From an optimization exercise on the open Yosys and OpenROAD flow, aimed at small area and a short achievable clock period; shortcuts taken in it are not production practice.
Only simulation tests tie the RTL to the original design; equivalence was not proved.
The series may have gaps, and a smaller design here may also do less where the tests do not look.

==> flow/design.v, too long to show whole: its modules and the start of the top module <==
// module DCT: 7966 lines
// module DCT_fa: 4 lines
// module DCT_ha: 4 lines
// module DCT_ao: 3 lines
module DCT #(parameter horizontal = 1) (
  input wire CLK, input wire RST, input wire i_stb,
  input wire [7:0] i_D0, i_D1, i_D2, i_D3, i_D4, i_D5, i_D6, i_D7,
  output wire o_stb,
  output wire signed [15:0] o_D0, o_D1, o_D2, o_D3, o_D4, o_D5, o_D6, o_D7
);
  // ...
==> flow/flow/run.sh <==
#!/bin/bash
# Own layout flow: the standard layout (standard.sh, standard synthesis unchanged),
# with a tighter setup-repair target and plain buffers on the ports.
# Knobs are set in flow/knobs.txt (one make assignment per line).
set -euo pipefail
here=$(pwd)
python3 - "$here" <<'PY'
import sys, shlex
here = sys.argv[1]
s = open(here + '/standard.sh').read()
knobs = [l.strip() for l in open(here + '/flow/knobs.txt') if l.strip() and not l.startswith('#')]
extra = ' '.join(shlex.quote(k) for k in knobs)
s = s.replace('"${@:-finish}"', extra + ' "${@:-finish}"')
open(here + '/standard_own.sh', 'w').write(s)
PY
bash standard_own.sh > "$here/flow_make.log" 2>&1
==> flow/flow/knobs.txt <==
SETUP_SLACK_MARGIN=5.25
BUFFER_PORTS_ARGS=-buffer_cell sky130_fd_sc_hd__buf_2
==> flow/standard.sh <==
#!/bin/bash
# synth_recipe.tcl (not shown) runs the flow's synth.tcl, then flattens the netlist and writes it again
# the make line also repeats each setting of config.mk as NAME=value (left out here)
make -C /OpenROAD-flow-scripts/flow DESIGN_CONFIG=/design/flow/config.mk WORK_HOME=/design/flow/orfs CLKGATE_MAP_FILE= SYNTH_SCRIPT=/design/flow/synth_recipe.tcl "${@:-finish}"
==> flow/config.mk <==
export PLATFORM = sky130hd
export DESIGN_NAME = DCT
export DESIGN_NICKNAME = DCT
export VERILOG_FILES = /design/flow/design.v
export SDC_FILE = /design/flow/constraint.sdc
export NUM_CORES = 4
export LEC_CHECK = 0
export ABC_CLOCK_PERIOD_IN_PS = 3000
export CAP_MARGIN = 20
export CORE_MARGIN = 2
export CORE_UTILIZATION = 40
export PLACE_DENSITY = 0.6
export SETUP_SLACK_MARGIN = 5
export SLEW_MARGIN = 20
export SYNTH_HIERARCHICAL = 1
export SYNTH_MINIMUM_KEEP_SIZE = 0
==> flow/constraint.sdc <==
create_clock -name core_clock -period 8.0 [get_ports {CLK}]
set_input_delay 1.6000 -clock core_clock [delete_from_list [all_inputs] [get_ports {CLK}]]
set_output_delay 1.6000 -clock core_clock [all_outputs]
set_load 0.01 [all_outputs]
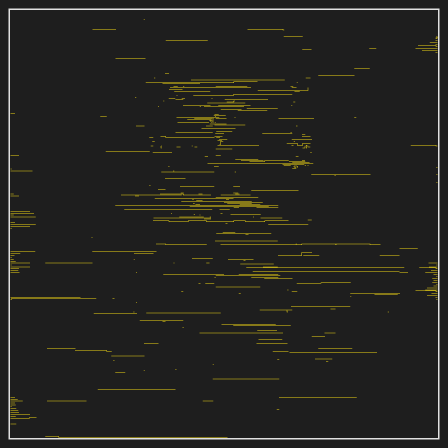
Figure 1: run 1, met3 routing.
main direction: horizontal
wire length on this layer: 4,870 um
longest straight run: 120 um
final wirelength: 84,100 um
met3 Use GR: 3.93%
routed via count: 20,300

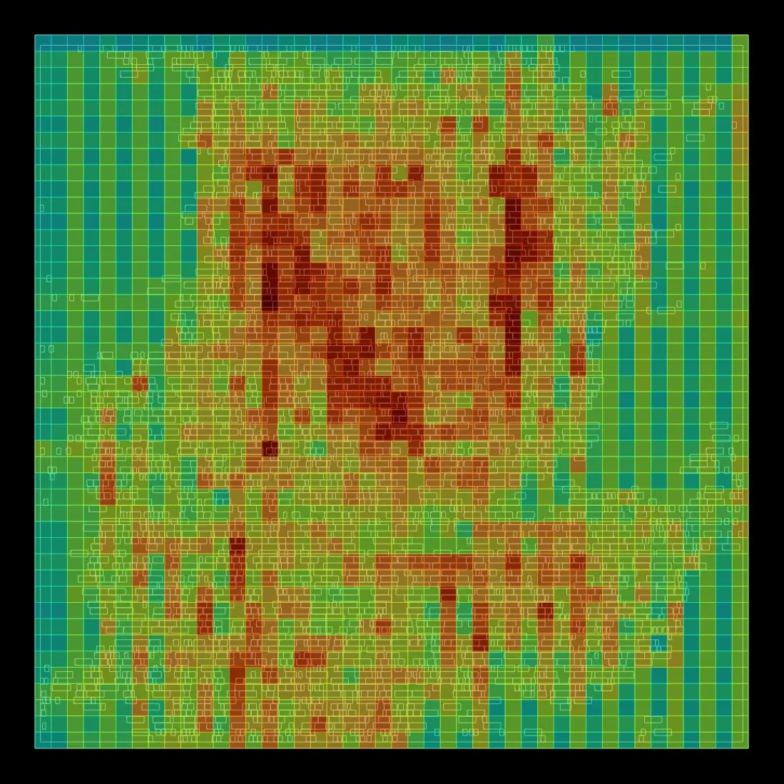
Figure 2: run 1, routing congestion.
GR Util met2: 31.7%
GR Layer Usage met1: 24.0%
GRT Total Usage: 18.9%

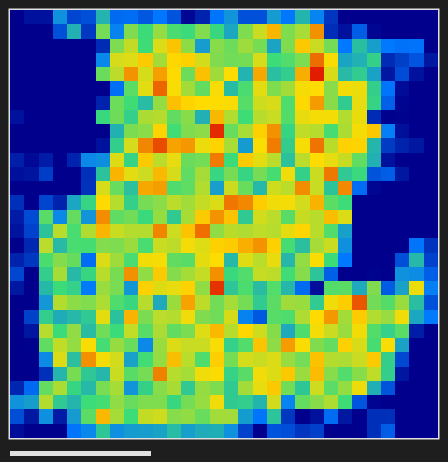
Figure 3: run 1, placement density heat map.
Scale bar: 100 um. 30 x 30 tiles, from dark blue (low) to red (high), 0 to 100% covered.
mean over tiles: 43%
densest ninth of the die: middle
fullest tile: 97%
nearly empty tiles: 19%
tiles over 75% full: 10%
placeable core area: 88,600 sq um
starting density of the core: 40.5%
final core occ: 46.0%

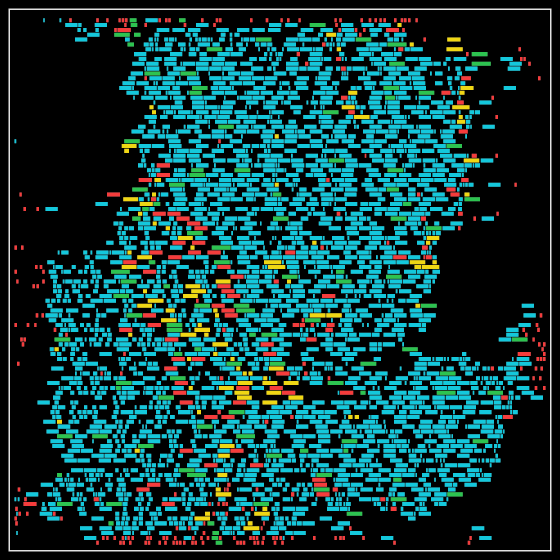
Figure 4: run 1, cell sizes after repair.
[cyan] x1 and smaller | cells: 2,616
[yellow] x3 and x4 | cells: 99
[red] x2 | cells: 302
[green] x6 and larger | cells: 109

==> out/qor.yml, run 1 <==
status: "complete, no violations"
viasPerCell: 4.73
final.setup.tns_ns: 0
wl_met2_um: 40300
area_dominant_class: "multi-input gates"
layout.nonclk_buf_share_pct: 3.15
final_cell_count_no_fill: 4293
synth_area_per_cell_sq_um: 12.4
n_all_inverters: 394
root_buffer: "clkbuf_16"
rsz0062_at_grt: "true"
mostFrequentLayoutCell: "fa_1"
grt.overflow.total: 0
ys_warn_count: 7
crit_chain: "fa_1, ha_4, nor2_4, a2111oi_4, nor3_2, buf_4, o211ai_4, a21oi_2, o21ai_2, or4b_1, o311ai_1"
syn_area_sq_um: 35900
wl_per_cell_um: 19.6
grt_start_max_net_pins: 16
largest_reg_flops: 4
max_cap_viol_count: 0
final_cell_mix: "fa_1 (521), dfxtp_1 (509), ha_1 (400), inv_1 (385), a21o_1 (239)"
worstPathArrival_ns: 3.34
dp_slack_ns: 4.71
n_clock_buffer: 90
synth_compound_area_share_pct: 7.36
multi_input_gates: 1795
hold_slack_ns: 0.325
==> run 1 -> run 2 <==
==> flow/flow/knobs.txt (replaced) <==
SETUP_SLACK_MARGIN=5.4
BUFFER_PORTS_ARGS=-buffer_cell sky130_fd_sc_hd__buf_2
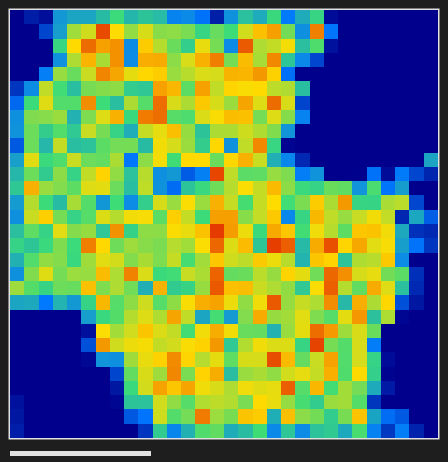
Figure 5: run 2, placement density heat map.
Scale bar: 100 um. 30 x 30 tiles, from dark blue (low) to red (high), 0 to 100% covered.
fullest tile: 93%
emptiest ninth of the die: top right
mean over tiles: 45%
nearly empty tiles: 22%
final core occ: 48.1%

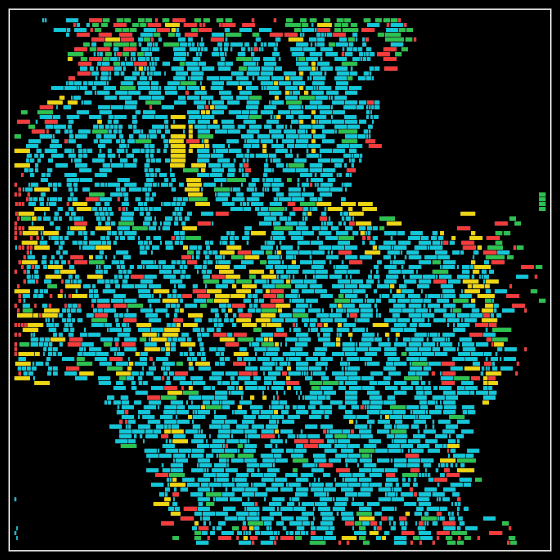
Figure 6: run 2, cell sizes after repair.
[cyan] x1 and smaller | cells: 2,463
[red] x2 | cells: 285
[yellow] x3 and x4 | cells: 240
[green] x6 and larger | cells: 208

==> run 2 against run 1 <==
Against the previous run:
- flip-flop and latch count unchanged
- final area up 4.6%
- critical path depth unchanged
- area after synthesis unchanged
- sequential share of layout area down 0.77 points
- global-route usage down 0.20 points
==> out/qor.yml, run 2 <==
use_met1_pct: 25.6
grt_util_met2_pct: 30.0
hold_slack_ns: 0.323
wl_met1_um: 38200
ys_warn_count: 7
dp_slack_ns: 4.89
mostFrequentLayoutCell: "fa_1"
n_all_inverters: 394
max_cap_viol_count: 0
synth.most_common_cell: "dfxtp_1"
muxShareOfSynthArea_pct: 0.408
final_cell_mix: "fa_1 (513), dfxtp_1 (421), inv_1 (385), ha_1 (365), a21o_1 (240)"
root_buffer: "clkbuf_16"
hold_class: "reg -> reg"
worstPathMaxFanout: 3
status: "complete, no violations"
area_dominant_class: "multi-input gates"
clock_sinks: 591
slew_violations: 0
syn_area_sq_um: 35900
grt.overflow.total: 0
finalInstanceArea_sq_um: 42600
num_vias: 20600
synth_compound_area_share_pct: 7.36
grt_start_max_net_pins: 16
n_clock_buffer: 86
final.setup.tns_ns: 0
fmax_mhz: 365
use_met3_pct: 3.62
wl_per_cell_um: 19.4
viasPerCell: 4.72
placeableCoreArea_sq_um: 88600
hpwl_um: 65200
wl_met2_um: 38800
grt_usage_pct: 18.7
yosys_most_used_dff: "dfxtp_1"
drive_gt1_share_pct: 22.9
worstPathArrival_ns: 3.25
drt-total-wl_um: 84800
final_cell_count_no_fill: 4361
synth_area_per_cell_sq_um: 12.4
largest_reg_flops: 4
layout.nonclk_buf_share_pct: 5.72
start_util_pct: 40.5
slowest_stage: "fa_1"
rsz0062_at_grt: "true"
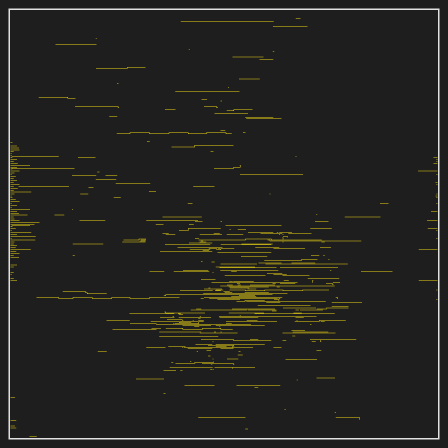
Figure 7: run 2, met3 routing.
main direction: horizontal
wire length on this layer: 5,270 um
share of all routed wire: 6.2%
nets with wire on the layer: 241

==> run 2 -> run 3 <==
==> flow/flow/knobs.txt (replaced) <==
SETUP_SLACK_MARGIN=5.1
BUFFER_PORTS_ARGS=-buffer_cell sky130_fd_sc_hd__buf_2
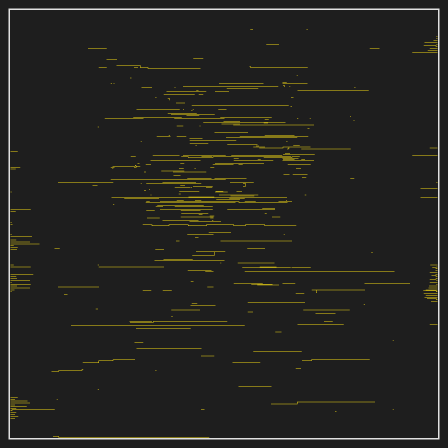
Figure 8: run 3, met3 routing.
main direction: horizontal
share of all routed wire: 5.8%
nets with wire on the layer: 196
wire length on this layer: 4,860 um
longest straight run: 124 um
final wirelength: 83,600 um
met3 Use GR: 3.34%
routed via count: 20,100

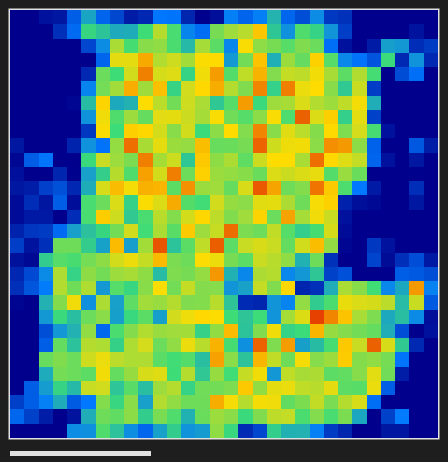
Figure 9: run 3, placement density heat map.
Scale bar: 100 um. 30 x 30 tiles, from dark blue (low) to red (high), 0 to 100% covered.
tiles over 75% full: 8.4%
nearly empty tiles: 18%
mean over tiles: 42%

==> run 3 against run 2 <==
Against the previous run:
- flip-flop and latch count unchanged
- non-clock buffer count down 88
- sequential share of layout area up 0.99 points
- wire length down 1.4%
- hold slack worse by 0.00056 ns
- synthesized cell count unchanged
- critical path type unchanged
- still clean
==> out/qor.yml, run 3 <==
layout.nonclk_buf_share_pct: 2.72
synth_compound_area_share_pct: 7.36
ys_warn_count: 7
worstPathMaxFanout: 6
start_util_pct: 40.5
slew_violations: 0
mostFrequentLayoutCell: "dfxtp_1"
grt_util_met2_pct: 30.8
grt_usage_pct: 18.8
finalInstanceArea_sq_um: 40100
placeableCoreArea_sq_um: 88600
max_cap_viol_count: 0
final.setup.tns_ns: 0
hold_class: "reg -> reg"
status: "complete, no violations"
final_cell_mix: "dfxtp_1 (546), fa_1 (521), ha_1 (417), inv_1 (394), a21o_1 (239)"
hpwl_um: 65000
rsz0062_at_grt: "true"
largest_reg_flops: 4
area_dominant_class: "multi-input gates"
wl_met1_um: 37000
wl_met2_um: 39100
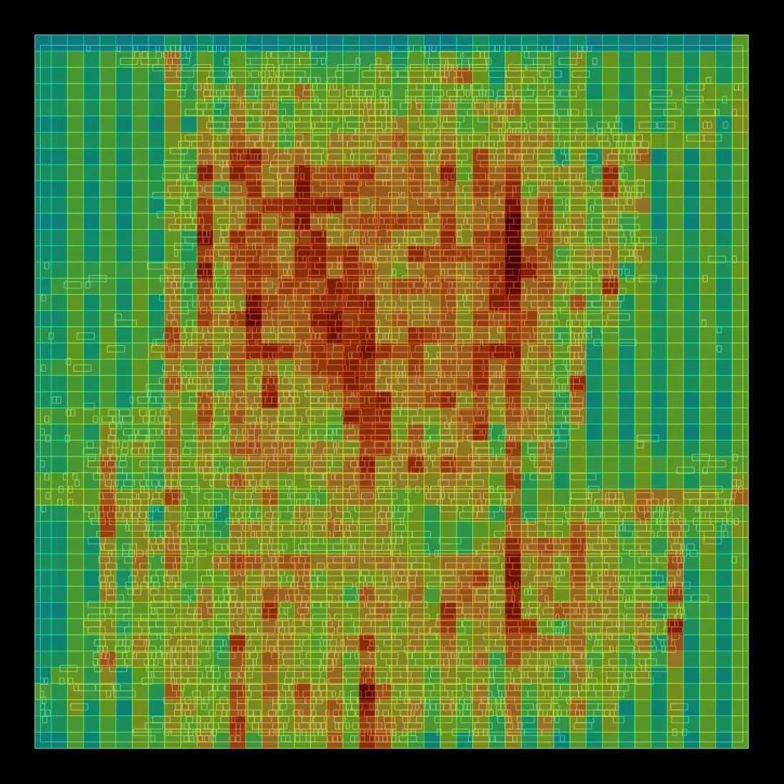
Figure 10: run 3, routing congestion.
drt wl/cell: 19.5 um
Most Crowded Layer GR: met2

==> run 3 -> run 4 <==
--- a/flow/config.mk
+++ b/flow/config.mk
@@ -10,4 +10,6 @@
 export CORE_MARGIN = 2
 export CORE_UTILIZATION = 40
+export CTS_CLUSTER_DIAMETER = 90
+export CTS_CLUSTER_SIZE = 24
 export PLACE_DENSITY = 0.6
 export SETUP_SLACK_MARGIN = 5
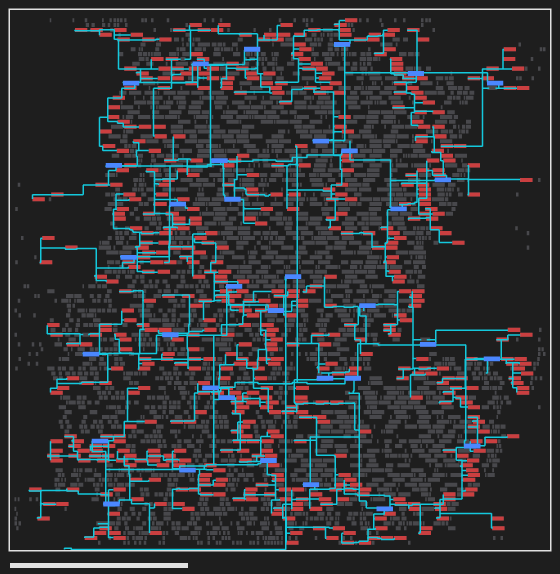
Figure 11: run 4, clock distribution.
Scale bar: 100 um.
[cyan] clock wires | length: 7,090 um
[red] flip-flops | count: 591
[blue] clock-net drivers | count: 34
routed clock nets: 35

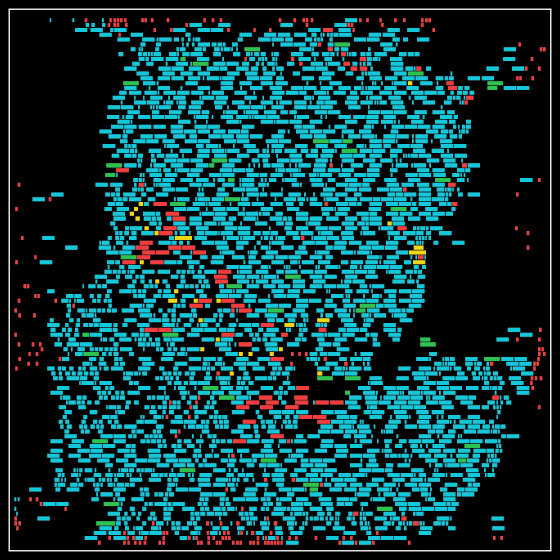
Figure 12: run 4, cell sizes after repair.
[cyan] x1 and smaller | cells: 2,682
[red] x2 | cells: 281
[green] x6 and larger | cells: 47
[yellow] x3 and x4 | cells: 29
area grow syn2layout: 8.04%
Plain + repair buffers: 207
fin worst setup slack: 5.14 ns
design area: 38,800 sq um

==> run 4 against run 3 <==
Against the previous run:
- still clean on timing, DRC and antenna
- global-route usage shrank 0.37 points
- sequential share of layout area grew 1.0 points
- via count down 1.1%
- wire length decreased by 1.6%
- cell count is 1.7% lower
- synthesized cell count unchanged
- clock skew increased by 0.016 ns
- non-clock buffer count shrank 1
==> out/qor.yml, run 4 <==
grt_util_met2_pct: 30.6
largest_reg_flops: 4
wl_per_cell_um: 19.5
rsz0062_at_grt: "true"
grt_usage_pct: 18.4
grt-busiest-layer: "met2"
ys_warn_count: 7
syn_area_sq_um: 35900
crit_chain: "fa_1, ha_1, inv_1, a211oi_4, a2111oi_4, nor3_4, o211ai_2, a21oi_2, o21ai_2, or4b_1, o311ai_2"
hold_class: "reg -> reg"
status: "complete, no violations"
slowest_stage: "fa_1"
area_dominant_class: "multi-input gates"
slew_violations: 0
grt_start_max_net_pins: 25
use_met1_pct: 25.2
num_vias: 19900
root_buffer: "clkbuf_16"
wl_met2_um: 38800
hold_slack_ns: 0.332
yosys_most_used_dff: "dfxtp_1"
synth_area_per_cell_sq_um: 12.4
max_cap_viol_count: 0
muxShareOfSynthArea_pct: 0.408
final.setup.tns_ns: 0
start_util_pct: 40.5
multi_input_gates: 1795
final_cell_mix: "dfxtp_1 (544), fa_1 (521), ha_1 (417), inv_1 (394), a21o_1 (239)"
worstPathMaxFanout: 3
synth.most_common_cell: "dfxtp_1"
n_all_inverters: 394
layout.nonclk_buf_share_pct: 2.79
synth_compound_area_share_pct: 7.36
hpwl_um: 65000
fmax_mhz: 350
n_clock_buffer: 37
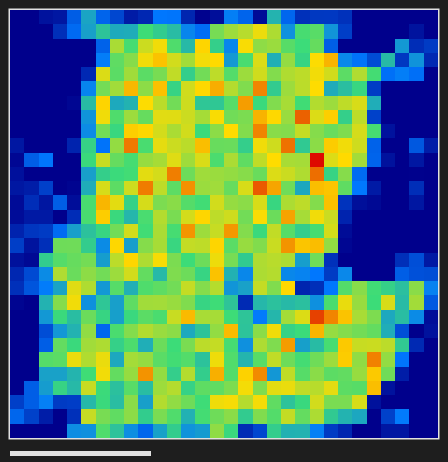
Figure 13: run 4, placement density heat map.
Scale bar: 100 um. 30 x 30 tiles, from dark blue (low) to red (high), 0 to 100% covered.
densest ninth of the die: middle
fullest tile: 99%
mean over tiles: 41%
nearly empty tiles: 19%
tiles over 75% full: 7.2%
final core occ: 43.8%

==> run 5: too many edits to list; what changed since run 4 <==
flow/design.v: 7977 -> 8389 lines; modules unchanged: 3
  DCT: edited, 7966 -> 8378 lines
==> flow/flow/knobs.txt (replaced) <==
SETUP_SLACK_MARGIN=5.15
BUFFER_PORTS_ARGS=-buffer_cell sky130_fd_sc_hd__buf_2
--- a/flow/config.mk
+++ b/flow/config.mk
@@ -10,6 +10,4 @@
 export CORE_MARGIN = 2
 export CORE_UTILIZATION = 40
-export CTS_CLUSTER_DIAMETER = 90
-export CTS_CLUSTER_SIZE = 24
 export PLACE_DENSITY = 0.6
 export SETUP_SLACK_MARGIN = 5
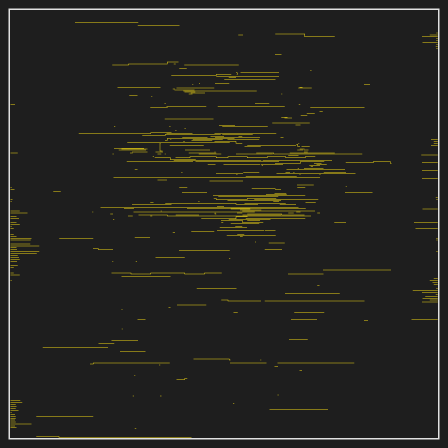
Figure 14: run 5, met3 routing.
longest straight run: 145 um
nets with wire on the layer: 200
met3 Use GR: 4.55%
routed via count: 19,500
final wirelength: 81,200 um

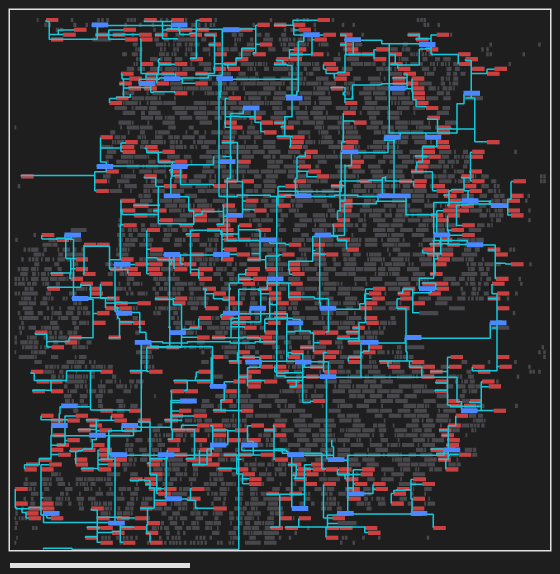
Figure 15: run 5, clock distribution.
Scale bar: 100 um.
[cyan] clock wires | length: 8,280 um
[blue] clock-net drivers | count: 71
[red] flip-flops | count: 591
flops lie: spread over the die

==> run 5 against run 4 <==
Against the previous run:
- maximum frequency up 1.2%
- still clean
- first-iteration DRC count down 4.7%
- die area down 1.9%
- critical path type unchanged
- sequential share of layout area down 0.84 points
- clock skew down 0.012 ns
- largest cell class unchanged
==> out/qor.yml, run 5 <==
use_met1_pct: 25.1
start_util_pct: 40.5
wl_met2_um: 36900
max_cap_viol_count: 0
dp_slack_ns: 4.50
syn_area_sq_um: 35200
layout.nonclk_buf_share_pct: 3.04
yosys_most_used_dff: "dfxtp_1"
wl_per_cell_um: 19.4
hold_slack_ns: 0.324
n_clock_buffer: 90
rsz0062_at_grt: "true"
grt_start_max_net_pins: 14
grt.overflow.total: 0
hold_class: "reg -> reg"
status: "complete, no violations"
fin_util_pct: 46.0
wl_met1_um: 36400
grt_usage_pct: 18.8
multi_input_gates: 1715
final_cell_count_no_fill: 4189
grt_util_met2_pct: 29.7
viasPerCell: 4.66
slowest_stage: "dfxtp_1"
final.setup.tns_ns: 0
largest_reg_flops: 4
crit_chain: "fa_1, fa_1, fa_1, fa_1"
muxShareOfSynthArea_pct: 0.458
fmax_mhz: 354
mostFrequentLayoutCell: "dfxtp_1"
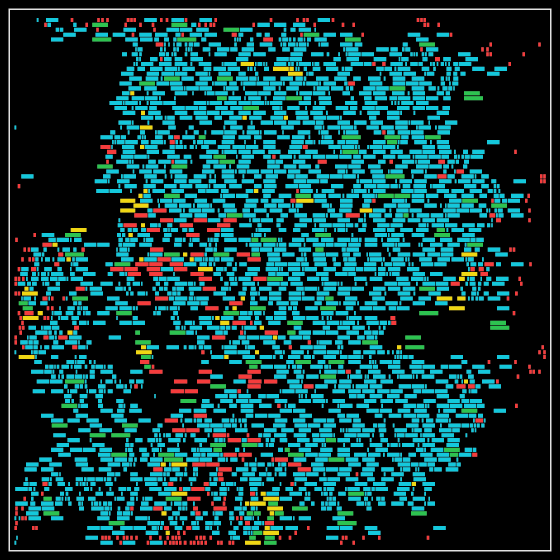
Figure 16: run 5, cell sizes after repair.
[yellow] x3 and x4 | cells: 66
[red] x2 | cells: 327
[cyan] x1 and smaller | cells: 2,525
[green] x6 and larger | cells: 116
area grow syn2layout: 13.6%
design area: 40,000 sq um
fin worst setup slack: 5.18 ns

==> run 5 -> run 6 <==
--- a/flow/config.mk
+++ b/flow/config.mk
@@ -10,4 +10,6 @@
 export CORE_MARGIN = 2
 export CORE_UTILIZATION = 40
+export CTS_CLUSTER_DIAMETER = 90
+export CTS_CLUSTER_SIZE = 24
 export PLACE_DENSITY = 0.6
 export SETUP_SLACK_MARGIN = 5
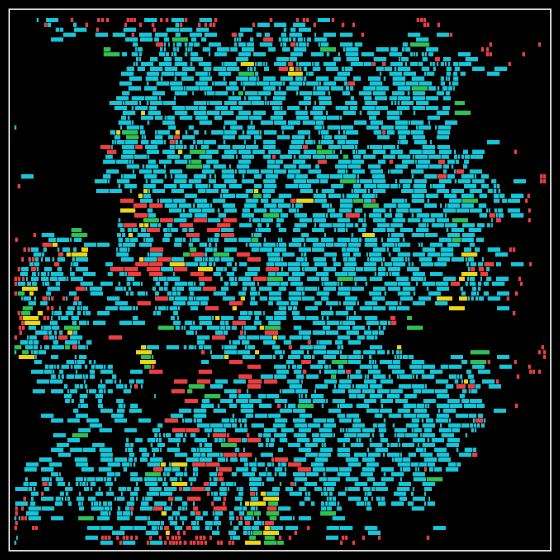
Figure 17: run 6, cell sizes after repair.
[green] x6 and larger | cells: 72
[yellow] x3 and x4 | cells: 60
[cyan] x1 and smaller | cells: 2,510
[red] x2 | cells: 323

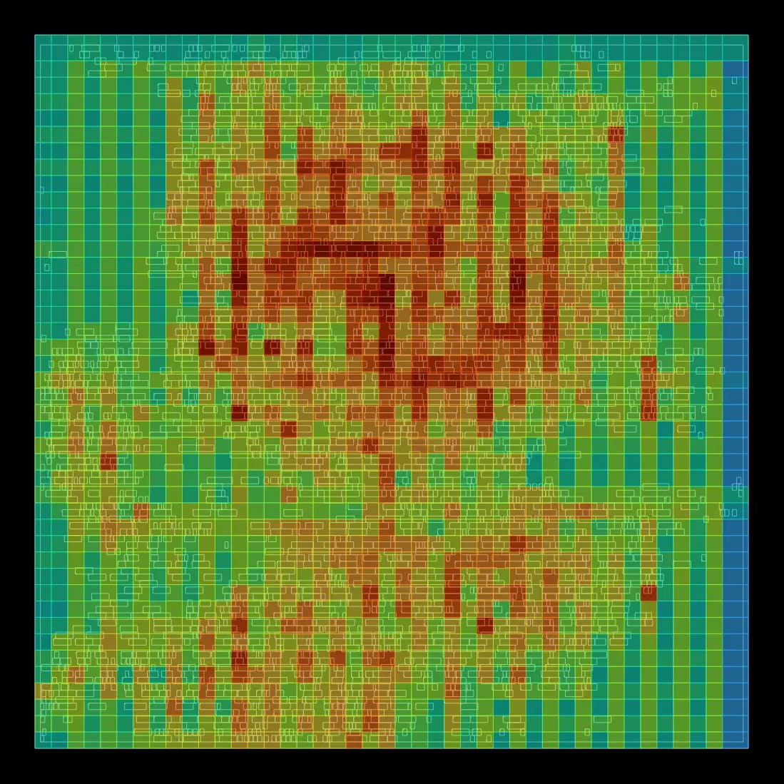
Figure 18: run 6, routing congestion.
met3 Use GR: 4.08%
drt wl/cell: 19.4 um
GR Util met2: 29.4%
GRT Total Usage: 18.4%
final core occ: 44.4%

==> run 6 against run 5 <==
Against the previous run:
- register-to-register slack is essentially flat
- critical path type is now in -> reg
- die area stayed put
- setup slack worse by 0.024 ns
- wire length is 1.6% lower
==> out/qor.yml, run 6 <==
slew_violations: 0
num_vias: 19300
num_rows: 108
status: "complete, no violations"
yosys_most_used_dff: "dfxtp_1"
end_kind: "flop"
slowest_stage: "ha_4"
syn_area_sq_um: 35200
ys_warn_count: 7
final_cell_count_no_fill: 4120
worstPathArrival_ns: 3.32
final.setup.tns_ns: 0
grt_start_max_net_pins: 25
critPathMaxStageDelay_ns: 0.23
drt-total-wl_um: 79900
hold_class: "reg -> reg"
syn_to_final_growth_pct: 9.79
hold_viol: 0
crit_chain: "buf_8, ha_4, a21o_1, a21o_1, a21o_1, a21oi_2, nor2b_2, o21ai_1, nand2b_1, ha_2, or2_4"
final_cell_mix: "fa_1 (520), dfxtp_1 (519), ha_1 (435), inv_1 (386), buf_2 (175)"
max_cap_viol_count: 0
synth_area_per_cell_sq_um: 12.5
netlist.area_leader.share_pct: 33.6
viasPerCell: 4.68
finalInstanceArea_sq_um: 38700
n_clock_buffer: 37
layout.nonclk_buf_share_pct: 3.24
fmax_mhz: 351
cp.required_ns: 8.47
drive_gt1_share_pct: 15.3
worstPathMaxFanout: 2
muxShareOfSynthArea_pct: 0.458
hpwl_um: 62800
root_buffer: "clkbuf_16"
wl_met2_um: 36300
grt-busiest-layer: "met2"
multi_input_gates: 1715
mostFrequentLayoutCell: "fa_1"
use_met1_pct: 24.9
synth.most_common_cell: "dfxtp_1"
grt.overflow.total: 0
largest_reg_flops: 4
rsz0062_at_grt: "true"
setup_slack_ns: 5.15
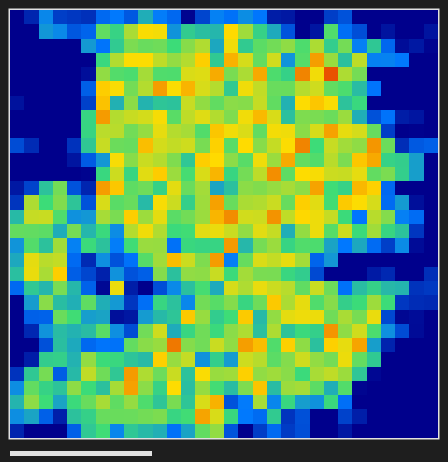
Figure 19: run 6, placement density heat map.
Scale bar: 100 um. 30 x 30 tiles, from dark blue (low) to red (high), 0 to 100% covered.
mean over tiles: 41%
fullest tile: 91%
nearly empty tiles: 18%
tiles over 75% full: 7.1%
starting density of the core: 40.5%
placeable core area: 87,000 sq um

==> run 6 -> run 7 <==
--- a/flow/config.mk
+++ b/flow/config.mk
@@ -10,6 +10,6 @@
 export CORE_MARGIN = 2
 export CORE_UTILIZATION = 40
-export CTS_CLUSTER_DIAMETER = 90
-export CTS_CLUSTER_SIZE = 24
+export CTS_CLUSTER_DIAMETER = 110
+export CTS_CLUSTER_SIZE = 32
 export PLACE_DENSITY = 0.6
 export SETUP_SLACK_MARGIN = 5
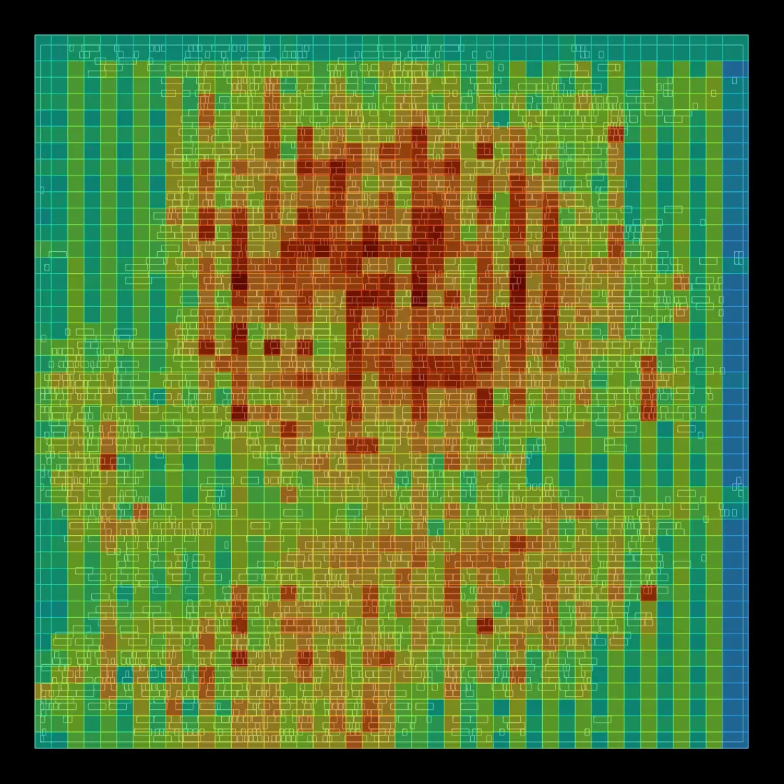
Figure 20: run 7, routing congestion.
GRT Total Usage: 18.3%
final core occ: 44.1%
drt wl/cell: 19.4 um

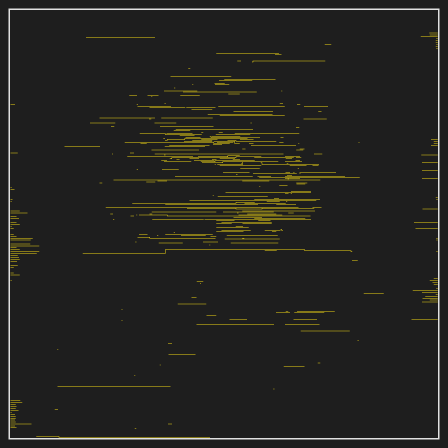
Figure 21: run 7, met3 routing.
wire length on this layer: 5,350 um
share of all routed wire: 6.7%
longest straight run: 145 um
main direction: horizontal
nets with wire on the layer: 203

==> run 7 against run 6 <==
Against the previous run:
- still clean
- synthesized cell count unchanged
- maximum frequency grew 1.4%
- die area unchanged
- via count fell by 0.79%
- cell count fell by 0.36%
- register-to-register slack about the same
- first-iteration DRC count up 0.78%
- sequential share of layout area grew 0.27 points
- utilization is 0.38 points lower
- highest routed layer unchanged
==> out/qor.yml, run 7 <==
n_all_inverters: 391
start_util_pct: 40.5
synth_area_per_cell_sq_um: 12.5
synth_compound_area_share_pct: 5.12
root_buffer: "clkbuf_16"
hpwl_um: 62800
hold_class: "reg -> reg"
slowest_stage: "dfxtp_1"
synth.most_common_cell: "dfxtp_1"
slew_violations: 0
status: "complete, no violations"
grt-busiest-layer: "met2"
grt.overflow.total: 0
rsz0062_at_grt: "true"
end_kind: "flop"
signal_buffers: 210
mostFrequentLayoutCell: "fa_1"
max_cap_viol_count: 0
viasPerCell: 4.66
muxShareOfSynthArea_pct: 0.458
use_met3_pct: 3.84
drt-total-wl_um: 79800
n_clock_buffer: 29
placeableCoreArea_sq_um: 87000
grt_start_max_net_pins: 33
area_dominant_class: "multi-input gates"
finalInstanceArea_sq_um: 38300
wl_met1_um: 35500
hold_slack_ns: 0.332
drive_gt1_share_pct: 14.8
multi_input_gates: 1715
clock_sinks: 591
critPathMaxStageDelay_ns: 0.79
num_vias: 19100
worstPathArrival_ns: 3.32
use_met1_pct: 24.8
final_cell_count_no_fill: 4105
setup_slack_ns: 5.19
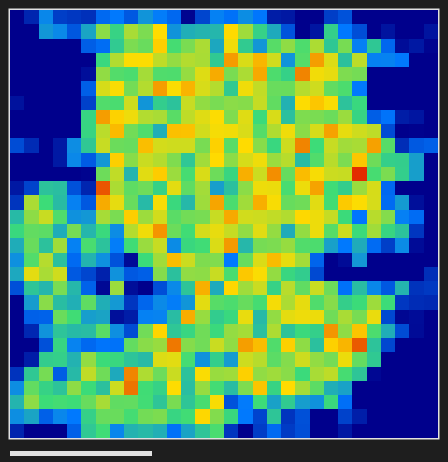
Figure 22: run 7, placement density heat map.
Scale bar: 100 um. 30 x 30 tiles, from dark blue (low) to red (high), 0 to 100% covered.
fullest tile: 95%
mean over tiles: 41%
densest ninth of the die: middle
tiles over 75% full: 7.0%
nearly empty tiles: 18%

==> run 7 -> run 8 <==
--- a/flow/config.mk
+++ b/flow/config.mk
@@ -10,6 +10,6 @@
 export CORE_MARGIN = 2
 export CORE_UTILIZATION = 40
-export CTS_CLUSTER_DIAMETER = 110
-export CTS_CLUSTER_SIZE = 32
+export CTS_CLUSTER_DIAMETER = 100
+export CTS_CLUSTER_SIZE = 28
 export PLACE_DENSITY = 0.6
 export SETUP_SLACK_MARGIN = 5
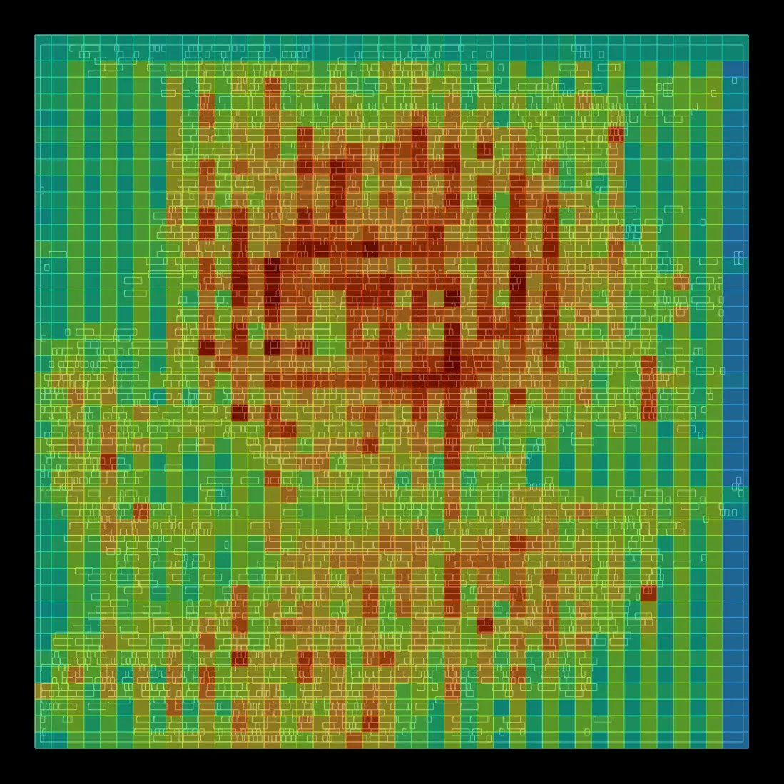
Figure 23: run 8, routing congestion.
GRT Total Usage: 18.4%
drt wl/cell: 19.5 um
GR Util met2: 29.6%
final core occ: 44.5%

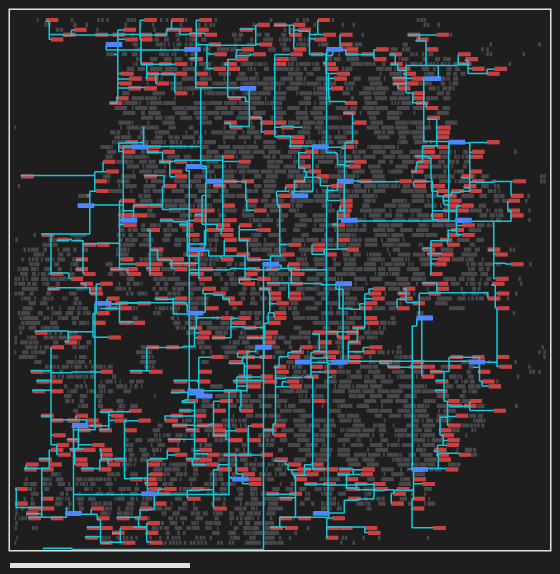
Figure 24: run 8, clock distribution.
Scale bar: 100 um.
[cyan] clock wires | length: 7,410 um
[blue] clock-net drivers | count: 34
[red] flip-flops | count: 591
routed clock nets: 35

==> run 8 against run 7 <==
Against the previous run:
- count of clock-buffer cells in the layout increased by 8
- first-iteration DRC count is 3.4% higher
- clock skew fell by 0.011 ns
- sequential share of layout area decreased by 0.29 points
- register-to-register slack worse by 0.03 ns
- final area increased by 0.96%
- global-route usage rose by 0.16 points
- still clean on timing, DRC and antenna
==> out/qor.yml, run 8 <==
fmax_mhz: 352
worstPathArrival_ns: 3.31
viasPerCell: 4.66
hpwl_um: 62800
end_kind: "flop"
slowest_stage: "dfxtp_1"
crit_chain: "ha_1, inv_1, fa_1, fa_1, fa_1"
drive_gt1_share_pct: 15.3
multi_input_gates: 1715
wl_met1_um: 36500
worstPathMaxFanout: 9
final_cell_mix: "fa_1 (521), dfxtp_1 (521), ha_1 (435), inv_1 (386), buf_2 (177)"
root_buffer: "clkbuf_16"
final.setup.tns_ns: 0
n_all_inverters: 391
yosys_most_used_dff: "dfxtp_1"
n_clock_buffer: 37
cp.required_ns: 8.47
rsz0062_at_grt: "true"
signal_buffers: 215
synth_compound_area_share_pct: 5.12
syn_area_sq_um: 35200
hold_slack_ns: 0.335
ys_warn_count: 7
slew_violations: 0
num_vias: 19200
status: "complete, no violations"
netlist.area_leader.share_pct: 33.6
wl_met2_um: 36700
layout.nonclk_buf_share_pct: 3.20
placeableCoreArea_sq_um: 87000
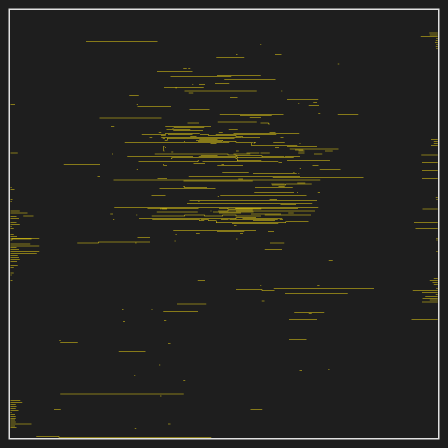
Figure 25: run 8, met3 routing.
main direction: horizontal
longest straight run: 145 um
wire length on this layer: 4,650 um
met3 Use GR: 3.62%
final wirelength: 80,400 um

==> run 8 -> run 9 <==
==> flow/flow/knobs.txt (replaced) <==
SETUP_SLACK_MARGIN=5.2
BUFFER_PORTS_ARGS=-buffer_cell sky130_fd_sc_hd__buf_1
--- a/flow/config.mk
+++ b/flow/config.mk
@@ -10,6 +10,6 @@
 export CORE_MARGIN = 2
 export CORE_UTILIZATION = 40
-export CTS_CLUSTER_DIAMETER = 100
-export CTS_CLUSTER_SIZE = 28
+export CTS_CLUSTER_DIAMETER = 90
+export CTS_CLUSTER_SIZE = 24
 export PLACE_DENSITY = 0.6
 export SETUP_SLACK_MARGIN = 5
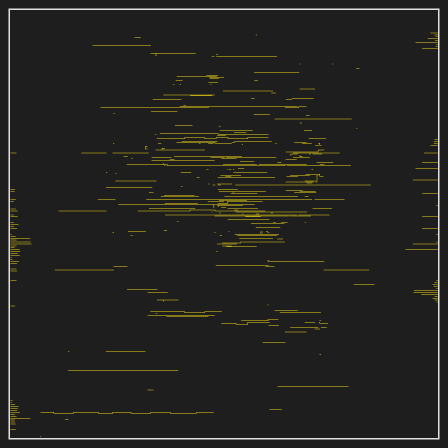
Figure 26: run 9, met3 routing.
longest straight run: 116 um
main direction: horizontal
routed via count: 19,300
met3 Use GR: 3.16%
final wirelength: 80,200 um

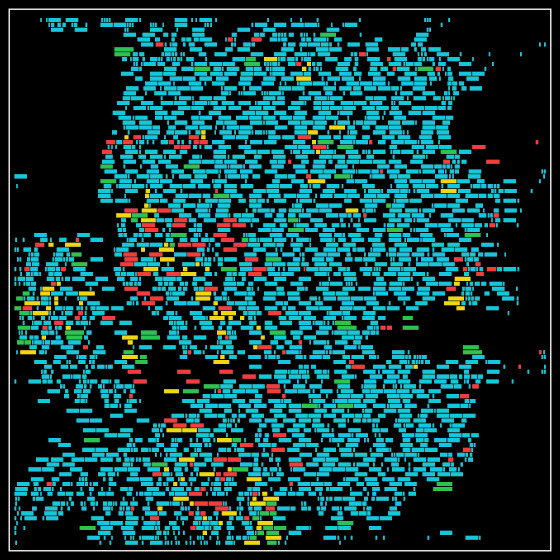
Figure 27: run 9, cell sizes after repair.
[yellow] x3 and x4 | cells: 94
[green] x6 and larger | cells: 73
[cyan] x1 and smaller | cells: 2,671
[red] x2 | cells: 138

==> run 9 against run 8 <==
Against the previous run:
- wire length decreased by 0.21%
- non-clock buffer count increased by 9
- largest cell class unchanged
- setup slack improved by 0.028 ns
- synthesized cell count unchanged
- count of clock-buffer cells in the layout increased by 2
- critical endpoint is now r1_974
- clock skew decreased by 0.0060 ns
- sequential share of layout area about the same
==> out/qor.yml, run 9 <==
hpwl_um: 62600
critPathMaxStageDelay_ns: 0.27
cp.required_ns: 8.52
slew_violations: 0
hold_slack_ns: 0.332
final_cell_mix: "fa_1 (521), dfxtp_1 (514), ha_1 (432), inv_1 (385), buf_1 (169)"
drive_gt1_share_pct: 10.2
multi_input_gates: 1715
area_dominant_class: "multi-input gates"
num_rows: 108
yosys_most_used_dff: "dfxtp_1"
hold_viol: 0
root_buffer: "clkbuf_16"
dp_slack_ns: 4.37
n_clock_buffer: 39
grt_start_max_net_pins: 25
signal_buffers: 224
layout.nonclk_buf_share_pct: 2.95
placeableCoreArea_sq_um: 87000
synth_compound_area_share_pct: 5.12
grt-busiest-layer: "met2"
ys_warn_count: 7
largest_reg_flops: 4
end_kind: "flop"
status: "complete, no violations"
setup_slack_ns: 5.19
synth.most_common_cell: "dfxtp_1"
worstPathArrival_ns: 3.33
viasPerCell: 4.68
n_all_inverters: 391
final.setup.tns_ns: 0
crit_chain: "buf_12, inv_12, ha_4, or2_4, a21oi_4, o21bai_4, a21o_1, a21oi_2, nor2b_2, o21ai_1, nand2b_1, ha_4"
mostFrequentLayoutCell: "fa_1"
muxShareOfSynthArea_pct: 0.458
finalInstanceArea_sq_um: 38800
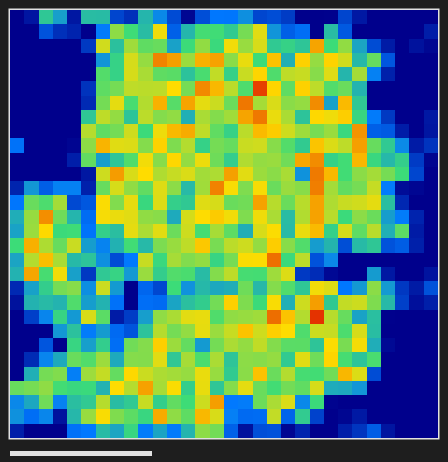
Figure 28: run 9, placement density heat map.
Scale bar: 100 um. 30 x 30 tiles, from dark blue (low) to red (high), 0 to 100% covered.
mean over tiles: 41%
tiles over 75% full: 7.9%
nearly empty tiles: 19%
fullest tile: 94%
final core occ: 44.6%

## Run 10: large edit since run 9, in outline
flow/design.v: 8389 -> 8189 lines; modules unchanged: 3
  DCT: edited, 8378 -> 8178 lines
==> flow/flow/knobs.txt (replaced) <==
SETUP_SLACK_MARGIN=5.3
BUFFER_PORTS_ARGS=-buffer_cell sky130_fd_sc_hd__buf_1
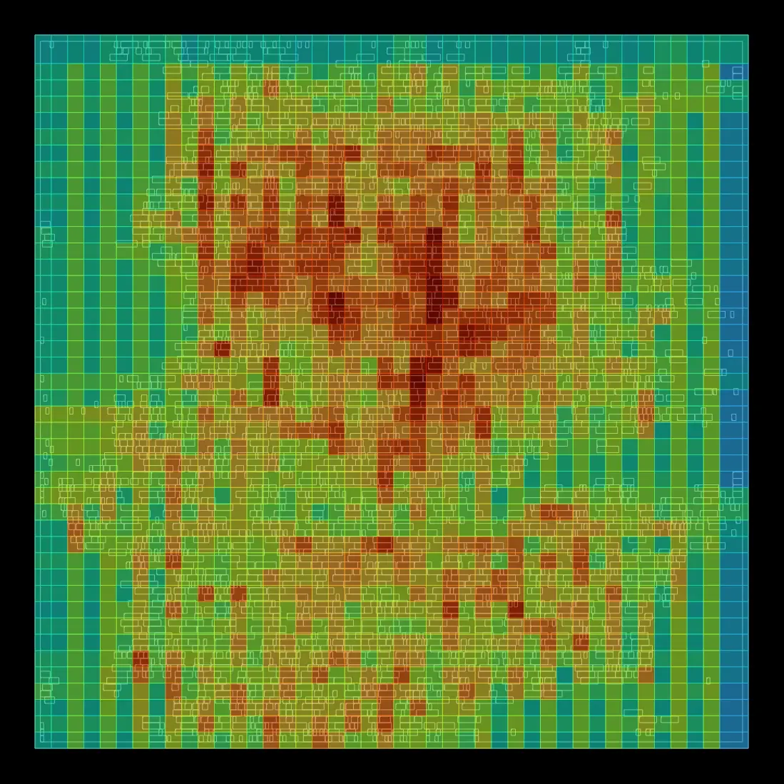
Figure 29: run 10, routing congestion.
GR Layer Usage met1: 24.9%
GRT Total Usage: 18.5%
met3 Use GR: 4.34%
final core occ: 45.0%

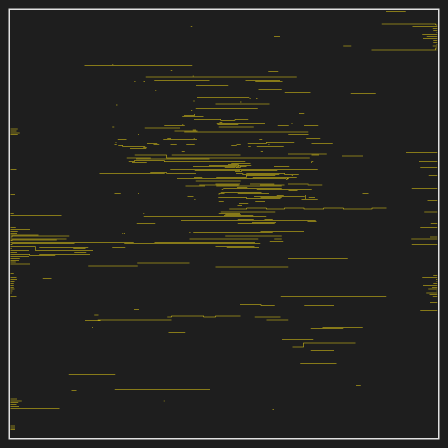
Figure 30: run 10, met3 routing.
longest straight run: 106 um
main direction: horizontal
wire length on this layer: 5,080 um
final wirelength: 81,500 um
routed via count: 19,700

==> run 10 against run 9 <==
Against the previous run:
- wire length up 1.5%
- final area increased by 2.1%
- maximum frequency rose by 4.1%
- highest routed layer is now met5
- area after synthesis grew 0.80%
- clock skew increased by 0.013 ns
- non-clock buffer count is 12 higher
==> out/qor.yml, run 10 <==
worstPathArrival_ns: 1.10
signal_buffers: 236
syn_to_final_growth_pct: 11.6
hold_class: "reg -> reg"
fmax_mhz: 370
end_kind: "output port"
clock_sinks: 591
mostFrequentLayoutCell: "fa_1"
grt-busiest-layer: "met2"
worstPathMaxFanout: 4
yosys_most_used_dff: "dfxtp_1"
num_rows: 109
root_buffer: "clkbuf_16"
cp.required_ns: 6.40
wl_met1_um: 36600
netlist.area_leader.share_pct: 33.3
finalInstanceArea_sq_um: 39600
largest_reg_flops: 4
viasPerCell: 4.68
multi_input_gates: 1754
status: "complete, no violations"
hpwl_um: 64400
grt_start_max_net_pins: 25
setup_slack_ns: 5.30
synth.most_common_cell: "dfxtp_1"
slew_violations: 0
n_all_inverters: 391
layout.nonclk_buf_share_pct: 3.73
critPathMaxStageDelay_ns: 0.40
slowest_stage: "dfxtp_4"
grt.overflow.total: 0
synth_compound_area_share_pct: 6.18
max_cap_viol_count: 0
hold_viol: 0
syn_area_sq_um: 35500
grt_util_met2_pct: 30.4
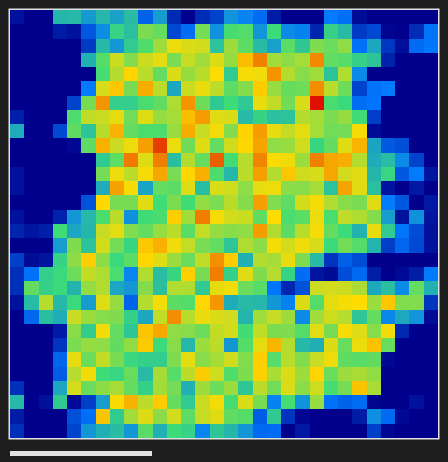
Figure 31: run 10, placement density heat map.
Scale bar: 100 um. 30 x 30 tiles, from dark blue (low) to red (high), 0 to 100% covered.
mean over tiles: 42%
densest ninth of the die: middle
tiles over 75% full: 7.7%
nearly empty tiles: 19%
starting density of the core: 40.3%
placeable core area: 88,100 sq um

==> run 10 -> run 11 <==
==> flow/flow/knobs.txt (replaced) <==
SETUP_SLACK_MARGIN=5.35
BUFFER_PORTS_ARGS=-buffer_cell sky130_fd_sc_hd__buf_1
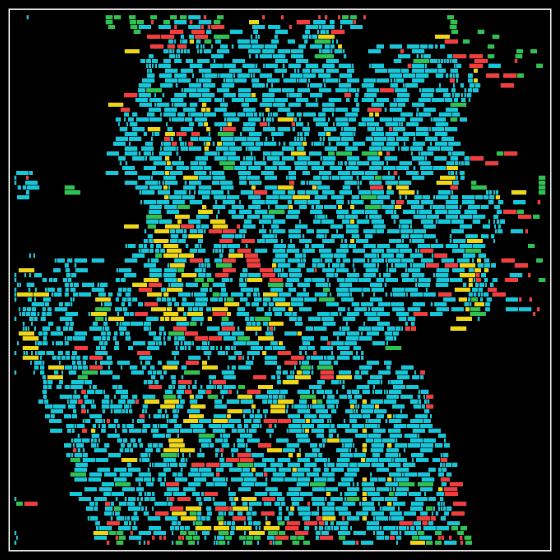
Figure 32: run 11, cell sizes after repair.
[red] x2 | cells: 211
[yellow] x3 and x4 | cells: 198
[green] x6 and larger | cells: 152
[cyan] x1 and smaller | cells: 2,510
fin worst setup slack: 5.32 ns
area grow syn2layout: 14.3%

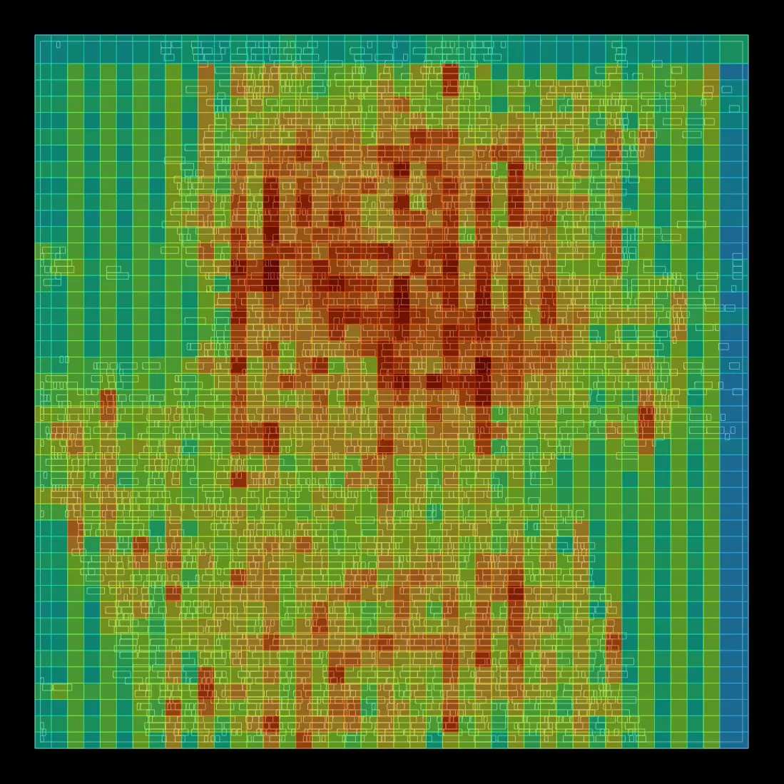
Figure 33: run 11, routing congestion.
GR Util met2: 30.7%
final core occ: 46.1%
GRT Total Usage: 18.9%

==> run 11 against run 10 <==
Against the previous run:
- highest routed layer unchanged
- maximum frequency rose by 0.85%
- utilization rose by 1.1 points
- count of clock-buffer cells in the layout did not move
- final area rose by 2.4%
- cell count rose by 0.90%
- area after synthesis did not move
- non-clock buffer count rose by 44
- flip-flop and latch count did not move
- critical path type unchanged
- still clean on timing, DRC and antenna
- setup slack improved by 0.023 ns
- global-route usage rose by 0.34 points
==> out/qor.yml, run 11 <==
worstPathArrival_ns: 1.08
wl_met2_um: 38300
num_vias: 20000
syn_area_sq_um: 35500
clock_sinks: 591
finalInstanceArea_sq_um: 40600
start_util_pct: 40.3
largest_reg_flops: 4
slowest_stage: "dfxtp_4"
ys_warn_count: 7
use_met1_pct: 25.5
status: "complete, no violations"
grt_start_max_net_pins: 25
mostFrequentLayoutCell: "fa_1"
layout.nonclk_buf_share_pct: 5.32
synth.most_common_cell: "dfxtp_1"
dp_slack_ns: 4.75
crit_chain: "buf_6"
synth_compound_area_share_pct: 6.18
placeableCoreArea_sq_um: 88100
area_dominant_class: "multi-input gates"
end_kind: "output port"
multi_input_gates: 1754
n_clock_buffer: 40
use_met3_pct: 4.25
num_rows: 109
root_buffer: "clkbuf_16"
viasPerCell: 4.73
n_all_inverters: 391
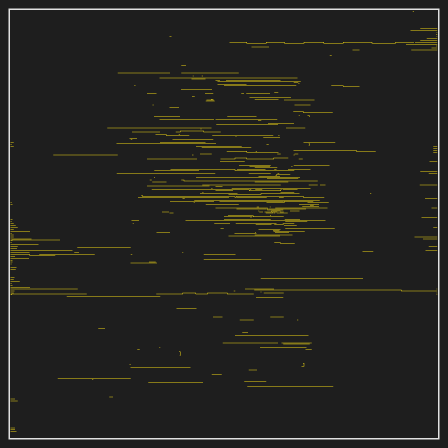
Figure 34: run 11, met3 routing.
main direction: horizontal
wire length on this layer: 5,320 um
nets with wire on the layer: 193
longest straight run: 104 um

==> run 11 -> run 12 <==
==> flow/flow/knobs.txt (replaced) <==
SETUP_SLACK_MARGIN=5.25
BUFFER_PORTS_ARGS=-buffer_cell sky130_fd_sc_hd__buf_1
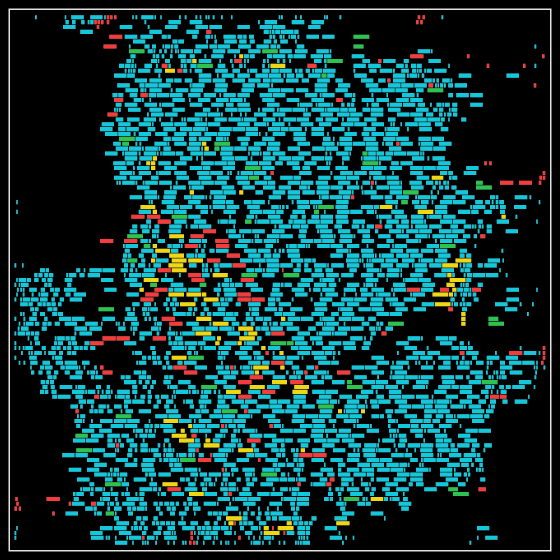
Figure 35: run 12, cell sizes after repair.
[yellow] x3 and x4 | cells: 89
[cyan] x1 and smaller | cells: 2,725
[green] x6 and larger | cells: 55
[red] x2 | cells: 143
area grow syn2layout: 9.02%
Plain + repair buffers: 225

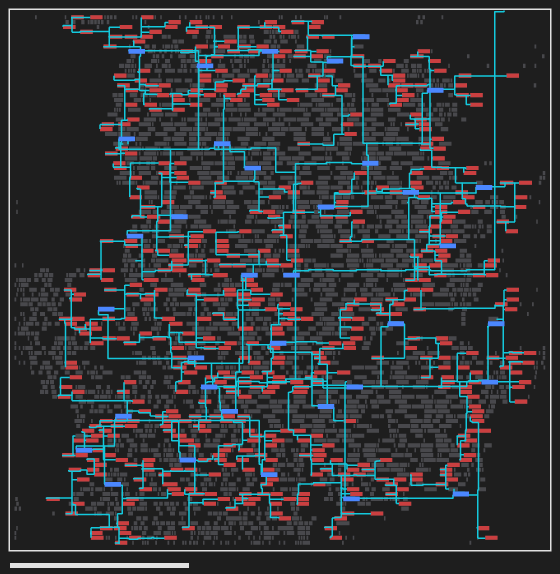
Figure 36: run 12, clock distribution.
Scale bar: 100 um.
[red] flip-flops | count: 591
[blue] clock-net drivers | count: 35
[cyan] clock wires | length: 7,390 um
routed clock nets: 36
worst skew pair latency: 0.60 ns
Layout Skew: 0.0271 ns

==> run 12 against run 11 <==
Against the previous run:
- global-route usage decreased by 0.35 points
- non-clock buffer count down 55
- clock skew down 0.0073 ns
==> out/qor.yml, run 12 <==
n_all_inverters: 391
start_util_pct: 40.3
dp_slack_ns: 4.85
wl_met2_um: 38300
setup_slack_ns: 5.29
placeableCoreArea_sq_um: 88100
multi_input_gates: 1754
mostFrequentLayoutCell: "fa_1"
largest_reg_flops: 4
grt_util_met2_pct: 30.6
end_kind: "flop"
viasPerCell: 4.69
fmax_mhz: 369
critPathMaxStageDelay_ns: 0.67
muxShareOfSynthArea_pct: 0.427
num_vias: 19600
rsz0062_at_grt: "true"
status: "complete, no violations"
grt.overflow.total: 0
max_cap_viol_count: 0
clock_sinks: 591
finalInstanceArea_sq_um: 38700
netlist.area_leader.share_pct: 33.3
worstPathMaxFanout: 4
cp.required_ns: 8.47
n_clock_buffer: 37
ys_warn_count: 7
syn_area_sq_um: 35500
slowest_stage: "dfxtp_1"
final_cell_mix: "fa_1 (521), dfxtp_1 (513), ha_1 (422), inv_1 (383), a21o_1 (148)"
final_cell_count_no_fill: 4179
wl_met1_um: 35800
num_rows: 109
layout.nonclk_buf_share_pct: 2.73
final.setup.tns_ns: 0
worstPathArrival_ns: 3.18
hold_viol: 0
drive_gt1_share_pct: 9.53
grt_start_max_net_pins: 25
wl_per_cell_um: 19.5
hold_class: "reg -> reg"
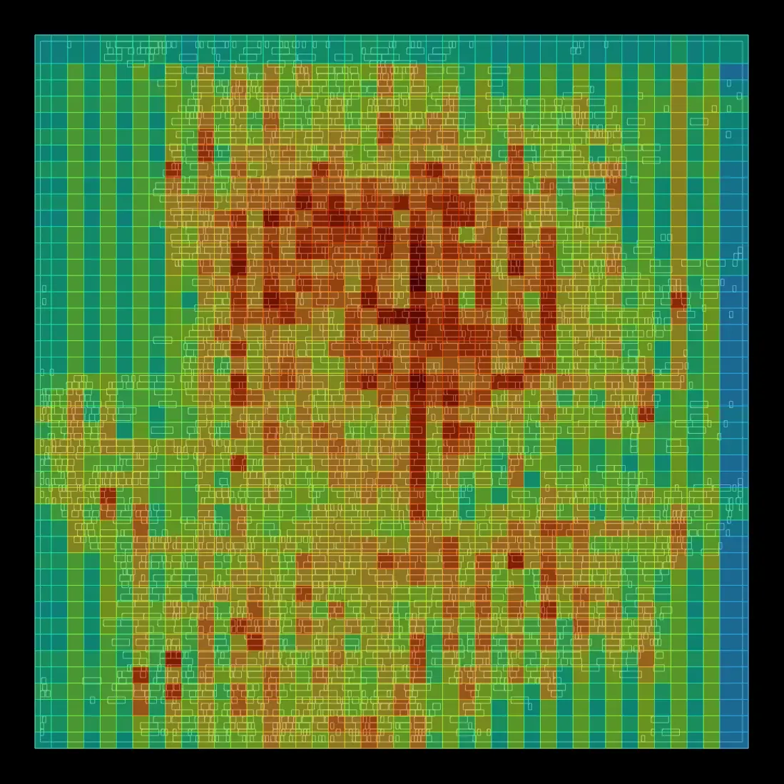
Figure 37: run 12, routing congestion.
final core occ: 43.9%
GR Layer Usage met1: 24.6%
met3 Use GR: 4.24%
GRT Total Usage: 18.5%

==> run 12 -> run 13 <==
--- a/flow/config.mk
+++ b/flow/config.mk
@@ -12,4 +12,5 @@
 export CTS_CLUSTER_DIAMETER = 90
 export CTS_CLUSTER_SIZE = 24
+export GPL_ROUTABILITY_DRIVEN = 0
 export PLACE_DENSITY = 0.6
 export SETUP_SLACK_MARGIN = 5
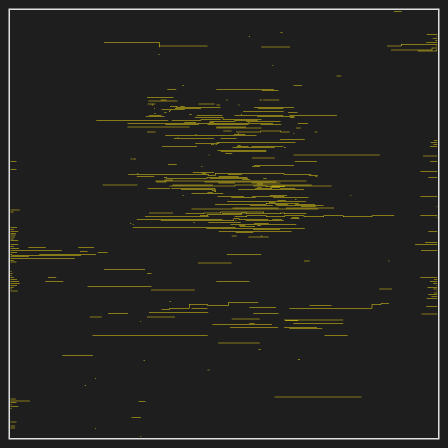
Figure 38: run 13, met3 routing.
longest straight run: 107 um
wire length on this layer: 5,350 um
main direction: horizontal
nets with wire on the layer: 209
final wirelength: 81,400 um
routed via count: 19,600

==> run 13 against run 12 <==
Against the previous run:
- global-route usage did not move
- flip-flop and latch count did not move
- via count did not move
- count of clock-buffer cells in the layout did not move
==> out/qor.yml, run 13 <==
status: "complete, no violations"
hold_class: "reg -> reg"
worstPathMaxFanout: 4
mostFrequentLayoutCell: "fa_1"
num_rows: 109
rsz0062_at_grt: "true"
use_met3_pct: 4.24
grt_start_max_net_pins: 25
grt.overflow.total: 0
cp.required_ns: 8.47
grt_usage_pct: 18.5
yosys_most_used_dff: "dfxtp_1"
layout.nonclk_buf_share_pct: 2.73
area_dominant_class: "multi-input gates"
setup_slack_ns: 5.29
n_all_inverters: 391
hpwl_um: 64400
muxShareOfSynthArea_pct: 0.427
grt_util_met2_pct: 30.6
wl_met1_um: 35800
syn_area_sq_um: 35500
clock_sinks: 591
synth_area_per_cell_sq_um: 12.4
crit_chain: "fa_1, fa_1, fa_1, fa_1"
multi_input_gates: 1754
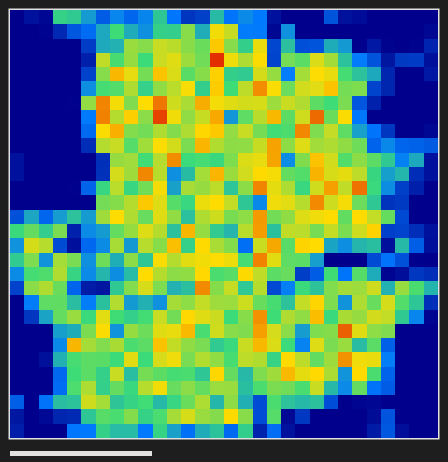
Figure 39: run 13, placement density heat map.
Scale bar: 100 um. 30 x 30 tiles, from dark blue (low) to red (high), 0 to 100% covered.
fullest tile: 95%
tiles over 75% full: 7.6%
nearly empty tiles: 20%
mean over tiles: 41%

==> run 13 -> run 14 <==
==> flow/flow/knobs.txt (replaced) <==
SETUP_SLACK_MARGIN=5.3
BUFFER_PORTS_ARGS=-buffer_cell sky130_fd_sc_hd__buf_1
--- a/flow/config.mk
+++ b/flow/config.mk
@@ -9,9 +9,8 @@
 export CAP_MARGIN = 20
 export CORE_MARGIN = 2
-export CORE_UTILIZATION = 40
+export CORE_UTILIZATION = 60
 export CTS_CLUSTER_DIAMETER = 90
 export CTS_CLUSTER_SIZE = 24
-export GPL_ROUTABILITY_DRIVEN = 0
-export PLACE_DENSITY = 0.6
+export PLACE_DENSITY = 0.72
 export SETUP_SLACK_MARGIN = 5
 export SLEW_MARGIN = 20
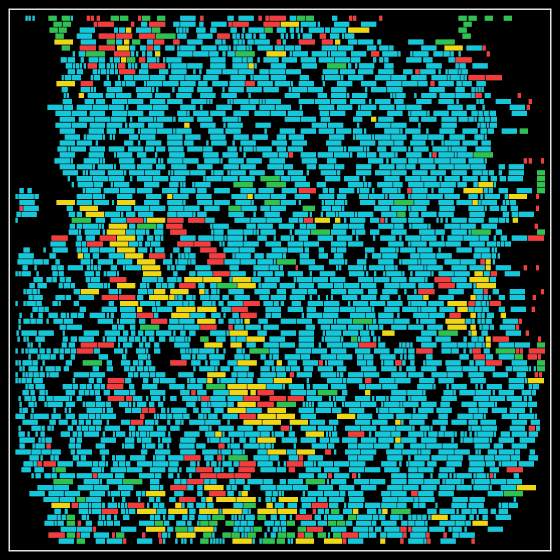
Figure 40: run 14, cell sizes after repair.
[yellow] x3 and x4 | cells: 135
[green] x6 and larger | cells: 107
[red] x2 | cells: 203
[cyan] x1 and smaller | cells: 2,555
fin worst setup slack: 5.29 ns
design area: 38,900 sq um
area grow syn2layout: 9.71%

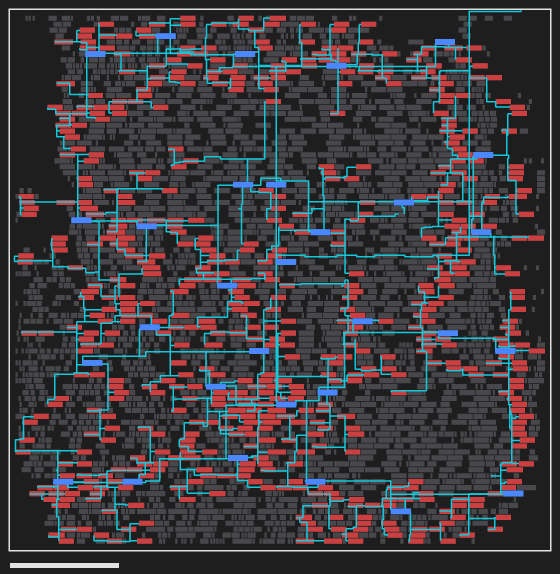
Figure 41: run 14, clock distribution.
Scale bar: 50 um.
[cyan] clock wires | length: 6,100 um
[blue] clock-net drivers | count: 30
[red] flip-flops | count: 591
flops lie: spread over the die
routed clock nets: 31
worst skew pair latency: 0.62 ns
Layout Skew: 0.0160 ns

==> run 14 against run 13 <==
Against the previous run:
- sequential share of layout area rose by 0.15 points
- critical endpoint is now o_D7[13]
- synthesized cell count did not move
- die area fell by 33%
- register-to-register slack barely moved
- hold slack barely moved
- via count rose by 3.6%
- setup slack got worse by 0.0016 ns
- first-iteration DRC count rose by 21%
- final area rose by 0.63%
- utilization rose by 22 points
==> out/qor.yml, run 14 <==
grt.overflow.total: 0
netlist.area_leader.share_pct: 33.3
final_cell_mix: "fa_1 (519), dfxtp_1 (456), ha_1 (409), inv_1 (384), a21o_1 (147)"
grt_start_max_net_pins: 25
multi_input_gates: 1754
largest_reg_flops: 4
rsz0062_at_grt: "true"
worstPathArrival_ns: 1.11
ys_warn_count: 7
area_dominant_class: "multi-input gates"
synth.most_common_cell: "dfxtp_1"
root_buffer: "clkbuf_16"
wl_met1_um: 33500
n_clock_buffer: 33
synth_area_per_cell_sq_um: 12.4
worstPathMaxFanout: 4
drt-total-wl_um: 79700
mostFrequentLayoutCell: "fa_1"
signal_buffers: 225
status: "complete, no violations"
wl_met2_um: 38200
fmax_mhz: 369
yosys_most_used_dff: "dfxtp_1"
end_kind: "output port"
hpwl_um: 62200
num_rows: 89
hold_slack_ns: 0.329
start_util_pct: 60.4
max_cap_viol_count: 0
dp_slack_ns: 4.75
drive_gt1_share_pct: 14.8
hold_class: "reg -> reg"
num_vias: 20300
synth_compound_area_share_pct: 6.18
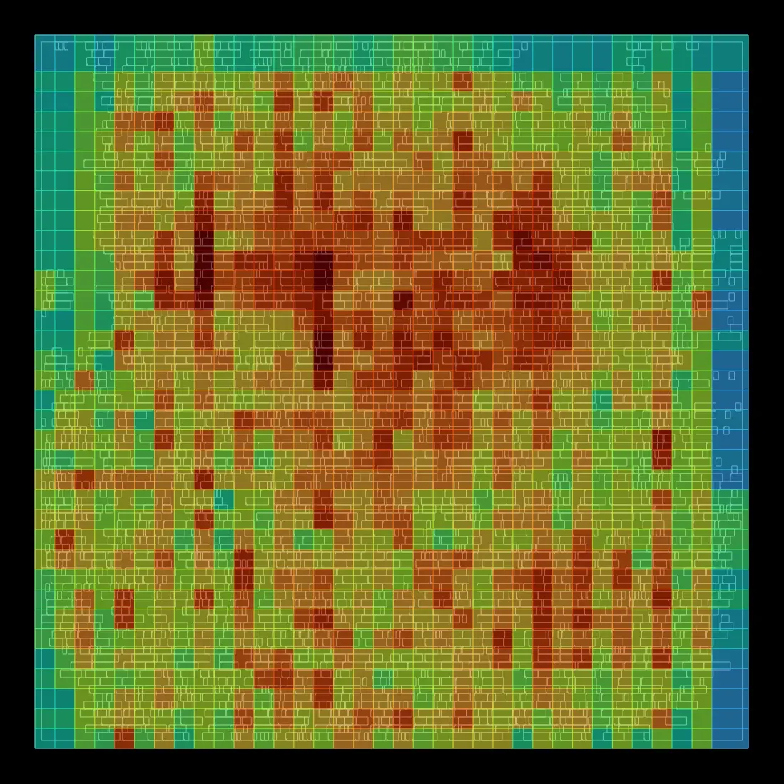
Figure 42: run 14, routing congestion.
drt wl/cell: 21.1 um
GRT Total Usage: 27.1%
final core occ: 66.2%
met3 Use GR: 5.19%
GR Layer Usage met1: 36.3%

==> run 14 -> run 15 <==
==> flow/flow/knobs.txt (replaced) <==
SETUP_SLACK_MARGIN=5.25
BUFFER_PORTS_ARGS=-buffer_cell sky130_fd_sc_hd__buf_1
--- a/flow/config.mk
+++ b/flow/config.mk
@@ -9,8 +9,8 @@
 export CAP_MARGIN = 20
 export CORE_MARGIN = 2
-export CORE_UTILIZATION = 60
+export CORE_UTILIZATION = 45
 export CTS_CLUSTER_DIAMETER = 90
 export CTS_CLUSTER_SIZE = 24
-export PLACE_DENSITY = 0.72
+export PLACE_DENSITY = 0.7
 export SETUP_SLACK_MARGIN = 5
 export SLEW_MARGIN = 20
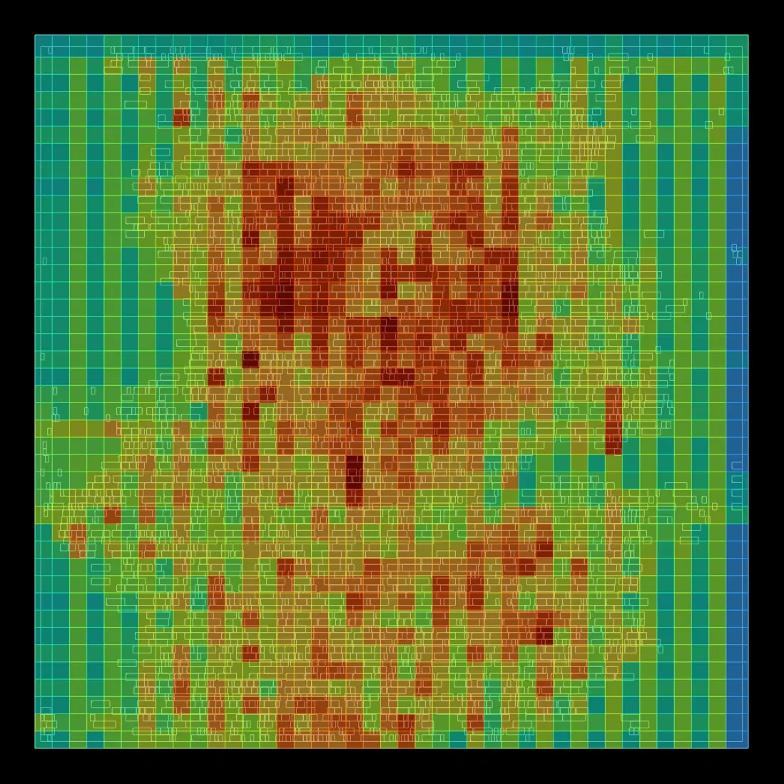
Figure 43: run 15, routing congestion.
GRT Total Usage: 19.9%
GR Util met2: 33.4%
final core occ: 49.5%
drt wl/cell: 19.6 um

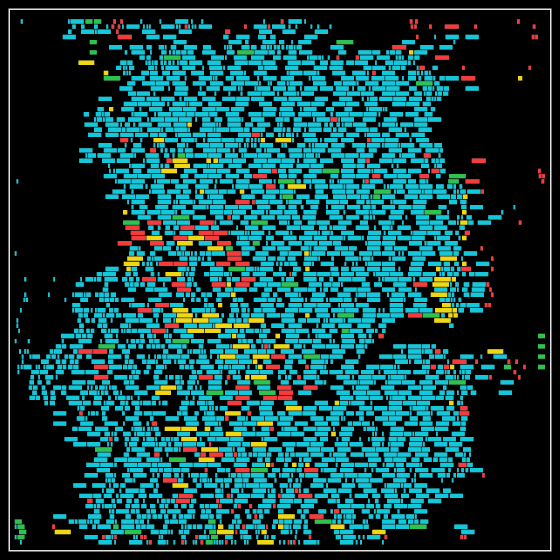
Figure 44: run 15, cell sizes after repair.
[green] x6 and larger | cells: 55
[red] x2 | cells: 187
[yellow] x3 and x4 | cells: 100
[cyan] x1 and smaller | cells: 2,660

==> run 15 against run 14 <==
Against the previous run:
- highest routed layer is now met5
- setup slack worse by 0.021 ns
- global-route usage down 7.2 points
- cell count grew 7.2%
- critical endpoint is now o_D2[12]
- maximum frequency decreased by 0.76%
==> out/qor.yml, run 15 <==
drt-total-wl_um: 79200
wl_met1_um: 34400
grt-busiest-layer: "met2"
n_clock_buffer: 32
syn_to_final_growth_pct: 8.47
clock_sinks: 591
n_all_inverters: 391
clock-skew-final_ns: 0.0436
grt_start_max_net_pins: 25
largest_reg_flops: 4
ys_warn_count: 7
use_met3_pct: 3.38
cp.required_ns: 6.40
num_vias: 19900
end_kind: "output port"
root_buffer: "clkbuf_16"
placeableCoreArea_sq_um: 77700
signal_buffers: 225
slowest_stage: "dfxtp_4"
muxShareOfSynthArea_pct: 0.427
multi_input_gates: 1754
syn_area_sq_um: 35500
netlist.area_leader.share_pct: 33.3
use_met1_pct: 26.5
setup_slack_ns: 5.27
worstPathMaxFanout: 4
status: "complete, no violations"
layout.nonclk_buf_share_pct: 3.15
worstPathArrival_ns: 1.13
hold_slack_ns: 0.329
rsz0062_at_grt: "true"
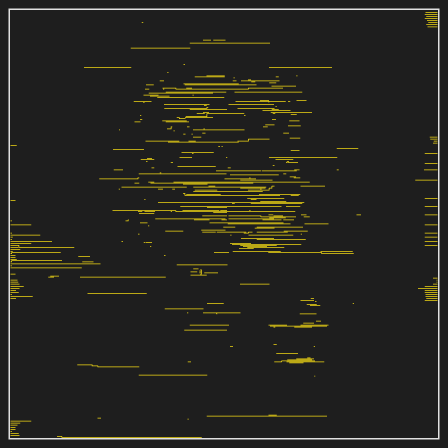
Figure 45: run 15, met3 routing.
nets with wire on the layer: 216
share of all routed wire: 6.2%
longest straight run: 97.1 um
main direction: horizontal

==> run 15 -> run 16 <==
--- a/flow/config.mk
+++ b/flow/config.mk
@@ -7,12 +7,12 @@
 export LEC_CHECK = 0
 export ABC_CLOCK_PERIOD_IN_PS = 3000
-export CAP_MARGIN = 20
+export CAP_MARGIN = 5
 export CORE_MARGIN = 2
-export CORE_UTILIZATION = 45
+export CORE_UTILIZATION = 40
 export CTS_CLUSTER_DIAMETER = 90
 export CTS_CLUSTER_SIZE = 24
-export PLACE_DENSITY = 0.7
+export PLACE_DENSITY = 0.6
 export SETUP_SLACK_MARGIN = 5
-export SLEW_MARGIN = 20
+export SLEW_MARGIN = 5
 export SYNTH_HIERARCHICAL = 1
 export SYNTH_MINIMUM_KEEP_SIZE = 0
==> run 16 against run 15 <==
Against the previous run:
- register-to-register slack about the same
- flip-flop and latch count unchanged
- via count down 1.5%
- non-clock buffer count unchanged
- maximum frequency up 0.82%
==> out/qor.yml, run 16 <==
hold_slack_ns: 0.329
grt_usage_pct: 18.5
cp.required_ns: 8.47
status: "complete, no violations"
worstPathArrival_ns: 3.18
final_cell_count_no_fill: 4179
dp_slack_ns: 4.85
synth.most_common_cell: "dfxtp_1"
drive_gt1_share_pct: 9.53
fin_util_pct: 43.9
hold_class: "reg -> reg"
rsz0062_at_grt: "true"
critPathMaxStageDelay_ns: 0.67
num_vias: 19600
finalInstanceArea_sq_um: 38700
setup_slack_ns: 5.29
yosys_most_used_dff: "dfxtp_1"
drt-total-wl_um: 81400
start_util_pct: 40.3
n_all_inverters: 391
hpwl_um: 64400
mostFrequentLayoutCell: "fa_1"
syn_to_final_growth_pct: 9.02
clock_latency_ns: 0.60
muxShareOfSynthArea_pct: 0.427
synth_compound_area_share_pct: 6.18
largest_reg_flops: 4
synth_area_per_cell_sq_um: 12.4
num_rows: 109
crit_chain: "fa_1, fa_1, fa_1, fa_1"
n_clock_buffer: 37
fmax_mhz: 369
netlist.area_leader.share_pct: 33.3
ys_warn_count: 7
area_dominant_class: "multi-input gates"
final.setup.tns_ns: 0

[static timing again, ports no longer ideal]
Ports are ideal in the flow. The routed layouts listed here were re-timed in OpenROAD. Step 1 (the two cells are an assumption about what drives the block):
set clk [get_ports {CLK}]
set_driving_cell -lib_cell sky130_fd_sc_hd__clkbuf_16 $clk
set_driving_cell -lib_cell sky130_fd_sc_hd__buf_2 [delete_from_list [all_inputs] $clk]
Step 2 moves the port delays by t, midway between the first and last clock arrival at a register: inputs arrive t later, outputs are due t later. That takes back most of the time a late clock gives input paths. a / b / c = ideal / step 1 / step 2; a / b = the first two.
| run | t, ns | setup WS [ns] | slew at the worst register clock pin (ns) | worst slew at a driven data input, ns | pins driven straight from the clock port |
|---|---|---|---|---|---|
| run 1 | 0.687 | 5.181 / 5.181 / 4.947 | 0.07 / 0.07 | 0.08 | 1 |
| run 2 | 0.674 | 5.261 / 5.223 / 4.972 | 0.07 / 0.07 | 0.07 | 1 |
| run 3 | 0.684 | 5.154 / 5.154 / 4.842 | 0.06 / 0.06 | 0.15 | 1 |
| run 4 | 0.634 | 5.143 / 5.143 / 4.861 | 0.10 / 0.10 | 0.16 | 1 |
| run 5 | 0.680 | 5.176 / 5.176 / 4.521 | 0.06 / 0.06 | 0.09 | 1 |
| run 6 | 0.639 | 5.152 / 5.155 / 4.516 | 0.10 / 0.10 | 0.09 | 1 |
| run 7 | 0.671 | 5.193 / 5.170 / 4.499 | 0.12 / 0.12 | 0.08 | 1 |
| run 8 | 0.643 | 5.158 / 5.155 / 4.532 | 0.11 / 0.11 | 0.09 | 1 |
| run 9 | 0.643 | 5.186 / 5.169 / 4.525 | 0.10 / 0.10 | 0.12 | 1 |
| run 10 | 0.645 | 5.297 / 5.235 / 4.761 | 0.10 / 0.10 | 0.10 | 1 |
| run 11 | 0.644 | 5.320 / 5.248 / 4.740 | 0.10 / 0.10 | 0.13 | 1 |
| run 12 | 0.649 | 5.292 / 5.238 / 4.892 | 0.10 / 0.10 | 0.09 | 1 |
| run 13 | 0.649 | 5.292 / 5.238 / 4.892 | 0.10 / 0.10 | 0.09 | 1 |
| run 14 | 0.668 | 5.291 / 5.230 / 4.780 | 0.10 / 0.10 | 0.07 | 1 |
| run 15 | 0.674 | 5.270 / 5.209 / 4.902 | 0.11 / 0.11 | 0.11 | 1 |
| run 16 | 0.649 | 5.292 / 5.238 / 4.892 | 0.10 / 0.10 | 0.09 | 1 |
After both steps every run listed still meets setup and hold. For run 7, which loses most, drivers alone change the setup slack by -0.023 ns; drivers and shift together by -0.694 ns.
